Source: an optimization exercise on an open RTL-to-GDS flow (aim: small area). Production flows keep margins and buffers that such runs may drop. At most, simulation tests tie the RTL to the original design; equivalence was not proved. Not every run is shown, and edits may drop behaviour that the tests do not exercise. The RTL of runs 3 to 7 was laid out without a check of its function.

## flow/design.v

```verilog
`timescale 1ns / 1ps
module TimeUnitEnable(
    input clk,
	 input reset,
    output pulse
    );
	function integer Size(input integer in);
		for (Size =0 ; in >0 ; Size = Size + 1) in = in >> 1 ;
	endfunction
	parameter FREQ_CLK = 50000000 ;
	parameter FREQ_WANTED = 20000 ;
	localparam NB_TIC = FREQ_CLK/FREQ_WANTED ;  
	localparam SIZE_CPT = Size(NB_TIC) ;
	reg[SIZE_CPT-1:0] cpt ; 
	always @(posedge clk) begin
		if (reset) cpt <= 0 ;
		else if (cpt == NB_TIC - 1) cpt <= 0 ;
			else cpt <= cpt + 1 ;
	end
	assign pulse = cpt == NB_TIC - 1 ;
endmodule
`timescale 1ns / 1ps
module Button(
    input clk,
	 input reset,
	 input pressed,
    output pulse
    );
	localparam WAITING_PRESS = 0 ;
	localparam PRESS_DETECTED = 1 ;
	localparam WAITING_RELEASE = 2 ;
	reg[1:0] state ;
	always @(posedge clk) begin
		if (reset) state <= WAITING_RELEASE ;
		else case(state)
			WAITING_PRESS: if (pressed) state <= PRESS_DETECTED ;
			PRESS_DETECTED: if (~pressed) state <= WAITING_PRESS ;
								 else state <= WAITING_RELEASE ;
			WAITING_RELEASE: if (~pressed) state <= WAITING_PRESS;
			default: state <= WAITING_RELEASE ;
		endcase
	end
	assign pulse = state==PRESS_DETECTED;
endmodule
`timescale 1ns / 1ps
module Vga_module(
    input clk,
    input enable,
    input reset,
    output hSync,
    output vSync,
    output [9:0] hPos,
    output [9:0] vPos
    );
	reg signal_h;
	reg signal_v;
	reg[9:0] hPos_reg;
	reg[9:0] vPos_reg;
	reg[9:0] count;
	reg[9:0] count_lines;
	reg sh_n, sv_n;
	reg[9:0] hp_n, vp_n, c_n, cl_n;
	assign hSync = signal_h;
	assign vSync = signal_v;
	assign hPos = hPos_reg;
	assign vPos = vPos_reg;
	always @(posedge clk) begin 
		c_n = count; cl_n = count_lines; sh_n = signal_h; sv_n = signal_v;
		hp_n = hPos_reg; vp_n = vPos_reg;
		if(reset) begin
			c_n = 0;
			sh_n = 0;
			sv_n = 0;
			cl_n = 0;
			hp_n = 0;
			vp_n = 0;
		end
		else begin
			if(enable) begin
				if (c_n == 143 || c_n >= 783) hp_n = 0;
				if (c_n > 143) hp_n = hp_n + 1;
				if (c_n >= 95) sh_n = 1;
				if (c_n >= 800) begin
					sh_n = 0;
					c_n = 0;
					if (cl_n >= 30) vp_n = vp_n + 1;
					if (cl_n == 30 || cl_n >= 510) vp_n = 0;
					if (cl_n >= 1) sv_n = 1;
					if(cl_n >= 520) begin
						cl_n = 0;
						sv_n = 0;
					end
					else cl_n = cl_n + 1;
				end
				c_n = c_n + 1 ;
			end
		end
		count <= c_n;
		count_lines <= cl_n;
		signal_h <= sh_n;
		signal_v <= sv_n;
		hPos_reg <= hp_n;
		vPos_reg <= vp_n;
	end
endmodule
`timescale 1ns / 1ps
module SpaceShip(
    input clk,
    input reset,
    input left,
    input right,
    input [9:0] hPos,
    input [9:0] vPos,
    output reg [9:0] gunPosition,
    output reg [2:0] color
    );
parameter SCREEN_WIDTH = 640 ;
parameter SCREEN_HEIGHT = 480 ;
parameter SHIP_WIDTH = 61 ;  
parameter SHIP_HEIGHT = 30 ;  
parameter STEP = 20 ;  
parameter BACKGROUND = 0 ;
parameter SPACESHIP = 1 ;
parameter ALIENS0 = 2 ;
parameter ALIENS1 = 3 ;
parameter ALIENS2 = 4 ;
parameter ALIENS3 = 5 ;
parameter LASER = 6 ;
parameter NONE = 7 ;
parameter RECT_PERCENT = 15 ;  
localparam RECT_WIDTH = SHIP_WIDTH*RECT_PERCENT/100;
parameter V_OFFSET = 10 ;  
parameter H_OFFSET = 10 ;  
localparam NB_PIXELS_DOWN = SCREEN_HEIGHT - SHIP_HEIGHT - H_OFFSET;
always @(posedge clk) begin
                if (reset) begin
                                gunPosition <= SCREEN_WIDTH/2;
                                color <= BACKGROUND;
                end
    if (right && gunPosition + SHIP_WIDTH/2 < SCREEN_WIDTH - H_OFFSET) begin
                        if (SCREEN_WIDTH - H_OFFSET - gunPosition + SHIP_WIDTH/2 > STEP) begin
                                gunPosition <= gunPosition + STEP ;
                        end
                        else gunPosition <= SCREEN_WIDTH - H_OFFSET - SHIP_WIDTH/2 ;
                end
    if (left && gunPosition - SHIP_WIDTH/2 > H_OFFSET) begin
                        if (gunPosition - SHIP_WIDTH/2 - H_OFFSET > STEP) begin
                                gunPosition <= gunPosition - STEP ;
                        end
                        else gunPosition <= H_OFFSET + SHIP_WIDTH/2 ;
                end
    if (vPos>(SCREEN_HEIGHT - SHIP_HEIGHT - H_OFFSET+1) && vPos < (SCREEN_HEIGHT - H_OFFSET+1) && hPos > gunPosition - SHIP_WIDTH/2 -  RECT_WIDTH && hPos < gunPosition + SHIP_WIDTH/2+ RECT_WIDTH) begin
            if ( (hPos > gunPosition - SHIP_WIDTH/2 && hPos < gunPosition - SHIP_WIDTH/2 + RECT_WIDTH) || (hPos > gunPosition + SHIP_WIDTH/2 - RECT_WIDTH && hPos < gunPosition + SHIP_WIDTH/2) ) begin
                color <= SPACESHIP;
            end  
        else if ( (  hPos < gunPosition && hPos > (gunPosition - (vPos-NB_PIXELS_DOWN))  ) || ( hPos > gunPosition && hPos < gunPosition + (vPos-NB_PIXELS_DOWN)) ) begin
                color <= SPACESHIP;
            end
            else color <= BACKGROUND;
        end
end
endmodule
module Laser (
  input clk,
  input reset,
  input enable,
  input fire,
  input killingAlien,
  input [9:0] gunPosition,
  input [9:0] hPos,
  input [9:0] vPos,
  output reg[9:0] xLaser,
  output reg[9:0] yLaser,
  output reg[2:0] colorLaser
  );
parameter BACKGROUND = 0; 
parameter LASER = 3 ;  
parameter RADIUS = 7;
parameter SCREEN_WIDTH = 640 ;
parameter SCREEN_HEIGHT = 480 ;
parameter SHIP_WIDTH = 60 ;  
parameter SHIP_HEIGHT = 30 ;  
parameter V_OFFSET = 10 ;  
parameter STEP_MOTION = 1 ;  
reg laserAlive;
localparam RADIUS_SQUARED = RADIUS * RADIUS;
wire vgaInLaser;
assign vgaInLaser = (hPos - xLaser) * (hPos - xLaser) + (vPos - yLaser) * (vPos - yLaser) < RADIUS_SQUARED;
always @(posedge clk) begin
	if (reset) begin
		laserAlive <= 0;
		xLaser <= 0;
		yLaser <= 0;
	end
	else if (enable) begin
		if (yLaser > STEP_MOTION) begin
			yLaser <= yLaser - STEP_MOTION;
		end
		else begin
			laserAlive <= 0;
			xLaser <= 0;
			yLaser <= 0;
		end
	end
	if (laserAlive) begin
		if (killingAlien) begin
			laserAlive <= 0;
			xLaser <= 0;
			yLaser <= 0;
		end
	end
	else begin
		if (fire) begin
			laserAlive <= 1;
			xLaser <= gunPosition;
			yLaser <= SCREEN_HEIGHT - V_OFFSET - SHIP_HEIGHT - RADIUS;
		end
	end
	if (laserAlive && vgaInLaser) begin
		if (killingAlien) colorLaser <= 1;
		else colorLaser <= LASER;
	end
	else colorLaser <= BACKGROUND;
end 
endmodule
`timescale 1ns / 1ps
module ZigZagAlien(
    input clk,
    input reset,
    input enable,
    input canLeft,
    input canRight,
    output reg[1:0] Motion
    );
	parameter NO_MOTION = 0 ;
	parameter LEFT = 1 ;
	parameter RIGHT = 2 ;
	parameter DOWN = 3 ;
	reg [1:0] lastMotion;
	always @(posedge clk) begin
	  	if (reset) begin 
	  		Motion <= NO_MOTION;
		  	lastMotion <= NO_MOTION;
	  	end
	  	else begin 
		   if (enable) begin 
				case (lastMotion)
					NO_MOTION: if (canRight) begin
									 Motion <= RIGHT;
									 lastMotion <= RIGHT;
								end 
						   		else begin 
									Motion <= DOWN;
									lastMotion <= DOWN;
								end 
					RIGHT:     if (~canRight) begin 
									 Motion <= DOWN;
									 lastMotion <= DOWN;
								end
								else begin 
									Motion <= RIGHT;
									lastMotion <= RIGHT;
								end 
					DOWN:      if (canLeft) begin 
									Motion <= LEFT;
									lastMotion <= LEFT;
								end 
							    else if (canRight) begin 
									Motion <= RIGHT;
									lastMotion <= RIGHT;
								end 
								else begin 
									 Motion <= NO_MOTION;
									 lastMotion <= NO_MOTION;
								end 
					LEFT:      if (~canLeft) begin 
									Motion <= DOWN;
									lastMotion <= DOWN;
								end
								else begin 
									Motion <= LEFT;
									lastMotion <= LEFT;
								end 
				endcase
			end 
			else Motion <= NO_MOTION;
		end 
		if (enable == 0) Motion <= NO_MOTION;
	end
endmodule  
`timescale 1ns / 1ps
module AliensMotion(
    clk,reset,
    xLaser,
    yLaser,
    motion,
    hPos,
    vPos,
    killingAlien,
    canLeft,
    canRight,
    victory,
    defeat,
    xAlien,  
    yAlien,
    alive  
);
parameter NB_LIN = 2;
parameter NB_COL = 2;
parameter NB_ALIENS = NB_COL*NB_LIN;
function integer Size(input integer in);
		for (Size =0 ; in >0 ; Size = Size + 1) in = in >> 1 ;
endfunction
localparam SIZE_I = Size(NB_LIN);
localparam SIZE_J = Size(NB_COL);
parameter OFFSET_H = 10;
parameter OFFSET_V = 5 ; 
parameter ALIENS_WIDTH = 20 ;
parameter ALIENS_HEIGHT = 10;
parameter STEP_H = 20 ;  
parameter STEP_V = 10 ;
parameter STEP_H_MOTION = 20 ;
parameter STEP_V_MOTION = 1 ;
parameter SCREEN_WIDTH = 640 ;
parameter SCREEN_HEIGHT = 480;
parameter LEFT = 1;
parameter RIGHT = 2;
parameter DOWN = 3;
parameter LIMIT_BOTTOM = 40;
input clk;
input reset;
input [9:0] xLaser;
input [9:0] yLaser;
input [1:0] motion;
input [9:0] hPos;
input [9:0] vPos;
output reg killingAlien;
output reg canLeft;
output reg canRight;
output reg victory;
output reg defeat;
output reg signed [10:0] xAlien;  
output reg [9:0] yAlien;
output reg [NB_ALIENS-1:0] alive;  
reg indxLeft;  
reg indxRight;  
reg indxBottom;  
reg testBottom;  
reg signed [10:0] x;
reg [9:0] y;
reg [SIZE_I -1:0] i;
reg [SIZE_J -1:0] j;
reg [SIZE_J -1:0] k;
reg [SIZE_I -1:0] sumLeft;
reg [SIZE_I -1:0] sumRight;
reg [SIZE_I -1:0] iLeft;
reg [SIZE_I -1:0] iRight;
reg killNext;
always @(posedge clk) begin 
    if (reset) begin 
        alive <= 4294967295; 
        xAlien <= 40;  
        yAlien <= 40;   
        indxLeft <= 0;
        indxRight <= NB_COL-1;
        indxBottom = NB_LIN -1;
        testBottom = 0;
		  killNext = 0;
		  defeat <= 0;
		  victory <= 0;
    end 
    sumLeft = 0;
    sumRight = 0;
    for (iLeft = 0 ; iLeft < NB_LIN ; iLeft = iLeft +1) begin
        sumLeft = sumLeft + alive[indxLeft + iLeft*NB_COL];
    end 
    for (iRight = 0 ; iRight < NB_LIN ; iRight = iRight +1) begin
        sumRight = sumRight + alive[indxRight + iRight*NB_COL];
    end 
    if (sumLeft == 0) indxLeft <= indxLeft + 1;
    if (sumRight == 0) indxRight <= indxRight +1;
    for (k = 0 ; k < NB_COL ; k = k+1) begin 
        if (alive[indxBottom*NB_COL + k]) testBottom = 1;
    end 
    if (testBottom == 0) indxBottom = indxBottom - 1;
    victory <= (alive == 0) ? 1 : 0;
    defeat <= ((yAlien + indxBottom*STEP_V+indxBottom*ALIENS_HEIGHT + ALIENS_HEIGHT/2 > SCREEN_HEIGHT - LIMIT_BOTTOM)) ? 1 : 0;
    canLeft <= (xAlien + indxLeft*STEP_H + indxLeft*ALIENS_WIDTH - ALIENS_WIDTH/2 - STEP_V_MOTION > OFFSET_V) ? 1 : 0; 
    canRight <= (xAlien + indxRight*STEP_H + indxRight*ALIENS_WIDTH + ALIENS_WIDTH/2 + STEP_V_MOTION < SCREEN_WIDTH - OFFSET_V) ? 1 : 0;
	killNext = 0;
    for (i = 0 ; i < NB_LIN ; i=i+1) begin
        for (j = 0 ; j < NB_COL ; j=j+1) begin 
        if (alive[i*NB_COL + j]) begin 
            x = xAlien + j*STEP_H + j*ALIENS_WIDTH;
            y = yAlien + i*STEP_V + i*ALIENS_HEIGHT;
            if (yLaser > y && yLaser < y + ALIENS_HEIGHT && xLaser > x && xLaser < x + ALIENS_WIDTH) begin 
                killNext =1;
                alive[i*NB_COL + j] <= 0;
            end 
        end 
        end 
    end
    case (motion) 
        LEFT : if (canLeft && ~defeat) xAlien <= xAlien - STEP_V_MOTION;
        RIGHT : if (canRight && ~defeat) xAlien <= xAlien + STEP_V_MOTION;
        DOWN : if (~defeat) yAlien <= yAlien + STEP_H_MOTION;
    endcase
    killingAlien <= killNext;
end 
endmodule
`timescale 1ns / 1ps
module ColorAlien(
    hPos,
    vPos,
    xAlien,
    yAlien,
    alive,
    colorAlien
    );
parameter NB_LIN = 2;
parameter NB_COL = 2;
function integer Size(input integer in);
		for (Size =0 ; in >0 ; Size = Size + 1) in = in >> 1 ;
	endfunction
localparam SIZE_I = Size(NB_LIN);
localparam SIZE_J = Size(NB_COL);
input [9:0] hPos;
input [9:0] vPos;
input signed [10:0] xAlien;
input [9:0] yAlien;
input [NB_LIN*NB_COL - 1:0] alive;
output [2:0] colorAlien;
reg [SIZE_I - 1:0] i;
reg [SIZE_J - 1:0] j;
reg [2:0] couleur;
parameter ALIENS0= 2;
parameter ALIENS1= 3;
parameter ALIENS2= 4;
parameter ALIENS3= 5;
parameter ALIENS_WIDTH = 20;
parameter ALIENS_HEIGHT = 10;
always @(hPos or vPos or xAlien or yAlien or alive) begin
	couleur=0;
	for (i=0; i<NB_LIN;i=i+1) begin
		for (j=0; j<NB_COL; j=j+1) begin
			if (alive[NB_COL*i+j] && hPos < xAlien - ALIENS_WIDTH/2 +ALIENS_WIDTH*(2*j+1) && hPos > xAlien - ALIENS_WIDTH/2 + ALIENS_WIDTH*2*j
			    && vPos < yAlien - ALIENS_HEIGHT/2 + ALIENS_HEIGHT*(2*i+1) && vPos > yAlien - ALIENS_HEIGHT/2 + ALIENS_HEIGHT*2*i) begin
					case ((i*NB_COL + j)%4)
						0: couleur = ALIENS0;
						1: couleur = ALIENS1;
						2: couleur = ALIENS2;
						3: couleur = ALIENS3;
				endcase
			end
		end
	end
end
assign colorAlien= couleur;
endmodule
`timescale 1ns / 1ps
module FinalColor(
    input [2:0] colorInput,
    input [9:0] hPos,
    input [9:0] vPos,
    output [2:0] color
    );
parameter SCREEN_WIDTH = 640 ;
parameter SCREEN_HEIGHT = 480 ;
parameter NONE = 7;
reg [2:0] color_reg ;
assign color = color_reg ;
always @(*) begin
	if (hPos>SCREEN_WIDTH | vPos>SCREEN_HEIGHT) begin
			color_reg = NONE ;
	end
	else begin
		color_reg = colorInput ;
	end
end
endmodule
`timescale 1ns / 1ps
module Rgb(
    input [2:0] color,
    output [7:0] rgb
    );
	parameter BACKGROUND = 0;
	parameter SPACESHIP = 1;
	parameter ALIENS0 = 2;
	parameter ALIENS1 = 3;
	parameter ALIENS2 = 4;
	parameter ALIENS3 = 5;
	parameter LASER =6;
	parameter NONE = 7;
	reg [7:0] rgb_reg;
	assign rgb = rgb_reg ;
	always @(color) begin
		case (color)
			0 : rgb_reg = 8'b00000000 ;
			1 : rgb_reg = 8'b11100000 ;
			2 : rgb_reg = 8'b00011100 ;
			3 : rgb_reg = 8'b11111100 ;
			4 : rgb_reg = 8'b00011111 ;
			5 : rgb_reg = 8'b11100011 ;
			6 : rgb_reg = 8'b11100000 ;
			7 : rgb_reg = 8'b00000000 ;
			default : rgb_reg = 8'b00000000 ;
		endcase
end
endmodule
module SpaceInvaders (
  input clk,
  input reset,
  input btnLeftInput,
  input btnRightInput,
  input fire,
  output [7:0] rgb,
  output hSync,
  output vSync,
  output victory,
  output defeat
  );
parameter NB_LIN = 3;
parameter NB_COL = 5;
parameter NB_ALIENS = NB_LIN*NB_COL;
wire [9:0] hPos;
wire [9:0] vPos;
wire [2:0] colorSpaceship;
wire [2:0] colorLaser;
wire [2:0] colorAlien;
wire [2:0] colorOutput;
reg [2:0] colorSum;
wire btnLeftWire;
wire btnRightWire;
wire killingAlien;
wire [9:0] gunPosition;
wire [9:0] xLaser;
wire [9:0] yLaser;
wire enableVga;
wire enableZigZag;
wire enableLaser;
wire [1:0] motion;
wire canLeft;
wire canRight;
wire signed [10:0] xAlien;
wire [9:0] yAlien;
wire [NB_ALIENS-1:0] alive;
TimeUnitEnable#(.FREQ_WANTED(25000000)) timeUnitVga(.clk(clk),.reset(reset),.pulse(enableVga));
TimeUnitEnable#(.FREQ_WANTED(1000000)) timeUnitZigZag(.clk(clk),.reset(reset),.pulse(enableZigZag));
TimeUnitEnable#(.FREQ_WANTED(3000000)) timeUnitLaser(.clk(clk),.reset(reset),.pulse(enableLaser));
Button btnLeftModule(.clk(clk), .reset(reset), .pressed(btnLeftInput),
.pulse(btnLeftWire));
Button btnRightModule(.clk(clk), .reset(reset), .pressed(btnRightInput),
.pulse(btnRightWire));
SpaceShip spaceship(.clk(clk),.reset(reset),
.left(btnLeftWire),.right(btnRightWire),
.hPos(hPos),.vPos(vPos),.gunPosition(gunPosition),.color(colorSpaceship));
Laser laser(.clk(clk),.reset(reset),.enable(enableLaser),
.fire(fire),.killingAlien(killingAlien),.gunPosition(gunPosition),
.hPos(hPos),.vPos(vPos),.xLaser(xLaser),.yLaser(yLaser),
.colorLaser(colorLaser));
ZigZagAlien zigZagAlien(.clk(clk),.reset(reset),
.enable(enableZigZag),.canLeft(canLeft),.canRight(canRight),
.Motion(motion));
AliensMotion#(.NB_LIN(NB_LIN),.NB_COL(NB_COL)) aliensMotion(
  .clk(clk), .reset(reset), .xLaser(xLaser), .yLaser(yLaser), 
  .motion(motion), .hPos(hPos), .vPos(vPos),
  .killingAlien(killingAlien), .canLeft(canLeft), .canRight(canRight),
  .victory(victory), .defeat(defeat),
  .xAlien(xAlien), .yAlien(yAlien), .alive(alive));
ColorAlien#(.NB_LIN(NB_LIN),.NB_COL(NB_COL)) colorAlienUnit(.hPos(hPos),.vPos(vPos),.xAlien(xAlien),
.yAlien(yAlien),.alive(alive),.colorAlien(colorAlien));
Vga_module vga(.clk(clk),.enable(enableVga),.reset(reset),.hPos(hPos),
.vPos(vPos),.hSync(hSync),.vSync(vSync));
FinalColor finalcolor(.colorInput(colorSum),.hPos(hPos),
.vPos(vPos),.color(colorOutput));
Rgb rgbUnit(.color(colorOutput),.rgb(rgb));
always @(posedge clk) begin
	colorSum <= colorAlien + colorLaser + colorSpaceship;
end
endmodule  
```

## flow/run.sh

```bash
#!/bin/bash
# synth_recipe.tcl (not shown) runs the flow's synth.tcl, then flattens the netlist and writes it again
# the make line also repeats each setting of config.mk as NAME=value (left out here)
make -C /OpenROAD-flow-scripts/flow DESIGN_CONFIG=/design/flow/config.mk WORK_HOME=/design/flow/orfs CLKGATE_MAP_FILE= SYNTH_SCRIPT=/design/flow/synth_recipe.tcl finish
```

## flow/config.mk

```make
export PLATFORM = sky130hd
export DESIGN_NAME = SpaceInvaders
export DESIGN_NICKNAME = SpaceInvaders
export VERILOG_FILES = /design/flow/design.v
export SDC_FILE = /design/flow/constraint.sdc
export NUM_CORES = 4
export LEC_CHECK = 0
export CAP_MARGIN = 20
export CORE_MARGIN = 2
export CORE_UTILIZATION = 40
export SLEW_MARGIN = 20
```

## flow/constraint.sdc

```tcl
create_clock -name core_clock -period 20.0 [get_ports {clk}]
set_input_delay 4.0000 -clock core_clock [delete_from_list [all_inputs] [get_ports {clk}]]
set_output_delay 4.0000 -clock core_clock [all_outputs]
set_load 0.01 [all_outputs]
```

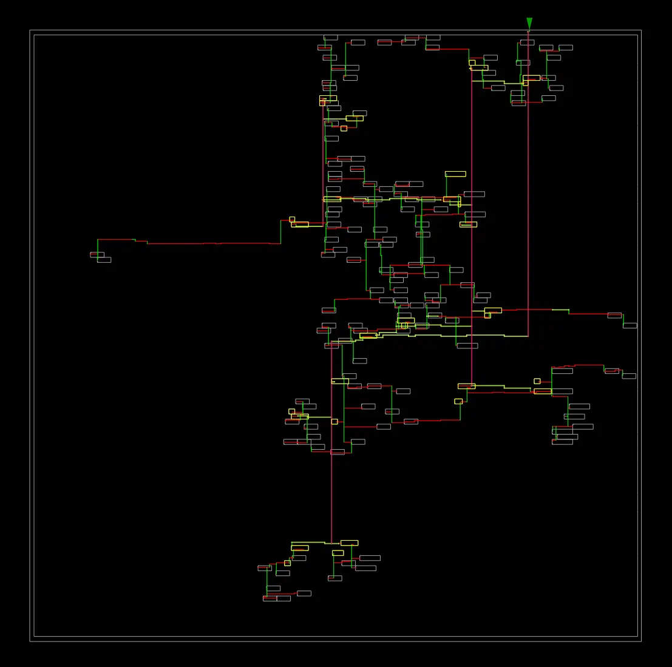
Fig. 1. Clock nets (run 1).
later-pin clock latency in the skew report: 0.50 ns

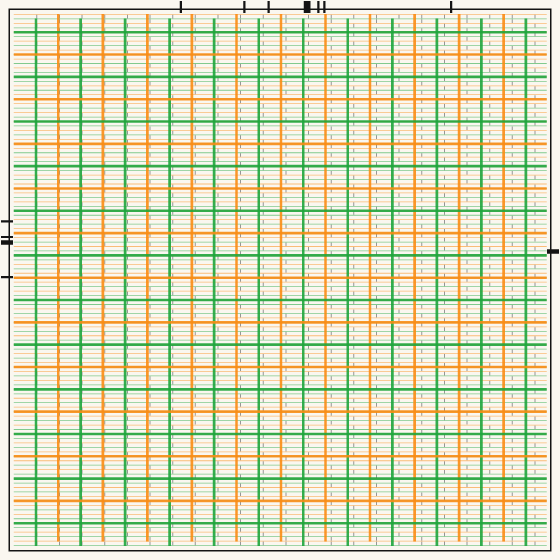
Fig. 2. PDN straps and rails (run 1).
Pins as bars on the die edge. Tap cells in gray.
Key: VSS = green; VDD = orange
1391 tap cells. The core has 119 rows. 120 met1 rails follow the rows.
core area: 0.1051 mm²
die width: 329.1 µm

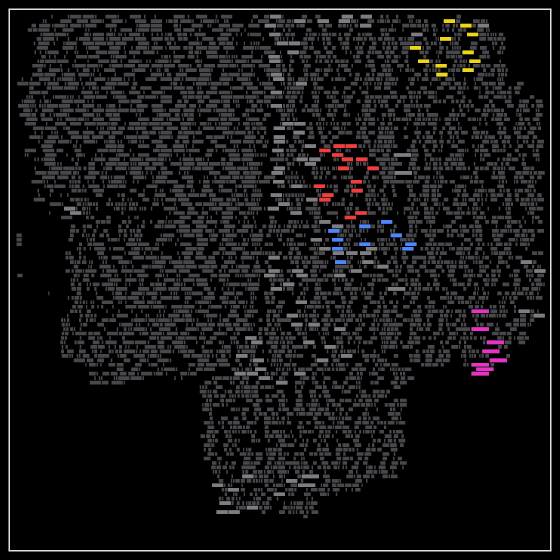
Fig. 3. Register map, names as in the netlist (run 1).
Key: spaceship.gunPosition = magenta [sequential cells 8]; aliensMotion.xAlien = yellow [sequential cells 11, where top right]; vga.hPos_reg = blue [sequential cells 10]; aliensMotion.alive = red [sequential cells 15]
storage element area: 0.002993 mm²

==> impl_metrics.py, run 1 <==
metrics = {
    "yosys": {
        "ys_warn_count": 13,
        "synth_area_leaders": "fa_1 (24%), ha_1 (24%), inv_1 (7.5%)",
        "yosysMostFrequentCell": "inv_1",
        "seq_area_frac_synth_pct": 7.080,
        "yosysUniqueCellTypes": 97,
        "synth_top_family_by_area": "adder cells",
        "ys_seq_elements": 143,
        "synth_top_area_share_pct": 24.20,
        "ys_top_cells_by_count": "inv_1 (840), ha_1 (815), fa_1 (511), nand2_1 (324), nor2_1 (324)",
        "syn-num-nets": 6260,
        "synth_xor_area_share_pct": 7.604,
        "synth_fa_ha_area_share_pct": 48.33,
        "synth_top_cell_by_area": "fa_1",
        "synth_area_mm2": 0.04227,
        "ys.flop_type": "dfxtp_1",
        "synth_mux_area_share_pct": 0.4559,
        "syn_area_per_cell_um2": 8.576,
        "synth-simple-area-share_pct": 14.42,
        "synth-edff-count": 13,
        "postSynthCellCount": 4929,
        "synthArstFlopShare_pct": 0,
        "synth_compound_area_share_pct": 13.22,
    },
    "grt": {
        "grt_pass1_vias": 34360,
        "grt_pass1_wl_um": 192000,
        "grt_max_degree": 59,
        "gr-total-overflow": 0,
        "antenna_found_initial": 0,
        "track_usage_pct": 22.40,
    },
    "detailed_routing": {
        "drc": 0,
        "route.met2.wl_um": 55530,
        "antenna_left": 0,
        "dr.pass1.iters": 5,
        "wl_per_cell_um": 18.69,
        "drtIter0Drc": 2068,
        "highest_layer": "met4",
        "wl_um": 117900,
        "met1Wirelength_um": 54730,
        "met3RoutedLength_um": 5058,
        "num_vias": 34020,
        "avgViaCountPerCell": 5.391,
    },
    "cts": {
        "clkSinkCount": 143,
        "cts_max_level": 4,
        "cts_setup_buffers": 0,
        "hold_buffers": 0,
        "root_buffer": "clkbuf_16",
        "tritoncts": "done",
        "clk_pin_slew_ns": 0.08,
        "cts_buffer_depth": 2,
        "postCtsResizedCells": 0,
        "cts_buffers": 17,
    },
    "critical_path": {
        "crit_path_start_kind": "flip-flop",
        "worstSetupEndpointType": "flip-flop",
        "critPathMaxFanout": 17,
        "max_stage_delay_ns": 1.09,
        "crit_top_cell": "fa_1",
        "r2r_slack_ns": 7.43,
        "worstPathRequired_ns": 20.42,
        "crit_slowest_cell": "fa_1",
        "criticalPathCategory": "flip-flop to flip-flop",
        "critical_path_arrival_ns": 13.00,
    },
    "layout": {
        "area.growth.synth_to_final_pct": 5.873,
        "reg_top3": "aliensMotion.alive (15), aliensMotion.xAlien (11)",
        "n_antenna_cell": 0,
        "largest_reg_flops": 15,
        "regMostFlops": "aliensMotion.alive",
        "nNetsFinal": 6238,
        "fin_util_pct": 42.57,
        "layout-drive-gt1-share_pct": 3.455,
    },
    "floorplanning": {
        "row_count": 119,
        "pin_count": 17,
        "start_util_pct": 40.21,
        "dieArea_mm2": 0.1083,
    },
    "sta": {
        "skew_ns": 0.03176,
        "worstMarginPinSlew_ns": 1.113,
        "slew_headroom_pct": 25.79,
        "min_period_ns": 12.57,
        "fmax_ghz": 0.07955,
        "fin_hold_ws_ns": 0.4276,
        "fin_ws_ns": 7.429,
        "fin_setup_tns_ns": 0,
        "grt_setup_unrepaired": "no",
        "hold_violations": 0,
        "post-route-period-util_pct": 62.86,
        "finalSetupViolCount": 0,
        "drv_slew": 0,
    },
    "placed_design": {
        "numPortBuffers": 16,
        "dpl_worst_slack_ns": 7.431,
        "dpl.hpwl_um": 97920,
        "gp_congestion": 0.9257,
    },
    "run": {
        "maxCapViolations": 0,
    },
    "min_path": {
        "hp-class": "flip-flop to flip-flop",
    },
    "outcome": {
        "outcome": "timing/DRC/antenna clean",
    },
}
[run 1: area by class of cell]
| type | instances | area (µm²) |
|---|---|---|
| clock buffer | 18 | 429.2 |
| clock inverter | 14 | 150.1 |
| fill | 10570 | 60370 |
| inverter | 860 | 3243 |
| multi-input combinational | 3804 | 35550 |
| sequential | 143 | 2993 |
| tap | 1391 | 1740 |
| timing repair buffer | 81 | 643.1 |
[run 1: cell usage in the layout (no fill, tap or decap), types with 30 or more instances in the layout]
cell type and n:
inv_1 840, ha_1 815, fa_1 510, nand2_1 324
nor2_1 322, xnor2_1 268, a21oi_1 234, o21ai_0 176
dfxtp_1 130, nor3_1 103, xor2_1 97, nand3_1 87
a21o_1 74, nand2b_1 66, buf_4 65, nand4_1 52
nor4_1 48, nor2b_1 43, a31oi_1 43, o21bai_1 34
o21a_1 30
[run 1: worst max-delay path, delay by kind of cell (launching register included)]
family	cells	cell delay [ns]
simple gates	7	1.65
fa+ha+maj	13	6.93
compound gates	9	2.16
buf+inv	10	1.28
flops	1	0.46
[run 1: path summary, 6_finish.rpt]
path	start	to	cells after the start
hold / removal	timeUnitVga.cpt[0]	timeUnitVga.cpt[0]	1
hold reg to reg	timeUnitVga.cpt[0]	timeUnitVga.cpt[0]	1
setup reg to reg	vga.vPos_reg[0]	laser.colorLaser[1]	39
setup / recovery	vga.vPos_reg[0]	laser.colorLaser[1]	39
[run 1: metrics by stage]
stage,std cells,instance area [µm²]
6_report,6311,44750
5_1_grt,6311,44750
4_1_cts,6311,44750
3_5_place_dp,6279,44170
3_3_place_gp,6279,44170
2_1_floorplan,4929,42270
[run 1: metal layers]
| layer | global-route usage, % | vias to the layer above |
|---|---|---|
| li1 | - | 16540 |
| met1 | 30.97 | 16650 |
| met2 | 37.35 | 701 |
| met3 | 2.355 | 135 |
| met4 | 5.672 | 0 |
| met5 | 0 | - |
==> run 2: a larger rewrite; changed files in full <==
==> flow/design.v <==
module SpaceInvaders (
  input clk,
  input reset,
  input btnLeftInput,
  input btnRightInput,
  input fire,
  output [7:0] rgb,
  output hSync,
  output vSync,
  output victory,
  output defeat
  );
function [11:0] add12(input [11:0] a, input [11:0] b, input cin);
  integer i;
  reg c;
  begin
    c = cin;
    for (i = 0; i < 12; i = i + 1) begin
      add12[i] = a[i] ^ b[i] ^ c;
      c = (a[i] & b[i]) | (c & (a[i] ^ b[i]));
    end
  end
endfunction
function ge(input [11:0] x, input [11:0] k);
  integer i;
  reg r;
  begin
    r = 1'b1;
    for (i = 0; i < 12; i = i + 1)
      r = k[i] ? (x[i] & r) : (x[i] | r);
    ge = r;
  end
endfunction
function le(input [11:0] x, input [11:0] k);
  integer i;
  reg r;
  begin
    r = 1'b1;
    for (i = 0; i < 12; i = i + 1)
      r = k[i] ? (~x[i] | r) : (~x[i] & r);
    le = r;
  end
endfunction
function [4:0] cols(input [11:0] w);
  reg [4:0] a;
  reg lo, z;
  begin
    a = w[7:3];
    lo = ~w[2] & ~(w[1] & w[0]);
    z = ~|w[11:8];
    cols[0] = z & (a == 5'd0  | a == 5'd1  | (a == 5'd2  & lo));
    cols[1] = z & (a == 5'd5  | a == 5'd6  | (a == 5'd7  & lo));
    cols[2] = z & (a == 5'd10 | a == 5'd11 | (a == 5'd12 & lo));
    cols[3] = z & (a == 5'd15 | a == 5'd16 | (a == 5'd17 & lo));
    cols[4] = z & (a == 5'd20 | a == 5'd21 | (a == 5'd22 & lo));
  end
endfunction
function [2:0] rows(input [7:0] u, input [1:0] l);
  reg z;
  begin
    z = (l == 2'd0);
    rows[0] = (u == 8'd0)  | (u == 8'd1)  | (u == 8'd2  & z);
    rows[1] = (u == 8'd5)  | (u == 8'd6)  | (u == 8'd7  & z);
    rows[2] = (u == 8'd10) | (u == 8'd11) | (u == 8'd12 & z);
  end
endfunction
reg t0;
reg [9:0] hc;
reg [9:0] vc;
reg [4:0] zc;
wire lineEnd = hc[9] & ~hc[8] & hc[7] & hc[4];                   
wire frameEnd = ~vc[9] & vc[8] & vc[7] & vc[6] & vc[5] & vc[3] & vc[0];  
wire hAct = ~(hc[9] & (hc[8] | hc[7]));                           
wire vAct = ~(vc[9] | (vc[8] & vc[7] & vc[6] & vc[5]));           
wire [9:0] vPos = vAct ? vc : 10'd0;
wire zcEnd = zc[4] & zc[3];                                       
wire zzEnable = t0 & zcEnd;
wire moveNow  = ~t0 & (zc == 5'd0);
wire laserEnable = t0 & (&hc[2:0]);
wire [11:0] hcInc = add12({2'b00, hc}, 12'd0, 1'b1);
wire [11:0] vcInc = add12({2'b00, vc}, 12'd0, 1'b1);
wire [11:0] zcInc = add12({7'd0, zc}, 12'd0, 1'b1);
always @(posedge clk) begin
  if (reset) begin
    t0 <= 1'b0;
    hc <= 10'd880;
    vc <= 10'd993;
    zc <= 5'd0;
  end else begin
    t0 <= ~t0;
    if (t0) begin
      zc <= zcEnd ? 5'd0 : zcInc[4:0];
      if (lineEnd) begin
        hc <= 10'd881;
        vc <= frameEnd ? 10'd993 : vcInc[9:0];
      end else
        hc <= hcInc[9:0];
    end
  end
end
assign hSync = ~(hc[9] & hc[8] & ~(hc[7] & hc[6] & (hc[5] | hc[4])));
assign vSync = ~(vc[9] & ~vc[4] & ~vc[3] & ~vc[2] & (vc[1] ^ vc[0]));
reg [1:0] bl, br;
always @(posedge clk) begin
  if (reset) begin
    bl <= 2'b10;
    br <= 2'b10;
  end else begin
    bl <= {btnLeftInput & (bl[0] | bl[1]), btnLeftInput & ~bl[0] & ~bl[1]};
    br <= {btnRightInput & (br[0] | br[1]), btnRightInput & ~br[0] & ~br[1]};
  end
end
reg [7:0] gp;
reg shipColor;
wire [11:0] su = add12({2'b00, hc}, ~{2'b00, gp, 2'b00}, 1'b1);
wire [11:0] sub38 = add12(su, 12'd38, 1'b0);
wire [5:0] sw = vc[5:0] + 6'd7;                                    
wire [6:0] sdd = sub38[6:0] - 7'd38;
wire [5:0] sd = sdd[6] ? 6'd0 - sdd[5:0] : sdd[5:0];  
wire shipBox = ge({2'b00, vc}, 12'd442) & le({2'b00, vc}, 12'd470) & le(sub38, 12'd76);
wire shipShape = (ge({6'd0, sd}, 12'd22) & le({6'd0, sd}, 12'd29)) | ((sd != 6'd0) & (sd <= sw));
wire left = bl[0];
wire right = br[0];
wire leftOk = left & ge({4'd0, gp}, 12'd11);
wire rightOk = right & le({4'd0, gp}, 12'd149);
wire [11:0] gpAdd = add12({4'd0, gp}, leftOk ? 12'hffb : 12'd5, 1'b0);
always @(posedge clk) begin
  if (reset) begin
    gp <= 8'd80;
    shipColor <= 1'b0;
  end else begin
    if (leftOk || rightOk) gp <= gpAdd[7:0];
    if (shipBox) shipColor <= shipShape;
  end
end
reg [14:0] alive;
reg [10:0] xA;
reg [7:0] ya;
reg idx, idxD;
reg defeatR;
reg killing;
reg [1:0] lastMotion;
wire canRight = idxD ? le({1'b0, xA}, 12'd583) : le({1'b0, xA}, 12'd623);
wire canLeft  = idxD | ~(ge({1'b0, xA}, 12'd11) & le({1'b0, xA}, 12'd16));
wire colDead0 = ~(alive[0] | alive[5] | alive[10]);
wire colDead1 = ~(alive[1] | alive[6] | alive[11]);
reg [8:0] ym;
reg [7:0] gl;
reg [1:0] colorLaser;
wire laserAlive = ~&ym;
wire [11:0] he = add12({2'b00, gl, 2'b00}, ~{1'b0, xA}, 1'b0);
wire [11:0] hf = add12({5'd0, ym[8:2]}, ~{4'd0, ya}, 1'b1);
wire [4:0] hitCol = cols({1'b0, he[10:0]});
wire [2:0] hitRow = rows(hf[7:0], ym[1:0]);
wire [14:0] hit = alive & {{5{hitRow[2]}} & hitCol, {5{hitRow[1]}} & hitCol, {5{hitRow[0]}} & hitCol};
wire [11:0] xAAdd = add12({1'b0, xA}, (lastMotion == 2'd1) ? 12'hfff : 12'd1, 1'b0);
wire [11:0] yaAdd = add12({4'd0, ya}, 12'd5, 1'b0);
always @(posedge clk) begin
  if (reset) begin
    alive <= 15'h7fff;
    xA <= 11'd40;
    ya <= 8'd10;
    idx <= 1'b0;
    idxD <= 1'b0;
    lastMotion <= 2'd0;
  end else begin
    alive <= alive & ~hit;
    idx <= idx ^ (idx ? colDead1 : colDead0);
    idxD <= idx;
    if (zzEnable) begin
      case (lastMotion)
        2'd0, 2'd2: lastMotion <= canRight ? 2'd2 : 2'd3;
        2'd3: lastMotion <= canLeft ? 2'd1 : (canRight ? 2'd2 : 2'd0);
        2'd1: lastMotion <= canLeft ? 2'd1 : 2'd3;
      endcase
    end
    if (moveNow && !defeatR) begin
      if ((lastMotion == 2'd1 && canLeft) || (lastMotion == 2'd2 && canRight)) xA <= xAAdd[10:0];
      if (lastMotion == 2'd3) ya <= yaAdd[7:0];
    end
  end
  killing <= |hit;
  defeatR <= ya[6] & ya[5] & ya[1];    
end
assign defeat = defeatR;
assign victory = ~|alive & ~killing;
wire [11:0] lx = add12({2'b00, hc}, ~{2'b00, gl, 2'b00}, 1'b1) ;
wire [11:0] lx6 = add12(lx, 12'd6, 1'b0);
wire [11:0] ly = add12({2'b00, vPos}, ~{3'b000, ym}, 1'b0);        
wire [11:0] ly6 = add12(ly, 12'd6, 1'b0);
reg disc;
always @(*) begin
  case ({lx6[3:0], ly6[3:0]})
    8'h00, 8'h01, 8'h02, 8'h0a, 8'h0b, 8'h0c, 8'h10, 8'h11, 8'h1b, 8'h1c, 8'h20, 8'h2c, 8'ha0, 8'hac, 8'hb0, 8'hb1, 8'hbb, 8'hbc, 8'hc0, 8'hc1, 8'hc2, 8'hca, 8'hcb, 8'hcc:
      disc = 1'b0;
    default: disc = 1'b1;
  endcase
end
wire inLaser = le(lx6, 12'd12) & le(ly6, 12'd12) & disc;
always @(posedge clk) begin
  if (reset)
    ym <= 9'h1ff;
  else if ((laserAlive && killing) || (laserEnable && ym == 9'd0))
    ym <= 9'h1ff;
  else if (!laserAlive && fire)
    ym <= 9'd432;
  else if (laserEnable && laserAlive)
    ym <= ym - 9'd1;
  if (!reset && !laserAlive && fire) gl <= gp;
  colorLaser <= {laserAlive & inLaser & ~killing, laserAlive & inLaser};
end
wire [11:0] ah = add12({2'b00, hc}, ~{1'b0, xA}, 1'b1);
wire [11:0] ah9 = add12(ah, 12'd9, 1'b0);
wire [11:0] av = add12({4'd0, vc[9:2]}, ~{4'd0, ya}, 1'b0);         
wire [11:0] av1 = add12(av, 12'd2, 1'b0);                           
wire [4:0] inCol = cols(ah9) & {5{hAct}};
wire [2:0] inRow = rows(av1[7:0], vc[1:0]) & {3{vAct}};
wire [14:0] drawn = alive & {{5{inRow[2]}} & inCol, {5{inRow[1]}} & inCol, {5{inRow[0]}} & inCol};
wire [2:0] colorAlien =
    ((drawn[0] | drawn[4] | drawn[8] | drawn[12]) ? 3'd2 : 3'd0) |
    ((drawn[1] | drawn[5] | drawn[9] | drawn[13]) ? 3'd3 : 3'd0) |
    ((drawn[2] | drawn[6] | drawn[10] | drawn[14]) ? 3'd4 : 3'd0) |
    ((drawn[3] | drawn[7] | drawn[11]) ? 3'd5 : 3'd0);
reg [2:0] colorSum;
always @(posedge clk)
  colorSum <= colorAlien + colorLaser + {2'b00, shipColor};
reg [7:0] rgbR;
always @(*) begin
  case (colorSum)
    3'd1: rgbR = 8'b11100000;
    3'd2: rgbR = 8'b00011100;
    3'd3: rgbR = 8'b11111100;
    3'd4: rgbR = 8'b00011111;
    3'd5: rgbR = 8'b11100011;
    3'd6: rgbR = 8'b11100000;
    default: rgbR = 8'b00000000;
  endcase
end
assign rgb = rgbR;
endmodule
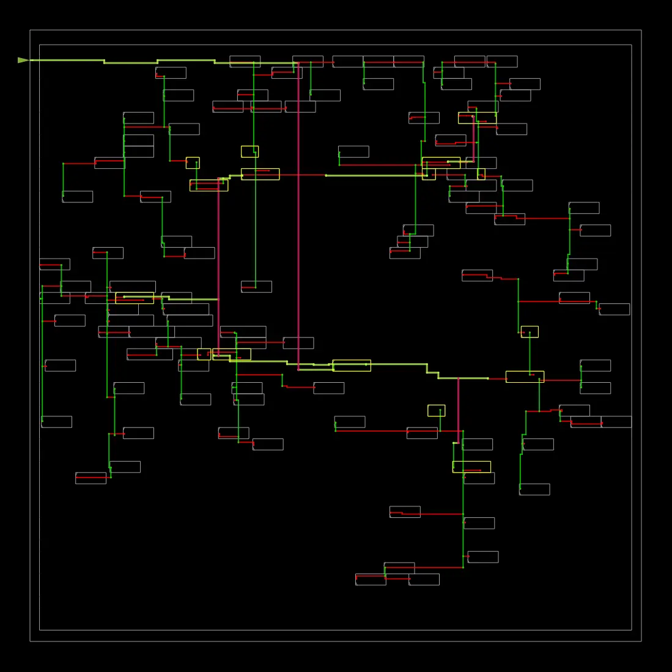
Fig. 4. Clock nets (run 2).
clock buffers: 9
Sink Count: 101
later-pin clock latency in the skew report: 0.36 ns
final setup skew: 0.006130 ns

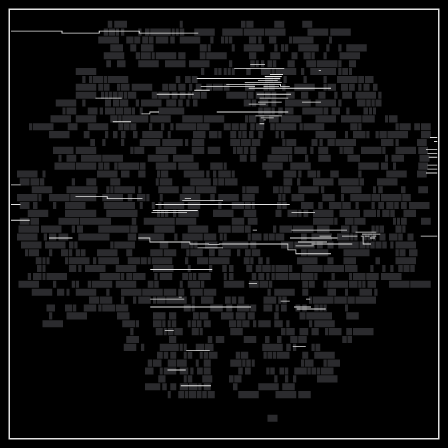
Fig. 5. Signal wires on met3 (run 2).
Cells faint in the background.
The wires run mostly horizontal. 67 nets have wire on it. The layer holds 4.3% of the routed length.
grt met3 use: 3.519%
Via Count: 6382
final WL: 18900 µm

==> run 2 against run 1 <==
- still clean on timing, DRC and antenna
- non-clock buffer count down 61
- critical path depth down 13
- synthesized cell count down 81%
- setup slack better by 5.4 ns
- clock skew down 0.026 ns
- sequential share of layout area up 17 points
- global-route usage down 4.1 points
- die area down 80%
- via count down 81%
- final cell count down 81%
- register-to-register slack better by 5.4 ns
- critical endpoint is now colorSum[2]
- highest routed layer unchanged
==> impl_metrics.py, run 2 <==
metrics = {
    "outcome": {
        "outcome": "timing/DRC/antenna clean",
    },
    "yosys": {
        "synth_top_area_share_pct": 22.53,
        "syn-num-nets": 1082,
        "synthArstFlopShare_pct": 0,
        "syn_area_per_cell_um2": 8.981,
        "yosysUniqueCellTypes": 76,
        "synth_area_leaders": "dfxtp_1 (23%), fa_1 (16%), ha_1 (13%)",
        "seq_area_frac_synth_pct": 25.44,
        "yosysMostFrequentCell": "inv_1",
        "ys_warn_count": 1,
        "synth_area_mm2": 0.008263,
        "ys_top_cells_by_count": "inv_1 (110), nand2_1 (102), dfxtp_1 (93), ha_1 (89), fa_1 (68)",
        "ys_seq_elements": 101,
        "ys.flop_type": "dfxtp_1",
        "synth_top_cell_by_area": "dfxtp_1",
    },
    "grt": {
        "antenna_found_initial": 0,
        "grt_max_degree": 55,
        "grt_pass1_wl_um": 31860,
        "track_usage_pct": 18.29,
        "grt_pass1_vias": 6091,
        "gr-total-overflow": 0,
    },
    "placed_design": {
        "dpl.hpwl_um": 14740,
        "gp_congestion": 0.8627,
        "numPortBuffers": 16,
    },
    "layout": {
        "nNetsFinal": 1080,
        "n_antenna_cell": 0,
        "area.growth.synth_to_final_pct": 7.798,
        "regMostFlops": "alive",
        "layout-drive-gt1-share_pct": 3.792,
        "multi_input_area_mm2": 0.005575,
        "largest_reg_flops": 15,
        "nFillCells": 2009,
        "reg_top3": "alive (15), xA (11)",
        "layout_common_cells": "inv_1 (110), nand2_1 (102), dfxtp_1 (93), ha_1 (89), fa_1 (68)",
        "layout_commonest_cell": "inv_1",
    },
    "sta": {
        "drv_slew": 0,
        "slew_headroom_pct": 29.22,
        "hold_violations": 0,
        "finalSetupViolCount": 0,
        "worstMarginPinSlew_ns": 1.058,
        "fin_hold_ws_ns": 0.4196,
        "min_period_ns": 7.172,
        "fin_setup_tns_ns": 0,
    },
    "floorplanning": {
        "start_util_pct": 40.84,
        "pin_count": 17,
        "dieArea_mm2": 0.02182,
        "core-area_mm2": 0.02023,
        "dieWidth_um": 147.7,
        "row_count": 52,
    },
    "critical_path": {
        "worstRegToRegCells": 26,
        "criticalPathCategory": "flip-flop to flip-flop",
        "crit_path_start_kind": "flip-flop",
        "worstSetupEndpointType": "flip-flop",
    },
    "min_path": {
        "holdPathStages": 1,
        "hp-class": "flip-flop to flip-flop",
    },
    "cts": {
        "root_buffer": "clkbuf_16",
        "clk_pin_slew_ns": 0.07,
        "tritoncts": "done",
        "cts_buffer_depth": 2,
        "cts_max_level": 3,
        "hold_buffers": 0,
        "cts_buffers": 9,
        "postCtsResizedCells": 0,
        "cts_setup_buffers": 0,
    },
    "detailed_routing": {
        "drtIter0Drc": 403,
        "dr.pass1.iters": 5,
        "drc": 0,
        "avgViaCountPerCell": 5.350,
        "antenna_left": 0,
        "wl_per_cell_um": 15.84,
    },
    "run": {
        "maxCapViolations": 0,
    },
}
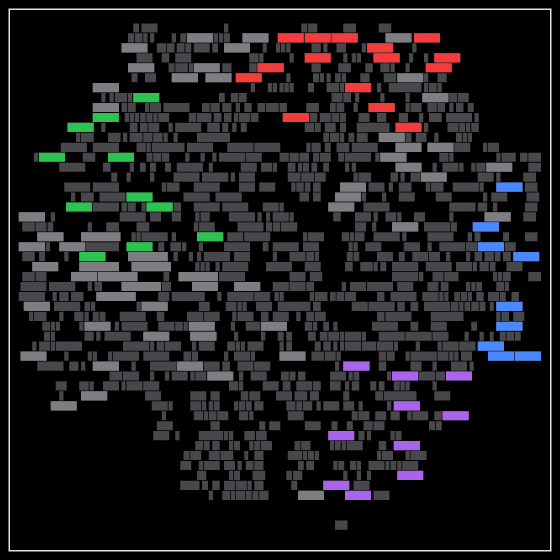
Fig. 6. Register map, names as in the netlist (run 2).
Key: vc = purple [sequential cells 10, where bottom right]; xA = green [sequential cells 11]; ym = blue [sequential cells 9, where right middle]; alive = red [sequential cells 15]
storage element area: 0.002102 mm²
Seq area share: 23.60%

run 2: cell count changes in the layout (fill, tap and decap cells not counted), moves of 61 or more:
cell and delta:
o21ai_0 -146, a21oi_1 -207, ha_1 -726, xor2_1 -90
xnor2_1 -244, nand2b_1 -61, a21o_1 -62, nand2_1 -222
buf_4 -61, inv_1 -730, nor3_1 -82, nor2_1 -268
fa_1 -442
run 2: kinds of logic after synthesis:
kind of cell | Yosys count | share of synthesized area (%)
simple gates | 307 | 18.46
buf+inv | 144 | 7.086
xor+xnor | 31 | 3.286
other cells | 1 | 0.04538
fa+ha+maj | 157 | 29.95
flops | 101 | 25.44
mux | 16 | 1.968
compound gates | 163 | 13.76
run 2: final timing paths:
check	start	to	slack [ns]
min	bl[1]	bl[0]	0.42
min reg2reg	bl[1]	bl[0]	0.42
max reg2reg	hc[0]	colorSum[2]	12.83
max	hc[0]	colorSum[2]	12.83
run 2: metal layers:
layer	track usage (%)	vias to the layer above	share of wire, %
met5	0	-	0
li1	-	3183	-
met2	29.51	139	47
met4	3.846	0	1.1
met3	3.519	15	4.2
met1	25.66	3045	48
run 2: final cells by class:
class	count	share of cell area [%]
clock buffers	9	2.528
clock inverters	7	0.7304
repair buffers	20	2.079
inverters	111	4.678
flip-flops and latches	101	23.60
multi-input cells	675	62.59
well taps	270	3.793
run 2: worst max-delay path, stage by stage (launching register included):
cell and delay (ns):
dfxtp_1 0.36, inv_1 0.19, ha_1 0.19, inv_1 0.05, fa_1 0.37, fa_1 0.39, fa_1 0.39, fa_1 0.39
fa_1 0.38, fa_1 0.37, inv_1 0.08, fa_1 0.16, inv_1 0.05, fa_1 0.38, fa_1 0.44, ha_1 0.22
fa_1 0.44, nor4b_1 0.26, nand2_1 0.19, nor4b_1 0.64, nand3_1 0.15, nand2_1 0.12, a311o_1 0.13, fa_1 0.17
inv_1 0.05, fa_1 0.39, xnor2_1 0.14
run 2: stage by stage:
stage	setup WS (ns)	area, µm²	instances
finish	12.83	8907	1193
global route	12.45	8907	1193
CTS	12.90	8907	1193
detailed placement	12.92	8617	1177
global placement	13.08	8617	1177
floorplan	13.44	8263	920
## Run 3: files that changed since run 2, shown whole
==> flow/design.v <==
module SpaceInvaders (
  input clk,
  input reset,
  input btnLeftInput,
  input btnRightInput,
  input fire,
  output [7:0] rgb,
  output hSync,
  output vSync,
  output victory,
  output defeat
  );
function [12:0] add12(input [11:0] a, input [11:0] b, input cin);
  integer i;
  reg c;
  begin
    c = cin;
    for (i = 0; i < 12; i = i + 1) begin
      add12[i] = a[i] ^ b[i] ^ c;
      c = (a[i] & b[i]) | (c & (a[i] ^ b[i]));
    end
    add12[12] = c;
  end
endfunction
function ge(input [11:0] x, input [11:0] k);
  integer i;
  reg r;
  begin
    r = 1'b1;
    for (i = 0; i < 12; i = i + 1)
      r = k[i] ? (x[i] & r) : (x[i] | r);
    ge = r;
  end
endfunction
function le(input [11:0] x, input [11:0] k);
  integer i;
  reg r;
  begin
    r = 1'b1;
    for (i = 0; i < 12; i = i + 1)
      r = k[i] ? (~x[i] | r) : (~x[i] & r);
    le = r;
  end
endfunction
localparam [4:0] ZSTART = 5'd1;
reg t0;
reg [9:0] hc;
reg [9:0] vc;
reg [4:0] zc;
function [4:0] lfsr(input [4:0] s);
  lfsr = {s[3:0], s[4] ^ s[2]};
endfunction
function [4:0] lfsrn(input [4:0] s, input integer n);
  integer i;
  begin
    lfsrn = s;
    for (i = 0; i < n; i = i + 1) lfsrn = lfsr(lfsrn);
  end
endfunction
localparam [4:0] ZEND = lfsrn(ZSTART, 24);
wire lineEnd = hc[9] & ~hc[8] & hc[7] & hc[4];                   
wire frameEnd = ~vc[9] & vc[8] & vc[7] & vc[6] & vc[5] & vc[3] & vc[0];  
wire hAct = ~(hc[9] & (hc[8] | hc[7]));                           
wire vAct = ~(vc[9] | (vc[8] & vc[7] & vc[6] & vc[5]));           
wire [9:0] vPos = vAct ? vc : 10'd0;
wire zcEnd = (zc == ZEND);
wire zzEnable = t0 & zcEnd;
wire moveNow  = ~t0 & (zc == ZSTART);
wire laserEnable = t0 & (&hc[2:0]);
wire [12:0] hcInc = add12({2'b00, hc}, 12'd0, 1'b1);
wire [12:0] vcInc = add12({2'b00, vc}, 12'd0, 1'b1);
always @(posedge clk) begin
  if (reset) begin
    t0 <= 1'b0;
    hc <= 10'd880;
    vc <= 10'd993;
    zc <= ZSTART;
  end else begin
    t0 <= ~t0;
    if (t0) begin
      zc <= zcEnd ? ZSTART : lfsr(zc);
      if (lineEnd) begin
        hc <= 10'd881;
        vc <= frameEnd ? 10'd993 : vcInc[9:0];
      end else
        hc <= hcInc[9:0];
    end
  end
end
assign hSync = ~(hc[9] & hc[8] & ~(hc[7] & hc[6] & (hc[5] | hc[4])));
assign vSync = ~(vc[9] & ~vc[4] & ~vc[3] & ~vc[2] & (vc[1] ^ vc[0]));
reg [1:0] bl, br;
always @(posedge clk) begin
  if (reset) begin
    bl <= 2'b10;
    br <= 2'b10;
  end else begin
    bl <= {btnLeftInput & (bl[0] | bl[1]), btnLeftInput & ~bl[0] & ~bl[1]};
    br <= {btnRightInput & (br[0] | br[1]), btnRightInput & ~br[0] & ~br[1]};
  end
end
wire left = bl[0];
wire right = br[0];
reg [7:0] gp;
reg shipColor;
wire [12:0] sdh = add12({4'd0, hc[9:2]}, ~{4'd0, gp}, 1'b1);
wire [10:0] sd = {sdh[8:0], hc[1:0]};
wire ss = sd[10];
wire [5:0] sx = sd[5:0] ^ {6{ss}};               
wire [5:0] sw = vc[5:0] + 6'd7;                   
wire [12:0] stri = add12({6'd0, sx}, {6'd0, ~sw}, ss);
wire shipBox = ge({2'b00, vc}, 12'd442) & le({2'b00, vc}, 12'd470) &
               (ss ? ge({1'b0, sd}, 12'd2010) : le({1'b0, sd}, 12'd38));
wire shipRect = ss ? (ge({6'd0, sx}, 12'd21) & le({6'd0, sx}, 12'd28))
                   : (ge({6'd0, sx}, 12'd22) & le({6'd0, sx}, 12'd29));
wire shipTri = ~stri[6] & (ss | (|sx));
wire shipShape = shipRect | shipTri;
wire leftOk = left & ge({4'd0, gp}, 12'd11);
wire rightOk = right & le({4'd0, gp}, 12'd149);
wire [12:0] gpAdd = add12({4'd0, gp}, leftOk ? 12'hffb : 12'd5, 1'b0);
always @(posedge clk) begin
  if (reset) begin
    gp <= 8'd80;
    shipColor <= 1'b0;
  end else begin
    if (leftOk || rightOk) gp <= gpAdd[7:0];
    if (shipBox) shipColor <= shipShape;
  end
end
reg [14:0] alive;
reg [10:0] xA;
reg [7:0] ya;
reg idx, idxD;
reg defeatR;
reg killing;
reg [1:0] lastMotion;
wire canRight = idxD ? le({1'b0, xA}, 12'd583) : le({1'b0, xA}, 12'd623);
wire canLeft  = idxD | ~(ge({1'b0, xA}, 12'd11) & le({1'b0, xA}, 12'd16));
wire colDead0 = ~(alive[0] | alive[5] | alive[10]);
wire colDead1 = ~(alive[1] | alive[6] | alive[11]);
reg [8:0] ym;
reg [7:0] gl;
reg [1:0] colorLaser;
wire laserAlive = ~&ym;
wire [12:0] heh = add12({4'd0, gl}, ~{3'd0, xA[10:2]}, 1'b0);
wire [10:0] he = {heh[8:0], ~xA[1:0]};
wire [12:0] hfh = add12({5'd0, ym[8:2]}, ~{4'd0, ya}, 1'b1);
wire [7:0] hf = hfh[7:0];
wire [4:0] ha = he[7:3];
wire hlo = ~he[2] & ~(he[1] & he[0]);
wire hz = ~|he[10:8];
wire [4:0] hitCol;
assign hitCol[0] = hz & (ha == 5'd0  | ha == 5'd1  | (ha == 5'd2  & hlo));
assign hitCol[1] = hz & (ha == 5'd5  | ha == 5'd6  | (ha == 5'd7  & hlo));
assign hitCol[2] = hz & (ha == 5'd10 | ha == 5'd11 | (ha == 5'd12 & hlo));
assign hitCol[3] = hz & (ha == 5'd15 | ha == 5'd16 | (ha == 5'd17 & hlo));
assign hitCol[4] = hz & (ha == 5'd20 | ha == 5'd21 | (ha == 5'd22 & hlo));
wire hfz = (ym[1:0] == 2'd0);
wire [2:0] hitRow;
assign hitRow[0] = (hf == 8'd0)  | (hf == 8'd1)  | (hf == 8'd2  & hfz);
assign hitRow[1] = (hf == 8'd5)  | (hf == 8'd6)  | (hf == 8'd7  & hfz);
assign hitRow[2] = (hf == 8'd10) | (hf == 8'd11) | (hf == 8'd12 & hfz);
wire [14:0] hit = alive & {{5{hitRow[2]}} & hitCol, {5{hitRow[1]}} & hitCol, {5{hitRow[0]}} & hitCol};
wire [12:0] xAAdd = add12({1'b0, xA}, (lastMotion == 2'd1) ? 12'hfff : 12'd1, 1'b0);
wire [12:0] yaAdd = add12({4'd0, ya}, 12'd5, 1'b0);
always @(posedge clk) begin
  if (reset) begin
    alive <= 15'h7fff;
    xA <= 11'd40;
    ya <= 8'd10;
    idx <= 1'b0;
    lastMotion <= 2'd0;
  end else begin
    alive <= alive & ~hit;
    idx <= idx ^ (idx ? colDead1 : colDead0);
    if (zzEnable) begin
      case (lastMotion)
        2'd0, 2'd2: lastMotion <= canRight ? 2'd2 : 2'd3;
        2'd3: lastMotion <= canLeft ? 2'd1 : (canRight ? 2'd2 : 2'd0);
        2'd1: lastMotion <= canLeft ? 2'd1 : 2'd3;
      endcase
    end
    if (moveNow && !defeatR) begin
      if ((lastMotion == 2'd1 && canLeft) || (lastMotion == 2'd2 && canRight)) xA <= xAAdd[10:0];
      if (lastMotion == 2'd3) ya <= yaAdd[7:0];
    end
  end
  idxD <= idx;
  killing <= |hit;
  defeatR <= ya[6] & ya[5] & ya[1];    
end
assign defeat = defeatR;
assign victory = ~|alive & ~killing;
wire [12:0] lxh = add12({4'd0, hc[9:2]}, ~{4'd0, gl}, 1'b1);
wire [10:0] lx = {lxh[8:0], hc[1:0]};                               
wire [12:0] lyh = add12({2'd0, vPos}, ~{3'd0, ym}, 1'b0);
wire [9:0] ly = lyh[9:0];                                           
wire lxIn = (~|lx[10:3] & le({9'd0, lx[2:0]}, 12'd6)) | (&lx[10:3] & ge({9'd0, lx[2:0]}, 12'd2));
wire lyIn = (~|ly[9:3] & le({9'd0, ly[2:0]}, 12'd6)) | (&ly[9:3] & ge({9'd0, ly[2:0]}, 12'd2));
reg disc;
always @(*) begin
  case ({lx[3:0], ly[3:0]})
    8'haa, 8'hab, 8'hac, 8'ha4, 8'ha5, 8'ha6, 8'hba, 8'hbb, 8'hb5, 8'hb6, 8'hca, 8'hc6,
    8'h4a, 8'h46, 8'h5a, 8'h5b, 8'h55, 8'h56, 8'h6a, 8'h6b, 8'h6c, 8'h64, 8'h65, 8'h66:
      disc = 1'b0;
    default: disc = 1'b1;
  endcase
end
wire inLaser = lxIn & lyIn & disc;
always @(posedge clk) begin
  if (reset)
    ym <= 9'h1ff;
  else if ((laserAlive && killing) || (laserEnable && ym == 9'd0))
    ym <= 9'h1ff;
  else if (!laserAlive && fire)
    ym <= 9'd432;
  else if (laserEnable && laserAlive)
    ym <= ym - 9'd1;
  if (!reset && !laserAlive && fire) gl <= gp;
  colorLaser <= {laserAlive & inLaser & ~killing, laserAlive & inLaser};
end
wire [12:0] ahh = add12({2'b00, hc}, ~{1'b0, xA}, 1'b1);
wire [11:0] ah = ahh[11:0];
wire az0 = ~|ah[11:8];
wire az1 = &ah[11:8];
wire [4:0] inCol;
assign inCol[0] = (az0 & le({4'd0, ah[7:0]}, 12'd9)) | (az1 & ge({4'd0, ah[7:0]}, 12'd247));
assign inCol[1] = az0 & ge({4'd0, ah[7:0]}, 12'd31)  & le({4'd0, ah[7:0]}, 12'd49);
assign inCol[2] = az0 & ge({4'd0, ah[7:0]}, 12'd71)  & le({4'd0, ah[7:0]}, 12'd89);
assign inCol[3] = az0 & ge({4'd0, ah[7:0]}, 12'd111) & le({4'd0, ah[7:0]}, 12'd129);
assign inCol[4] = az0 & ge({4'd0, ah[7:0]}, 12'd151) & le({4'd0, ah[7:0]}, 12'd169);
wire [12:0] avh = add12({4'd0, vc[9:2]}, ~{4'd0, ya}, 1'b1);
wire [7:0] av = avh[7:0];
wire avz = (vc[1:0] == 2'd0);
wire [2:0] inRow;
assign inRow[0] = (av == 8'd255) | (av == 8'd0) | (av == 8'd1 & avz);
assign inRow[1] = (av == 8'd4)   | (av == 8'd5) | (av == 8'd6 & avz);
assign inRow[2] = (av == 8'd9)   | (av == 8'd10) | (av == 8'd11 & avz);
wire [14:0] drawn = alive & {{5{inRow[2]}} & inCol, {5{inRow[1]}} & inCol, {5{inRow[0]}} & inCol}
                    & {15{hAct & vAct}};
wire [2:0] colorAlien =
    ((drawn[0] | drawn[4] | drawn[8] | drawn[12]) ? 3'd2 : 3'd0) |
    ((drawn[1] | drawn[5] | drawn[9] | drawn[13]) ? 3'd3 : 3'd0) |
    ((drawn[2] | drawn[6] | drawn[10] | drawn[14]) ? 3'd4 : 3'd0) |
    ((drawn[3] | drawn[7] | drawn[11]) ? 3'd5 : 3'd0);
wire [2:0] colorSum = colorAlien + colorLaser + {2'b00, shipColor};
reg [2:0] rgbF;
always @(posedge clk)
  rgbF <= {colorSum == 3'd1 || colorSum == 3'd3 || colorSum == 3'd5 || colorSum == 3'd6,
           colorSum == 3'd2 || colorSum == 3'd3 || colorSum == 3'd4,
           colorSum == 3'd4 || colorSum == 3'd5};
assign rgb = {{3{rgbF[2]}}, {3{rgbF[1]}}, {2{rgbF[0]}}};
endmodule
==> flow/config.mk <==
export PLATFORM = sky130hd
export DESIGN_NAME = SpaceInvaders
export DESIGN_NICKNAME = SpaceInvaders
export VERILOG_FILES = /design/flow/design.v
export SDC_FILE = /design/flow/constraint.sdc
export NUM_CORES = 4
export LEC_CHECK = 0
export CAP_MARGIN = 20
export CORE_MARGIN = 2
export CORE_UTILIZATION = 40
export CTS_CLUSTER_DIAMETER = 200
export CTS_CLUSTER_SIZE = 50
export SLEW_MARGIN = 20
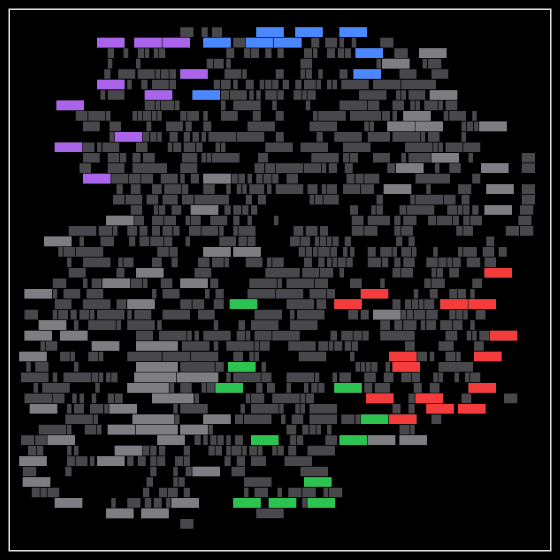
Fig. 7. Register map, names as in the netlist (run 3).
Seq area share: 25.97%
Final Util: 44.76%

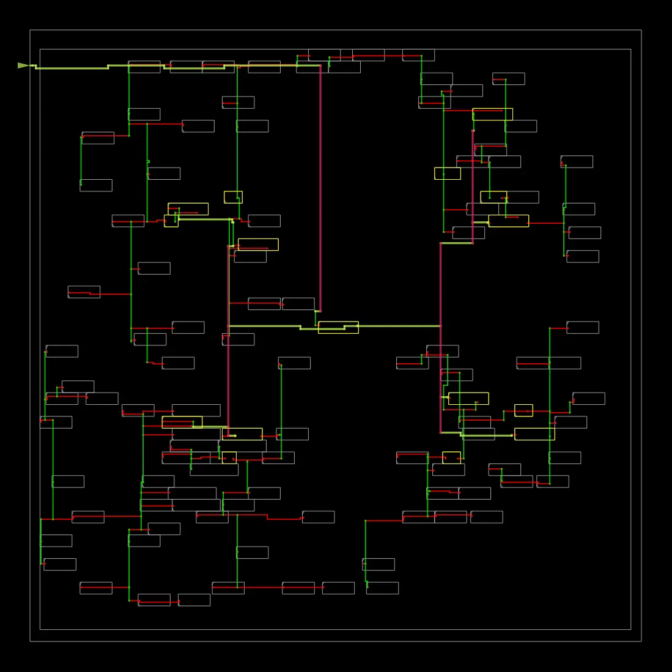
Fig. 8. Clock nets (run 3).
Seq Cell Count: 101
final setup skew: 0.01350 ns
Inserted Clock Buffers: 9

==> run 3 against run 2 <==
- via count fell by 10%
- sequential cell count did not move
- still clean on timing, DRC and antenna
- global-route usage rose by 0.32 points
- synthesized cell count fell by 12%
- first-iteration DRC count fell by 18%
- critical path type unchanged
- die area fell by 9.7%
==> impl_metrics.py, run 3 <==
metrics = {
    "min_path": {
        "holdPathStages": 0,
        "hp-class": "flip-flop to flip-flop",
    },
    "grt": {
        "track_usage_pct": 18.62,
        "grt_pass1_wl_um": 29300,
        "grt_pass1_vias": 5612,
        "antenna_found_initial": 0,
        "gr-total-overflow": 0,
        "grt_max_degree": 66,
    },
    "critical_path": {
        "crit_path_start_kind": "flip-flop",
        "max_stage_delay_ns": 0.47,
        "worstPathRequired_ns": 20.25,
        "r2r_slack_ns": 12.98,
        "critPathMaxFanout": 6,
        "critical_path_arrival_ns": 7.27,
        "crit_top_cell": "fa_1",
        "crit_slowest_cell": "fa_1",
        "worstRegToRegCells": 28,
        "worstSetupEndpointType": "flip-flop",
        "criticalPathCategory": "flip-flop to flip-flop",
    },
    "sta": {
        "grt_setup_unrepaired": "no",
        "fmax_ghz": 0.1424,
        "post-route-period-util_pct": 35.12,
        "finalSetupViolCount": 0,
        "min_period_ns": 7.024,
        "hold_violations": 0,
        "fin_ws_ns": 12.98,
        "worstMarginPinSlew_ns": 0.8389,
        "drv_slew": 0,
        "fin_setup_tns_ns": 0,
        "slew_headroom_pct": 43.56,
    },
    "cts": {
        "worstSkewPairLatency_ns": 0.36,
        "clkSinkCount": 101,
        "cts_max_level": 3,
        "root_buffer": "clkbuf_16",
        "clk_pin_slew_ns": 0.08,
        "cts_buffer_depth": 2,
        "tritoncts": "done",
        "postCtsResizedCells": 0,
        "cts_setup_buffers": 0,
        "hold_buffers": 0,
    },
    "layout": {
        "layout-drive-gt1-share_pct": 3.898,
        "reg_top3": "alive (15), xA (11)",
        "area.growth.synth_to_final_pct": 8.758,
        "regMostFlops": "alive",
        "largest_reg_flops": 15,
        "layout_commonest_cell": "dfxtp_1",
        "layout_common_cells": "dfxtp_1 (93), inv_1 (90), fa_1 (67), nor2_1 (61), nand2_1 (57)",
        "nNetsFinal": 930,
        "n_antenna_cell": 0,
    },
    "yosys": {
        "synth_area_mm2": 0.007443,
        "syn-num-nets": 927,
        "ys_top_cells_by_count": "dfxtp_1 (93), inv_1 (90), fa_1 (67), nor2_1 (61), nand2_1 (57)",
        "ys_warn_count": 1,
        "yosysMostFrequentCell": "dfxtp_1",
        "postSynthCellCount": 813,
        "ys.flop_type": "dfxtp_1",
        "seq_area_frac_synth_pct": 28.24,
        "synth_area_leaders": "dfxtp_1 (25%), fa_1 (18%), ha_1 (7.1%)",
        "synth_top_cell_by_area": "dfxtp_1",
        "synthArstFlopShare_pct": 0,
        "yosysUniqueCellTypes": 69,
        "syn_area_per_cell_um2": 9.155,
        "synth_top_area_share_pct": 25.01,
        "ys_seq_elements": 101,
        "synth-edff-count": 8,
    },
    "placed_design": {
        "dpl_worst_slack_ns": 13.09,
        "gp_congestion": 0.8690,
        "dpl.hpwl_um": 13420,
        "numPortBuffers": 16,
    },
    "detailed_routing": {
        "avgViaCountPerCell": 5.470,
        "wl_um": 17330,
        "dr.pass1.iters": 5,
        "drc": 0,
        "drtIter0Drc": 329,
        "wl_per_cell_um": 16.50,
        "antenna_left": 0,
        "num_vias": 5743,
    },
    "floorplanning": {
        "start_util_pct": 41.16,
        "dieArea_mm2": 0.01972,
        "pin_count": 17,
        "row_count": 49,
    },
    "run": {
        "maxCapViolations": 0,
    },
    "outcome": {
        "outcome": "timing/DRC/antenna clean",
    },
}
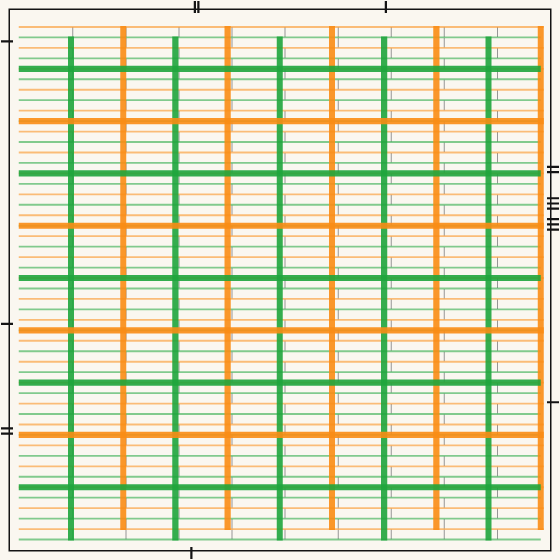
Fig. 9. PDN straps and rails (run 3).
Pins as bars on the die edge. Tap cells in gray.
Key: VSS = green; VDD = orange
10 straps on met4. 229 tap cells. The core has 49 rows. 9 straps on met5.
core area: 0.01809 mm²
DIE HEIGHT: 140.4 µm
die width: 140.4 µm

-- run 3: cell count changes after synthesis, sizes merged, moves of 7 or more --
cell	delta
buf	-8
inv	-20
nand3	+8
and3	-8
a22o	+9
ha	-47
a31oi	-8
nor3	+12
and2	-7
nand2	-45
nand2b	+15
-- run 3: metal layers --
metal	track usage, %	routed length, µm
met1	26.44	8531
met2	29.57	7921
met3	2.701	598
met4	5.529	274
met5	0	0
-- run 3: cell families (layout without fill, tap and decap cells) --
kind of cell | Yosys count | in the layout | share of synthesized area, %
AND/OR/NAND/NOR | 291 | 291 | 20.31
buffers and inverters | 118 | 126 | 6.270
multiplexers | 17 | 17 | 2.320
AO/OA/AOI/OAI | 152 | 152 | 14.66
flip-flops | 101 | 101 | 28.24
XOR/XNOR | 25 | 25 | 3.127
adder cells (fa/ha/maj) | 109 | 109 | 25.08
-- run 3: layout make-up --
cell class,instances,area (µm²)
fill,1764,9991
tap,229,286.5
clock inverter,7,83.83
multi-input combinational,594,4875
inverter,90,337.8
timing repair buffer,20,185.2
sequential,101,2102
clock buffer,9,225.2
-- run 3: path summary, 6_finish.rpt --
kind,end,startpoint
setup / recovery,rgbF[2],hc[0]
hold / removal,idxD,idx
setup reg to reg,rgbF[2],hc[0]
hold reg to reg,idxD,idx
-- run 3: per-stage QoR --
step	hold slack, ns	utilization, %	cells	instance area, µm²
3_3_place_gp	0.3681	43.05	1034	7786
4_1_cts	0.3805	44.76	1050	8095
6_report	0.3832	44.76	1050	8095
5_1_grt	0.3881	44.76	1050	8095
2_1_floorplan	0.3522	-	813	7443
3_5_place_dp	0.3656	43.05	1034	7786
-- run 3: critical path, delay by kind of cell (launching register included) --
kind / cells / cell delay, ns
AND/OR/NAND/NOR: 5 / 0.73
flip-flops: 1 / 0.38
adder cells (fa/ha/maj): 13 / 4.28
AO/OA/AOI/OAI: 5 / 1.10
buffers and inverters: 5 / 0.42
==> run 4, diff against run 3 <==
--- a/flow/config.mk
+++ b/flow/config.mk
@@ -9,5 +9,4 @@
 export CORE_MARGIN = 2
 export CORE_UTILIZATION = 40
-export CTS_CLUSTER_DIAMETER = 200
-export CTS_CLUSTER_SIZE = 50
+export CTS_BUF_LIST = sky130_fd_sc_hd__clkbuf_8
 export SLEW_MARGIN = 20
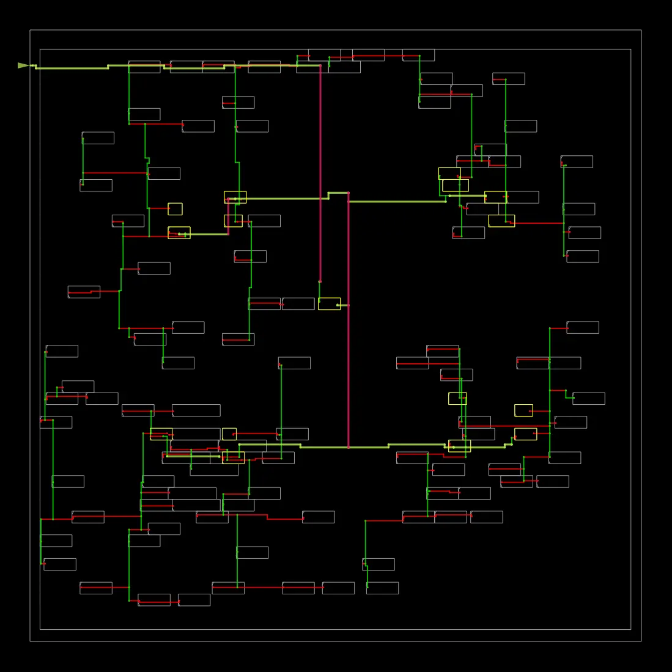
Fig. 10. Clock nets (run 4).
later-pin clock latency in the skew report: 0.40 ns
final setup skew: 0.01917 ns

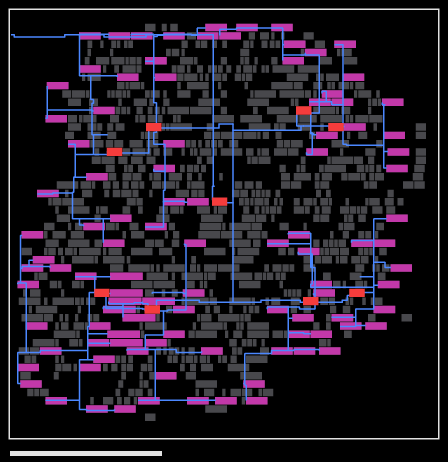
Fig. 11. Clock distribution (run 4).
Bar = 50 µm.
Key: clock wires = blue [length 1470 µm]; clock drivers = red [count 9]; flip-flops = magenta [count 101]
Position of the flops: widely spread. There are 10 routed clock nets.

==> run 4 against run 3 <==
- global-route usage down 0.13 points
- clock skew is 0.0057 ns higher
- core utilization down 0.56 points
- design area down 1.3%
- sequential share of layout area grew 0.33 points
- critical endpoint unchanged
- via count about the same
- register-to-register slack improved by 0.05 ns
- sequential cell count stayed put
==> impl_metrics.py, run 4 <==
metrics = {
    "layout": {
        "layout-drive-gt1-share_pct": 3.898,
        "largest_reg_flops": 15,
        "nFillCells": 1779,
        "instances_no_fill": 1050,
        "regMostFlops": "alive",
        "n_antenna_cell": 0,
        "multi_input_area_mm2": 0.004875,
        "seqCellArea_mm2": 0.002102,
        "layout_commonest_cell": "dfxtp_1",
        "nNetsFinal": 930,
        "area.growth.synth_to_final_pct": 7.396,
        "reg_top3": "alive (15), xA (11)",
        "layout_common_cells": "dfxtp_1 (93), inv_1 (90), fa_1 (67), nor2_1 (61), nand2_1 (57)",
    },
    "sta": {
        "fin_setup_tns_ns": 0,
        "grt_setup_unrepaired": "no",
        "fin_ws_ns": 13.03,
        "finalSetupViolCount": 0,
        "hold_violations": 0,
        "post-route-period-util_pct": 34.87,
        "fin_hold_ws_ns": 0.3885,
        "drv_slew": 0,
        "min_period_ns": 6.973,
        "worstMarginPinSlew_ns": 0.8299,
        "fmax_ghz": 0.1434,
        "slew_headroom_pct": 44.16,
    },
    "cts": {
        "cts_setup_buffers": 0,
        "root_buffer": "clkbuf_8",
        "cts_buffers": 9,
        "cts_buffer_depth": 2,
        "cts_max_level": 3,
        "tritoncts": "done",
        "clk_pin_slew_ns": 0.11,
        "clkSinkCount": 101,
        "postCtsResizedCells": 0,
        "hold_buffers": 0,
    },
    "critical_path": {
        "crit_slowest_cell": "fa_1",
        "criticalPathCategory": "flip-flop to flip-flop",
        "cp_num_buf_inv": 5,
        "crit_family": "adder cells",
        "r2r_slack_ns": 13.03,
        "max_stage_delay_ns": 0.47,
        "worstSetupEndpointType": "flip-flop",
        "critical_path_arrival_ns": 7.27,
        "worstPathRequired_ns": 20.29,
        "crit_top_cell": "fa_1",
        "crit_path_start_kind": "flip-flop",
        "critPathMaxFanout": 6,
    },
    "grt": {
        "globalRouteMet3Util_pct": 3.453,
        "grt_pass1_vias": 5593,
        "grt_max_degree": 66,
        "antenna_found_initial": 0,
        "grt_pass1_wl_um": 29180,
        "grtUsageMet1_pct": 26.30,
        "met2_usage_pct": 29.49,
        "top_usage_layer": "met2",
        "track_usage_pct": 18.49,
        "gr-total-overflow": 0,
    },
    "detailed_routing": {
        "wl_per_cell_um": 16.53,
        "num_vias": 5742,
        "dr.pass1.iters": 5,
        "antenna_left": 0,
        "drc": 0,
        "drtIter0Drc": 331,
        "avgViaCountPerCell": 5.469,
        "wl_um": 17350,
    },
    "yosys": {
        "ys_top_cells_by_count": "dfxtp_1 (93), inv_1 (90), fa_1 (67), nor2_1 (61), nand2_1 (57)",
        "yosysMostFrequentCell": "dfxtp_1",
        "ys.flop_type": "dfxtp_1",
        "yosysUniqueCellTypes": 69,
        "synth_top_cell_by_area": "dfxtp_1",
        "postSynthCellCount": 813,
        "synthArstFlopShare_pct": 0,
        "syn_area_per_cell_um2": 9.155,
        "synth_area_leaders": "dfxtp_1 (25%), fa_1 (18%), ha_1 (7.1%)",
        "seq_area_frac_synth_pct": 28.24,
        "synth_area_mm2": 0.007443,
        "syn-num-nets": 927,
        "synth_top_area_share_pct": 25.01,
        "ys_seq_elements": 101,
        "ys_warn_count": 1,
        "synth-edff-count": 8,
    },
    "floorplanning": {
        "start_util_pct": 41.16,
        "die_h_um": 140.4,
        "dieWidth_um": 140.4,
        "dieArea_mm2": 0.01972,
        "core-area_mm2": 0.01809,
        "pin_count": 17,
        "row_count": 49,
    },
    "min_path": {
        "hp-class": "flip-flop to flip-flop",
    },
    "outcome": {
        "outcome": "timing/DRC/antenna clean",
    },
    "placed_design": {
        "numPortBuffers": 16,
        "dpl_worst_slack_ns": 13.09,
        "dpl.hpwl_um": 13420,
        "gp_congestion": 0.8690,
        "place_inst": 1034,
    },
    "run": {
        "maxCapViolations": 0,
    },
}
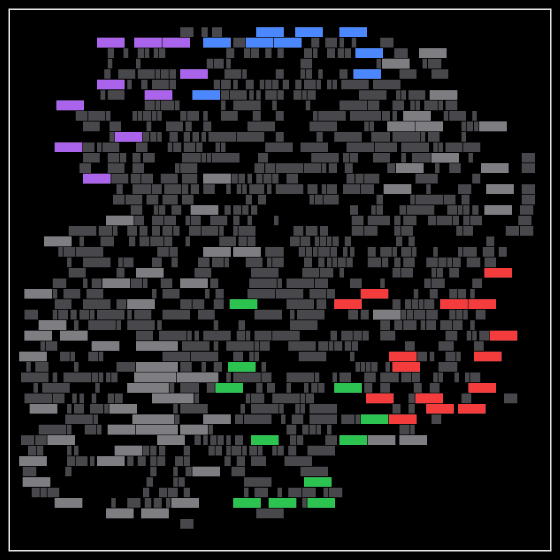
Fig. 12. Register map, names as in the netlist (run 4).
Seq area share: 26.30%
Final Util: 44.20%

[run 4: cell types whose count changed in the layout (fill, tap and decap cells not counted)]
cell | previous run | this run
clkbuf_16 | 9 | 0
clkbuf_8 | 0 | 9
[run 4: per-stage QoR]
stage,instance area (µm²),utilization [%]
after floorplan,7443,-
after global placement,7786,43.05
after detailed placement,7786,43.05
after CTS,7994,44.20
after global routing,7994,44.20
final,7994,44.20
[run 4: kinds of logic after synthesis]
kind of cell	after synthesis	share of synthesized area, %
and+or+nand+nor	291	20.31
AOI/OAI and AO/OA	152	14.66
buffers and inverters	118	6.270
adders and majority gates	109	25.08
DFF	101	28.24
xor gates and xnor gates	25	3.127
muxes	17	2.320
[run 4: cell type report]
type / count / share of cell area (%)
repair buffers: 20 / 2.316
inverters: 90 / 4.226
clock buffers: 9 / 1.550
well taps: 229 / 3.584
clock inverters: 7 / 1.049
flip-flops and latches: 101 / 26.30
multi-input cells: 594 / 60.98
[run 4: path summary, 6_finish.rpt]
| path | from | endpoint | cells after the start |
|---|---|---|---|
| min | idx | idxD | 0 |
| max | hc[0] | rgbF[2] | 28 |
| min reg2reg | idx | idxD | 0 |
| max reg2reg | hc[0] | rgbF[2] | 28 |
[run 4: routing by layer]
metal / wire length (µm) / vias to the layer above
met2: 7837 / 108
met3: 574 / 19
li1: - / 2851
met5: 0 / -
met4: 243 / 0
met1: 8696 / 2764
==> run 5, diff against run 4 <==
--- a/flow/config.mk
+++ b/flow/config.mk
@@ -8,5 +8,5 @@
 export CAP_MARGIN = 20
 export CORE_MARGIN = 2
-export CORE_UTILIZATION = 40
+export CORE_UTILIZATION = 70
 export CTS_BUF_LIST = sky130_fd_sc_hd__clkbuf_8
 export SLEW_MARGIN = 20
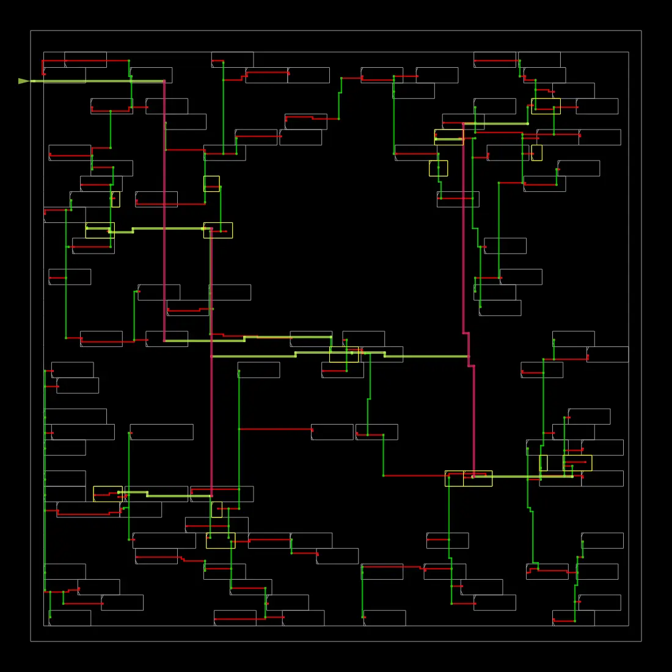
Fig. 13. Clock nets (run 5).
later-pin clock latency in the skew report: 0.39 ns
final setup skew: 0.01131 ns

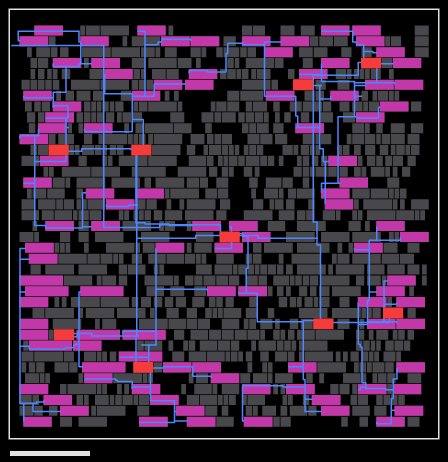
Fig. 14. Clock distribution (run 5).
Bar = 20 µm.

==> run 5 against run 4 <==
- still clean on timing, DRC and antenna
- core utilization rose by 32 points
- maximum frequency fell by 2.0%
- first-iteration DRC count rose by 35%
- critical path depth did not move
- critical path type unchanged
==> impl_metrics.py, run 5 <==
metrics = {
    "yosys": {
        "syn-num-nets": 927,
        "synth_area_mm2": 0.007443,
        "seq_area_frac_synth_pct": 28.24,
        "yosysMostFrequentCell": "dfxtp_1",
        "ys_seq_elements": 101,
        "ys_warn_count": 1,
        "synth-edff-count": 8,
        "synth_top_area_share_pct": 25.01,
        "ys_top_cells_by_count": "dfxtp_1 (93), inv_1 (90), fa_1 (67), nor2_1 (61), nand2_1 (57)",
        "synthArstFlopShare_pct": 0,
        "synth_top_cell_by_area": "dfxtp_1",
        "ys.flop_type": "dfxtp_1",
        "syn_area_per_cell_um2": 9.155,
        "postSynthCellCount": 813,
        "yosysUniqueCellTypes": 69,
        "synth_area_leaders": "dfxtp_1 (25%), fa_1 (18%), ha_1 (7.1%)",
    },
    "critical_path": {
        "crit_path_start_kind": "flip-flop",
        "worstPathRequired_ns": 20.29,
        "crit_top_cell": "fa_1",
        "max_stage_delay_ns": 0.47,
        "worstSetupEndpointType": "flip-flop",
        "critPathMaxFanout": 6,
        "criticalPathCategory": "flip-flop to flip-flop",
        "worstRegToRegCells": 28,
        "crit_slowest_cell": "fa_1",
        "critical_path_arrival_ns": 7.41,
    },
    "sta": {
        "slew_headroom_pct": 39.56,
        "fin_ws_ns": 12.88,
        "fin_setup_tns_ns": 0,
        "finalSetupViolCount": 0,
        "drv_slew": 0,
        "min_period_ns": 7.119,
        "fin_hold_ws_ns": 0.3805,
        "worstMarginPinSlew_ns": 0.8983,
        "hold_violations": 0,
        "fmax_ghz": 0.1405,
        "grt_setup_unrepaired": "no",
        "post-route-period-util_pct": 35.60,
    },
    "grt": {
        "grt_pass1_vias": 5829,
        "met2_usage_pct": 52.98,
        "track_usage_pct": 32.01,
        "grtUsageMet1_pct": 41.58,
        "antenna_found_initial": 0,
        "grt_pass1_wl_um": 28500,
        "grt_max_degree": 66,
        "top_usage_layer": "met2",
        "gr-total-overflow": 0,
        "globalRouteMet3Util_pct": 5.471,
    },
    "floorplanning": {
        "row_count": 37,
        "dieArea_mm2": 0.01147,
        "start_util_pct": 72.10,
        "pin_count": 17,
    },
    "cts": {
        "cts_buffers": 9,
        "cts_buffer_depth": 2,
        "tritoncts": "done",
        "clk_pin_slew_ns": 0.10,
        "clkSinkCount": 101,
        "postCtsResizedCells": 0,
        "cts_max_level": 3,
        "cts_setup_buffers": 0,
        "root_buffer": "clkbuf_8",
        "hold_buffers": 0,
    },
    "run": {
        "maxCapViolations": 0,
    },
    "layout": {
        "nNetsFinal": 930,
        "regMostFlops": "alive",
        "largest_reg_flops": 15,
        "design_area_mm2": 0.007836,
        "reg_top3": "alive (15), xA (11)",
        "n_antenna_cell": 0,
        "instances_no_fill": 957,
        "layout-drive-gt1-share_pct": 3.654,
        "area.growth.synth_to_final_pct": 5.278,
        "layout_common_cells": "dfxtp_1 (93), inv_1 (91), fa_1 (67), nor2_1 (61), nand2_1 (57)",
        "layout_commonest_cell": "dfxtp_1",
    },
    "placed_design": {
        "numPortBuffers": 16,
        "place_inst": 941,
        "gp_congestion": 1.003,
        "dpl.hpwl_um": 13250,
        "place_area_mm2": 0.007670,
        "dpl_worst_slack_ns": 12.99,
    },
    "outcome": {
        "outcome": "timing/DRC/antenna clean",
    },
    "detailed_routing": {
        "wl_um": 17020,
        "drtIter0Drc": 446,
        "wl_per_cell_um": 17.78,
        "num_vias": 6020,
        "dr.pass1.iters": 8,
        "avgViaCountPerCell": 6.290,
        "drc": 0,
        "antenna_left": 0,
    },
    "min_path": {
        "hp-class": "flip-flop to flip-flop",
        "holdPathStages": 0,
    },
}
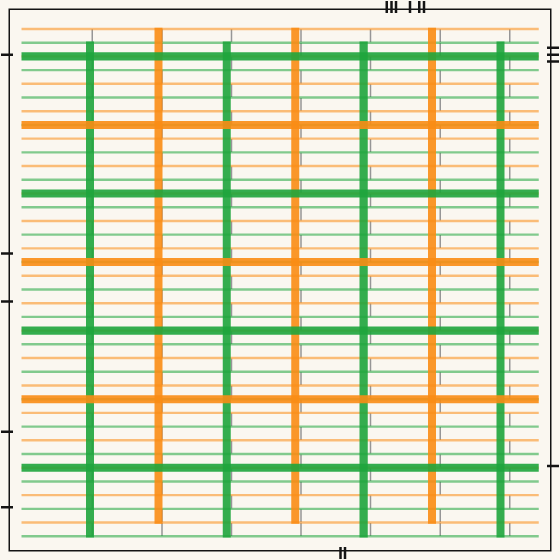
Fig. 15. PDN straps and rails (run 5).
Pins as bars on the die edge. Tap cells in gray.
Key: VSS = green; VDD = orange
7 straps on met4. The core has 37 rows. 17 signal pins sit on the boundary.
core area: 0.01032 mm²
DIE HEIGHT: 107.1 µm
die width: 107.1 µm

==> run 5: cell counts after synthesis <==
Identical to the previous run, type by type.
==> run 5: path summary, 6_finish.rpt <==
check	from	end	slack [ns]
max	hc[0]	rgbF[2]	12.88
min	idx	idxD	0.38
max reg2reg	hc[0]	rgbF[2]	12.88
min reg2reg	idx	idxD	0.38
==> run 5: worst max-delay path: cells and delay by family, from the launching register on <==
kind            cells  cell delay, ns
compound gates      5            1.09
buf+inv             5            0.43
flops               1            0.39
simple gates        5            0.83
fa+ha+maj          13            4.30
==> run 5: layout make-up <==
class                           instances  area, µm²
Clock buffer                            9      123.9
Clock inverter                          7      42.54
Fill cell                             760       2487
Inverter                               90      337.8
Multi-Input combinational cell        594       4875
Sequential cell                       101       2102
Tap cell                              136      170.2
Timing Repair Buffer                   20      185.2
==> run 5: metrics by stage <==
step | util [%]
finish | 75.91
global route | 75.91
CTS | 75.91
detailed placement | 74.29
global placement | 74.29
floorplan | -
==> run 5: routing by layer <==
layer	vias to the layer above	wire, µm
li1	2855	-
met1	2911	7320
met2	211	8109
met3	43	1031
met4	0	558
met5	-	0
==> run 5: kinds of logic (layout without fill, tap and decap cells) <==
group	Yosys count	in the layout	share of synthesized area (%)
xor gates and xnor gates	25	25	3.127
buffers and inverters	118	126	6.270
adders and majority gates	109	109	25.08
muxes	17	17	2.320
DFF	101	101	28.24
and+or+nand+nor	291	291	20.31
AOI/OAI and AO/OA	152	152	14.66
==> run 6, diff against run 5 <==
--- a/flow/config.mk
+++ b/flow/config.mk
@@ -9,4 +9,3 @@
 export CORE_MARGIN = 2
 export CORE_UTILIZATION = 70
-export CTS_BUF_LIST = sky130_fd_sc_hd__clkbuf_8
 export SLEW_MARGIN = 20
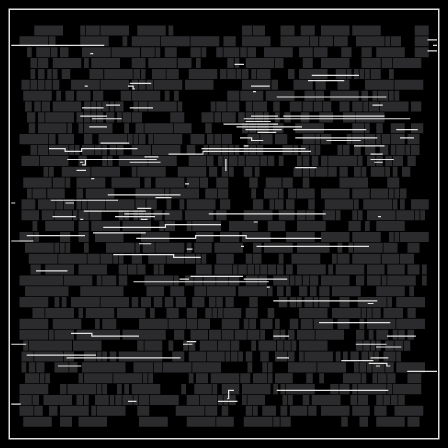
Fig. 16. Signal wires on met3 (run 6).
Cells faint in the background.
78 nets have wire on it. The longest straight run is 41.4 µm. The layer carries 1020 µm of wire. The layer holds 6.0% of the routed length.
grt met3 use: 5.471%
Via Count: 5988
final WL: 16990 µm

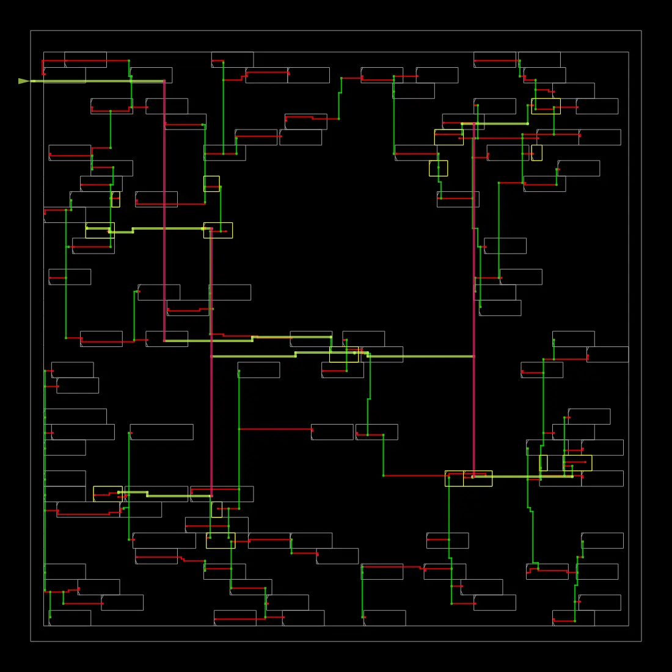
Fig. 17. Clock nets (run 6).
clock buffers: 10
final setup skew: 0.01148 ns

==> run 6 against run 5 <==
- critical path depth stayed put
- final cell count stayed put
- setup slack better by 0.0091 ns
==> impl_metrics.py, run 6 <==
metrics = {
    "outcome": {
        "outcome": "timing/DRC/antenna clean",
    },
    "yosys": {
        "seq_area_frac_synth_pct": 28.24,
        "ys.flop_type": "dfxtp_1",
        "ys_warn_count": 1,
        "synth_compound_area_share_pct": 14.66,
        "ys_top_cells_by_count": "dfxtp_1 (93), inv_1 (90), fa_1 (67), nor2_1 (61), nand2_1 (57)",
        "ys_seq_elements": 101,
        "synth_xor_area_share_pct": 3.127,
        "yosysMostFrequentCell": "dfxtp_1",
        "yosysUniqueCellTypes": 69,
        "postSynthCellCount": 813,
        "syn-num-nets": 927,
        "synth-simple-area-share_pct": 20.31,
        "syn_area_per_cell_um2": 9.155,
        "synthArstFlopShare_pct": 0,
        "synth_top_cell_by_area": "dfxtp_1",
        "synth_mux_area_share_pct": 2.320,
        "synth_top_area_share_pct": 25.01,
        "synth_area_leaders": "dfxtp_1 (25%), fa_1 (18%), ha_1 (7.1%)",
        "synth_top_family_by_area": "adder cells",
        "synth_area_mm2": 0.007443,
        "synth-edff-count": 8,
        "synth_fa_ha_area_share_pct": 25.08,
    },
    "critical_path": {
        "max_stage_delay_ns": 0.47,
        "crit_top_cell": "fa_1",
        "r2r_slack_ns": 12.89,
        "reg2reg_to": "rgbF[2]",
        "critPathMaxFanout": 6,
        "worstSetupEndpointType": "flip-flop",
        "r2r_start": "hc[0]",
        "cp_num_buf_inv": 5,
        "worstRegToRegCells": 28,
        "crit_path_start_kind": "flip-flop",
        "worstPathRequired_ns": 20.29,
        "critical_path_arrival_ns": 7.40,
        "crit_family": "adder cells",
        "crit_slowest_cell": "fa_1",
        "criticalPathCategory": "flip-flop to flip-flop",
    },
    "layout": {
        "layout_common_cells": "dfxtp_1 (93), inv_1 (90), fa_1 (67), nor2_1 (61), nand2_1 (57)",
        "layout_commonest_cell": "dfxtp_1",
        "reg_top3": "alive (15), xA (11)",
        "layout-drive-gt1-share_pct": 3.654,
        "nNetsFinal": 930,
        "area.growth.synth_to_final_pct": 5.278,
        "regMostFlops": "alive",
        "nFillCells": 760,
        "largest_reg_flops": 15,
        "n_antenna_cell": 0,
    },
    "sta": {
        "hold_violations": 0,
        "grt_setup_unrepaired": "no",
        "worstMarginPinSlew_ns": 0.9092,
        "post-route-period-util_pct": 35.55,
        "slew_headroom_pct": 38.83,
        "fin_ws_ns": 12.89,
        "drv_slew": 0,
        "min_period_ns": 7.110,
        "finalSetupViolCount": 0,
        "fin_setup_tns_ns": 0,
        "fmax_ghz": 0.1406,
    },
    "cts": {
        "cts_setup_buffers": 0,
        "worstSkewPairLatency_ns": 0.39,
        "root_buffer": "clkbuf_8",
        "cts_buffers": 9,
        "hold_buffers": 0,
        "clkSinkCount": 101,
        "clk_pin_slew_ns": 0.10,
        "tritoncts": "done",
        "cts_buffer_depth": 2,
        "postCtsResizedCells": 0,
        "cts_max_level": 3,
    },
    "detailed_routing": {
        "dr.pass1.iters": 5,
        "antenna_left": 0,
        "wl_per_cell_um": 17.75,
        "drtIter0Drc": 446,
        "avgViaCountPerCell": 6.257,
        "drc": 0,
    },
    "floorplanning": {
        "start_util_pct": 72.10,
        "pin_count": 17,
        "dieWidth_um": 107.1,
        "dieArea_mm2": 0.01147,
        "core-area_mm2": 0.01032,
        "die_h_um": 107.1,
        "row_count": 37,
    },
    "placed_design": {
        "dpl.hpwl_um": 13250,
        "numPortBuffers": 16,
        "gp_congestion": 1.003,
        "dpl_worst_slack_ns": 12.99,
    },
    "min_path": {
        "hold_start": "idx",
        "holdPathStages": 0,
        "hold_end": "idxD",
        "hp-class": "flip-flop to flip-flop",
    },
    "grt": {
        "antenna_found_initial": 0,
        "grt_pass1_wl_um": 28500,
        "grt_max_degree": 66,
        "grt_pass1_vias": 5829,
        "gr-total-overflow": 0,
        "track_usage_pct": 32.01,
    },
    "run": {
        "maxCapViolations": 0,
    },
}
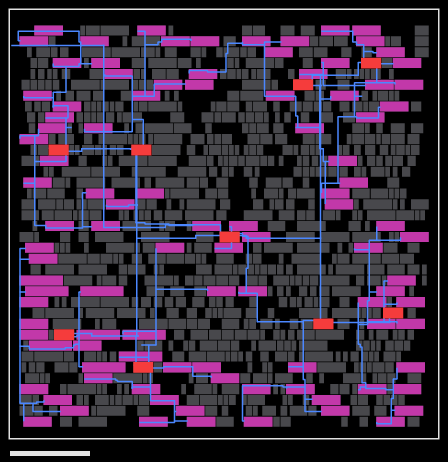
Fig. 18. Clock distribution (run 6).
Bar = 20 µm.
Key: flip-flops = magenta [count 101]; clock drivers = red [count 9]; clock wires = blue [length 1340 µm]
There are 10 routed clock nets.

run 6: cell count changes in the layout (fill, tap and decap cells not counted), sizes merged:
cell and delta:
inv -1, clkbuf +1
run 6: cells by family (layout without fill, tap and decap cells):
family	Yosys count	count (layout)
XOR/XNOR	25	25
AND/OR/NAND/NOR	291	291
adder cells (fa/ha/maj)	109	109
AO/OA/AOI/OAI	152	152
multiplexers	17	17
flip-flops	101	101
buffers and inverters	118	126
run 6: cell type report:
type	instances	area, µm²	area share (%)
Clock inverter	6	38.79	0.4950
Timing Repair Buffer	20	185.2	2.363
Sequential cell	101	2102	26.82
Inverter	90	337.8	4.311
Clock buffer	10	127.6	1.629
Tap cell	136	170.2	2.171
Multi-Input combinational cell	594	4875	62.21
run 6: worst max path at each step:
stage | start | to | slack [ns] | cells past startpoint
detailed placement | hc[0] | rgbF[2] | 12.99 | 28
floorplan | hc[0] | rgbF[2] | 13.54 | 28
CTS | hc[0] | rgbF[2] | 12.95 | 28
finish | hc[0] | rgbF[2] | 12.89 | 28
global placement | hc[0] | rgbF[2] | 13.30 | 28
global route | hc[0] | rgbF[2] | 12.48 | 28
run 6: metrics by stage:
stage / instance area, µm² / util, % / hold WS (ns) / instances
2_1_floorplan: 7443 / - / 0.3522 / 813
3_3_place_gp: 7670 / 74.29 / 0.3620 / 941
4_1_cts: 7836 / 75.91 / 0.3833 / 957
5_1_grt: 7836 / 75.91 / 0.3964 / 957
6_report: 7836 / 75.91 / 0.3805 / 957
3_5_place_dp: 7670 / 74.29 / 0.3678 / 941
run 6: worst reg2reg max path, delay by kind of cell, from the launching register on:
family	cells	cell delay [ns]
adders and majority gates	13	4.30
DFF	1	0.39
and+or+nand+nor	5	0.83
AOI/OAI and AO/OA	5	1.08
buffers and inverters	5	0.43
run 6: per-layer routing:
metal / up-vias / routed length, µm / track usage (%)
met3: 38 / 1021 / 5.471
met5: - / 0 / 0
met4: 0 / 541 / 13.45
met1: 2899 / 7291 / 41.58
li1: 2855 / - / -
met2: 196 / 8134 / 52.98
==> run 7, diff against run 6 <==
--- a/flow/config.mk
+++ b/flow/config.mk
@@ -8,4 +8,7 @@
 export CAP_MARGIN = 20
 export CORE_MARGIN = 2
-export CORE_UTILIZATION = 70
+export CORE_UTILIZATION = 40
+export CTS_BUF_LIST = sky130_fd_sc_hd__clkbuf_4 sky130_fd_sc_hd__clkbuf_8 sky130_fd_sc_hd__clkbuf_16
+export CTS_CLUSTER_DIAMETER = 50
+export CTS_CLUSTER_SIZE = 20
 export SLEW_MARGIN = 20
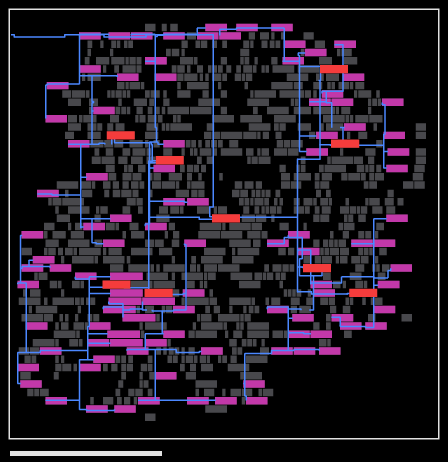
Fig. 19. Clock distribution (run 7).
Bar = 50 µm.
Key: clock wires = blue [length 1460 µm]; flip-flops = magenta [count 101]; clock drivers = red [count 9]
There are 10 routed clock nets. Position of the flops: widely spread.
final setup skew: 0.01350 ns
later-pin clock latency in the skew report: 0.36 ns

==> run 7 against run 6 <==
- critical path depth did not move
- clock-buffer cell count down 1
- critical endpoint unchanged
- highest routed layer unchanged
==> impl_metrics.py, run 7 <==
metrics = {
    "grt": {
        "grt_pass1_wl_um": 29300,
        "grt_pass1_vias": 5612,
        "gr-total-overflow": 0,
        "track_usage_pct": 18.62,
        "grt_max_degree": 66,
        "antenna_found_initial": 0,
    },
    "yosys": {
        "synthArstFlopShare_pct": 0,
        "syn-num-nets": 927,
        "ys_warn_count": 1,
        "synth_top_area_share_pct": 25.01,
        "yosysUniqueCellTypes": 69,
        "synth-edff-count": 8,
        "ys_seq_elements": 101,
        "ys.flop_type": "dfxtp_1",
        "synth_area_mm2": 0.007443,
        "synth_top_cell_by_area": "dfxtp_1",
        "syn_area_per_cell_um2": 9.155,
        "ys_top_cells_by_count": "dfxtp_1 (93), inv_1 (90), fa_1 (67), nor2_1 (61), nand2_1 (57)",
        "synth_area_leaders": "dfxtp_1 (25%), fa_1 (18%), ha_1 (7.1%)",
        "postSynthCellCount": 813,
        "yosysMostFrequentCell": "dfxtp_1",
    },
    "floorplanning": {
        "die_h_um": 140.4,
        "core-area_mm2": 0.01809,
        "dieWidth_um": 140.4,
        "start_util_pct": 41.16,
        "dieArea_mm2": 0.01972,
        "pin_count": 17,
    },
    "placed_design": {
        "numPortBuffers": 16,
        "place_area_mm2": 0.007786,
        "dpl_worst_slack_ns": 13.09,
        "gp_congestion": 0.8690,
        "dpl.hpwl_um": 13420,
    },
    "detailed_routing": {
        "wl_per_cell_um": 16.50,
        "highest_layer": "met4",
        "dr.pass1.iters": 5,
        "met3RoutedLength_um": 598,
        "antenna_left": 0,
        "drc": 0,
        "avgViaCountPerCell": 5.470,
        "met1Wirelength_um": 8531,
        "drtIter0Drc": 329,
        "route.met2.wl_um": 7921,
    },
    "sta": {
        "grt_setup_unrepaired": "no",
        "min_period_ns": 7.024,
        "drv_slew": 0,
        "worstMarginPinSlew_ns": 0.8389,
        "fin_ws_ns": 12.98,
        "fin_setup_tns_ns": 0,
        "finalSetupViolCount": 0,
        "slew_headroom_pct": 43.56,
        "post-route-period-util_pct": 35.12,
        "fmax_ghz": 0.1424,
        "hold_violations": 0,
    },
    "layout": {
        "area.growth.synth_to_final_pct": 8.758,
        "layout-drive-gt1-share_pct": 3.898,
        "design_area_mm2": 0.008095,
        "n_antenna_cell": 0,
        "reg_top3": "alive (15), xA (11)",
        "nNetsFinal": 930,
        "layout_common_cells": "dfxtp_1 (93), inv_1 (90), fa_1 (67), nor2_1 (61), nand2_1 (57)",
        "fin_util_pct": 44.76,
        "layout_commonest_cell": "dfxtp_1",
        "regMostFlops": "alive",
        "largest_reg_flops": 15,
    },
    "cts": {
        "postCtsResizedCells": 0,
        "clkSinkCount": 101,
        "hold_buffers": 0,
        "cts_max_level": 3,
        "cts_setup_buffers": 0,
        "cts_buffers": 9,
        "cts_buffer_depth": 2,
        "clk_pin_slew_ns": 0.08,
        "root_buffer": "clkbuf_16",
        "tritoncts": "done",
    },
    "critical_path": {
        "max_stage_delay_ns": 0.47,
        "cp_num_cells": 28,
        "crit_top_cell": "fa_1",
        "critPathMaxFanout": 6,
        "crit_path_start_kind": "flip-flop",
        "criticalPathCategory": "flip-flop to flip-flop",
        "critical_path_arrival_ns": 7.27,
        "worstSetupEndpointType": "flip-flop",
        "crit_family": "adder cells",
        "crit_slowest_cell": "fa_1",
        "worstPathRequired_ns": 20.25,
        "cp_num_buf_inv": 5,
        "worstRegToRegCells": 28,
    },
    "run": {
        "maxCapViolations": 0,
    },
    "min_path": {
        "hp-class": "flip-flop to flip-flop",
        "holdPathStages": 0,
    },
    "outcome": {
        "outcome": "timing/DRC/antenna clean",
    },
}
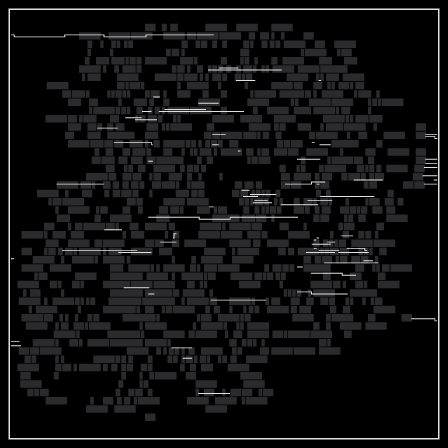
Fig. 20. Signal wires on met3 (run 7).
Cells faint in the background.
Via Count: 5743
final WL: 17330 µm
grt met3 use: 2.701%

==> run 7: cell counts after synthesis <==
No cell type changed its count.
==> run 7: kinds of logic after synthesis <==
logic type	synth area share, %
simple gates	20.31
compound gates	14.66
buf+inv	6.270
fa+ha+maj	25.08
flops	28.24
xor+xnor	3.127
mux	2.320
==> run 7: cell type report <==
cell class	count	area (µm²)
Sequential cell	101	2102
Clock inverter	7	83.83
Tap cell	229	286.5
Clock buffer	9	225.2
Inverter	90	337.8
Timing Repair Buffer	20	185.2
Multi-Input combinational cell	594	4875
Fill cell	1764	9991
==> run 7: worst paths after layout <==
kind | slack, ns | to | from
setup / recovery | 12.98 | rgbF[2] | hc[0]
hold / removal | 0.38 | idxD | idx
setup reg to reg | 12.98 | rgbF[2] | hc[0]
hold reg to reg | 0.38 | idxD | idx
==> run 7: per-stage QoR <==
stage	std cells	hold slack (ns)
final	1050	0.3832
after floorplan	813	0.3522
after CTS	1050	0.3805
after global routing	1050	0.3881
after detailed placement	1034	0.3656
after global placement	1034	0.3681
==> run 7: worst reg2reg max path, delay by kind of cell, from the launching register on <==
kind / cells / cell delay [ns]
simple gates: 5 / 0.73
fa+ha+maj: 13 / 4.29
buf+inv: 5 / 0.42
compound gates: 5 / 1.10
flops: 1 / 0.38
==> run 7: per-layer routing <==
metal / global-route usage, % / vias to the layer above
met5: 0 / -
met4: 5.529 / 0
met3: 2.701 / 22
met2: 29.57 / 118
met1: 26.44 / 2740
li1: - / 2863
==> run 8, diff against run 7 <==
--- a/flow/design.v
+++ b/flow/design.v
@@ -91,12 +91,9 @@
 assign vSync = ~(vc[9] & ~vc[4] & ~vc[3] & ~vc[2] & (vc[1] ^ vc[0]));
 reg [1:0] bl, br;
-always @(posedge clk) begin
-  if (reset) begin
-    bl <= 2'b10;
-    br <= 2'b10;
-  end else begin
-    bl <= {btnLeftInput & (bl[0] | bl[1]), btnLeftInput & ~bl[0] & ~bl[1]};
-    br <= {btnRightInput & (br[0] | br[1]), btnRightInput & ~br[0] & ~br[1]};
-  end
+wire pl = btnLeftInput | reset;
+wire pr = btnRightInput | reset;
+always @(posedge clk) begin
+  bl <= {pl & (bl[0] | bl[1]), pl & ~bl[0] & ~bl[1]};
+  br <= {pr & (br[0] | br[1]), pr & ~br[0] & ~br[1]};
 end
 wire left = bl[0];
@@ -108,6 +105,6 @@
 wire ss = sd[10];
 wire [5:0] sx = sd[5:0] ^ {6{ss}};               
-wire [5:0] sw = vc[5:0] + 6'd7;                   
-wire [12:0] stri = add12({6'd0, sx}, {6'd0, ~sw}, ss);
+wire [4:0] sw = vc[4:0] + 5'd7;                   
+wire [12:0] stri = add12({6'd0, sx}, {6'd0, 1'b1, ~sw}, ss);
 wire shipBox = ge({2'b00, vc}, 12'd442) & le({2'b00, vc}, 12'd470) &
                (ss ? ge({1'b0, sd}, 12'd2010) : le({1'b0, sd}, 12'd38));
@@ -230,7 +227,7 @@
 assign inCol[3] = az0 & ge({4'd0, ah[7:0]}, 12'd111) & le({4'd0, ah[7:0]}, 12'd129);
 assign inCol[4] = az0 & ge({4'd0, ah[7:0]}, 12'd151) & le({4'd0, ah[7:0]}, 12'd169);
-wire [12:0] avh = add12({4'd0, vc[9:2]}, ~{4'd0, ya}, 1'b1);
+wire [12:0] avh = add12({4'd0, vPos[9:2]}, ~{4'd0, ya}, 1'b1);
 wire [7:0] av = avh[7:0];
-wire avz = (vc[1:0] == 2'd0);
+wire avz = (vPos[1:0] == 2'd0);
 wire [2:0] inRow;
 assign inRow[0] = (av == 8'd255) | (av == 8'd0) | (av == 8'd1 & avz);
@@ -238,5 +235,5 @@
 assign inRow[2] = (av == 8'd9)   | (av == 8'd10) | (av == 8'd11 & avz);
 wire [14:0] drawn = alive & {{5{inRow[2]}} & inCol, {5{inRow[1]}} & inCol, {5{inRow[0]}} & inCol}
-                    & {15{hAct & vAct}};
+                    & {15{hAct}};
 wire [2:0] colorAlien =
     ((drawn[0] | drawn[4] | drawn[8] | drawn[12]) ? 3'd2 : 3'd0) |
==> flow/config.mk (replaced) <==
export PLATFORM = sky130hd
export DESIGN_NAME = SpaceInvaders
export DESIGN_NICKNAME = SpaceInvaders
export VERILOG_FILES = /design/flow/design.v
export SDC_FILE = /design/flow/constraint.sdc
export NUM_CORES = 4
export LEC_CHECK = 0
export CAP_MARGIN = 20
export CORE_MARGIN = 2
export CORE_UTILIZATION = 70
export CTS_BUF_LIST = sky130_fd_sc_hd__clkbuf_8
export SLEW_MARGIN = 20
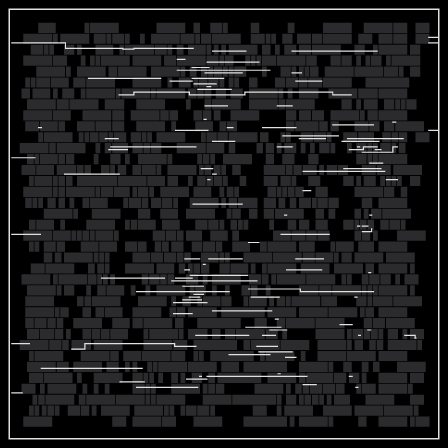
Fig. 21. Signal wires on met3 (run 8).
Cells faint in the background.
final WL: 16380 µm
Via Count: 5844
grt met3 use: 6.438%

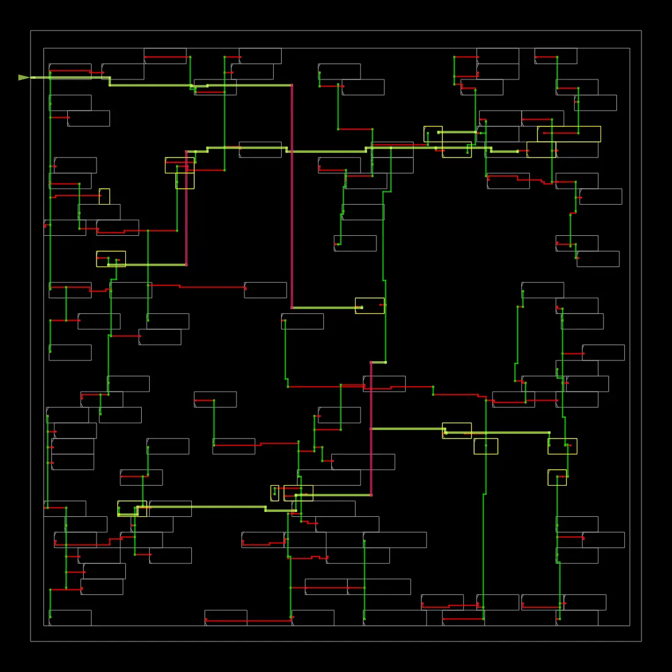
Fig. 22. Clock nets (run 8).
final setup skew: 0.02263 ns
clock buffers: 9
later-pin clock latency in the skew report: 0.40 ns

==> run 8 against run 7 <==
- still clean on timing, DRC and antenna
- largest cell class unchanged
- core utilization up 31 points
- clock-buffer cell count unchanged
- first-iteration DRC count up 65%
- wire length down 5.5%
- register-to-register slack worse by 0.28 ns
- final cell count shrank 10%
==> impl_metrics.py, run 8 <==
metrics = {
    "yosys": {
        "synthArstFlopShare_pct": 0,
        "seq_area_frac_synth_pct": 28.62,
        "synth_area_mm2": 0.007346,
        "yosysUniqueCellTypes": 77,
        "ys_seq_elements": 101,
        "ys.flop_type": "dfxtp_1",
        "syn-num-nets": 908,
        "yosysMostFrequentCell": "dfxtp_1",
    },
    "cts": {
        "tritoncts": "done",
        "cts_max_level": 3,
        "cts_buffers": 9,
        "root_buffer": "clkbuf_8",
        "postCtsResizedCells": 0,
        "clk_pin_slew_ns": 0.11,
        "clkSinkCount": 101,
    },
    "layout": {
        "design_area_mm2": 0.007772,
        "regMostFlops": "alive",
        "reg_top3": "alive (15), xA (11)",
        "layout_commonest_cell": "dfxtp_1",
        "seqCellArea_mm2": 0.002102,
        "n_antenna_cell": 0,
        "layout-drive-gt1-share_pct": 4.963,
        "nFillCells": 766,
        "layout_common_cells": "dfxtp_1 (93), inv_1 (84), nand2_1 (77), nor2_1 (69), fa_1 (67)",
        "largest_reg_flops": 15,
        "multi_input_area_mm2": 0.004811,
    },
    "sta": {
        "worstMarginPinSlew_ns": 1.022,
        "finalSetupViolCount": 0,
        "min_period_ns": 7.300,
        "fin_setup_tns_ns": 0,
        "fmax_ghz": 0.1370,
    },
    "run": {
        "maxCapViolations": 0,
    },
    "critical_path": {
        "critPathMaxFanout": 7,
        "worstSetupEndpointType": "flip-flop",
        "crit_slowest_cell": "or4b_2",
        "crit_top_cell": "fa_1",
        "critical_path_arrival_ns": 7.64,
        "criticalPathCategory": "flip-flop to flip-flop",
        "r2r_slack_ns": 12.70,
        "worstRegToRegCells": 29,
    },
    "grt": {
        "antenna_found_initial": 0,
        "track_usage_pct": 31.42,
        "grt_pass1_wl_um": 27990,
        "gr-total-overflow": 0,
        "grt_max_degree": 67,
        "grt_pass1_vias": 5858,
    },
    "placed_design": {
        "gp_congestion": 0.9367,
        "dpl.hpwl_um": 12750,
        "place_area_mm2": 0.007566,
        "numPortBuffers": 16,
    },
    "min_path": {
        "holdPathStages": 0,
        "hp-class": "flip-flop to flip-flop",
    },
    "floorplanning": {
        "core-area_mm2": 0.01028,
        "die_h_um": 106.4,
        "start_util_pct": 71.48,
    },
    "detailed_routing": {
        "wl_per_cell_um": 17.39,
        "drc": 0,
    },
    "outcome": {
        "outcome": "timing/DRC/antenna clean",
    },
}
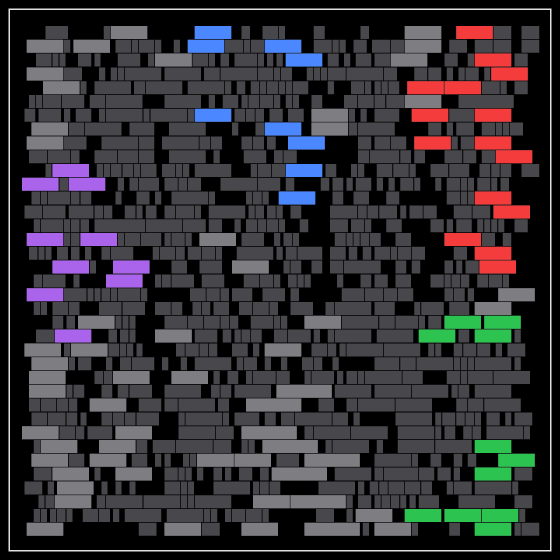
Fig. 23. Register map, names as in the netlist (run 8).
Final Util: 75.63%
Seq area share: 27.04%

## run 8: cell types whose count changed in the layout (fill, tap and decap cells not counted), moves of 8 or more
| cell | delta |
|---|---|
| nor2_1 | +8 |
| clkbuf_8 | +9 |
| clkbuf_16 | -9 |
| nand2_1 | +20 |
| nand3_1 | -13 |
| nor3_1 | -8 |
| a22o_1 | -9 |
## run 8: worst paths after layout
kind / start / to
setup / recovery: hc[0] / rgbF[2]
hold / removal: idx / idxD
setup reg to reg: hc[0] / rgbF[2]
hold reg to reg: idx / idxD
## run 8: cells by family (layout without fill, tap and decap cells)
group | count (synthesis) | count (layout) | share of synthesized area [%]
AOI/OAI and AO/OA | 154 | 154 | 15.33
xor gates and xnor gates | 27 | 27 | 3.219
adders and majority gates | 108 | 108 | 25.24
buffers and inverters | 107 | 118 | 5.978
DFF | 101 | 101 | 28.62
muxes | 15 | 15 | 2.078
and+or+nand+nor | 283 | 283 | 19.54
## run 8: layout make-up
| type | count | area share [%] |
|---|---|---|
| clock buffers | 9 | 1.594 |
| clock inverters | 7 | 0.9820 |
| inverters | 83 | 4.008 |
| multi-input cells | 587 | 61.90 |
| flip-flops and latches | 101 | 27.04 |
| well taps | 136 | 2.189 |
| repair buffers | 19 | 2.286 |
## run 8: through the flow
step	cells	setup slack, ns
after global routing	942	12.31
after detailed placement	926	12.80
after global placement	926	13.01
final	942	12.70
after CTS	942	12.76
after floorplan	795	13.27
## run 8: layer usage
metal	wire [µm]	GRT usage, %	vias to the layer above
met5	0	0	-
met4	387	10.11	0
met3	859	6.438	34
met2	8131	53.98	190
met1	7000	39.86	2833
li1	-	-	2787
## run 8: critical path: cells and delay by family, from the launching register on
family	cells	cell delay [ns]
AO/OA/AOI/OAI	6	1.04
adder cells (fa/ha/maj)	13	4.28
buffers and inverters	5	0.43
flip-flops	1	0.39
AND/OR/NAND/NOR	5	1.11

==> gallery <==
Clock distribution.
(a)
Bar = 100 µm.
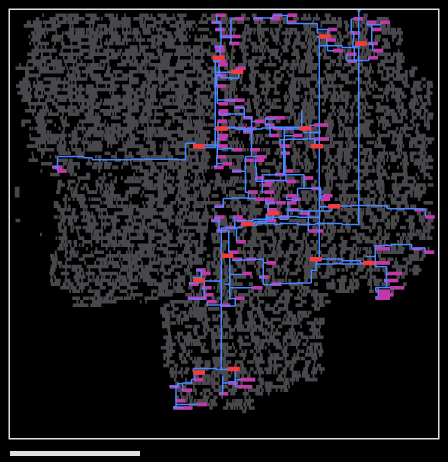
(b)
Bar = 20 µm.
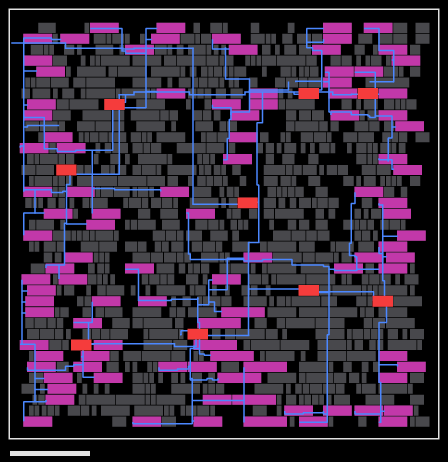
(c)
Bar = 50 µm.
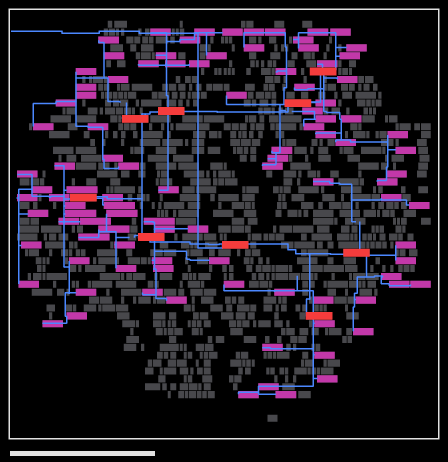
The one with the largest die is (a).
The one with the smallest die is (b).
| from | picture |
|---|---|
| run 1 | (a) |
| run 8 | (b) |
| run 2 | (c) |

port drivers added, routing unchanged:
How much do the figures lean on ideal ports? The routed layouts below were timed once more, with nothing changed but the port constraints. Step 1 sets driving cells, clkbuf_16 on the clock port and buf_2 on the other inputs (assumed; they add their load-dependent delay and slew). Step 2 also shifts input and output timing later by t, the mid clock arrival at the registers, as if the neighbouring blocks saw the same clock. Slacks: ideal / step 1 / step 2; pairs: ideal / step 1.
run	t (ns)	slack for setup (ns)	latest minus earliest clock arrival (ns)	worst slew at a driven data input, ns	cell pins on the clock port's net
run 1	0.556	7.429 / 7.429 / 7.429	0.032 / 0.032	0.04	1
run 2	0.404	12.828 / 12.828 / 12.828	0.007 / 0.007	0.03	1
run 3	0.401	12.976 / 12.976 / 12.976	0.014 / 0.014	0.03	1
run 4	0.432	13.027 / 13.027 / 13.027	0.019 / 0.019	0.03	1
run 5	0.423	12.881 / 12.881 / 12.881	0.013 / 0.013	0.03	1
run 6	0.422	12.890 / 12.890 / 12.890	0.013 / 0.013	0.03	1
run 7	0.401	12.976 / 12.976 / 12.976	0.014 / 0.014	0.03	1
run 8	0.426	12.700 / 12.700 / 12.700	0.023 / 0.023	0.03	1
After both steps setup and hold are still met in every run listed.
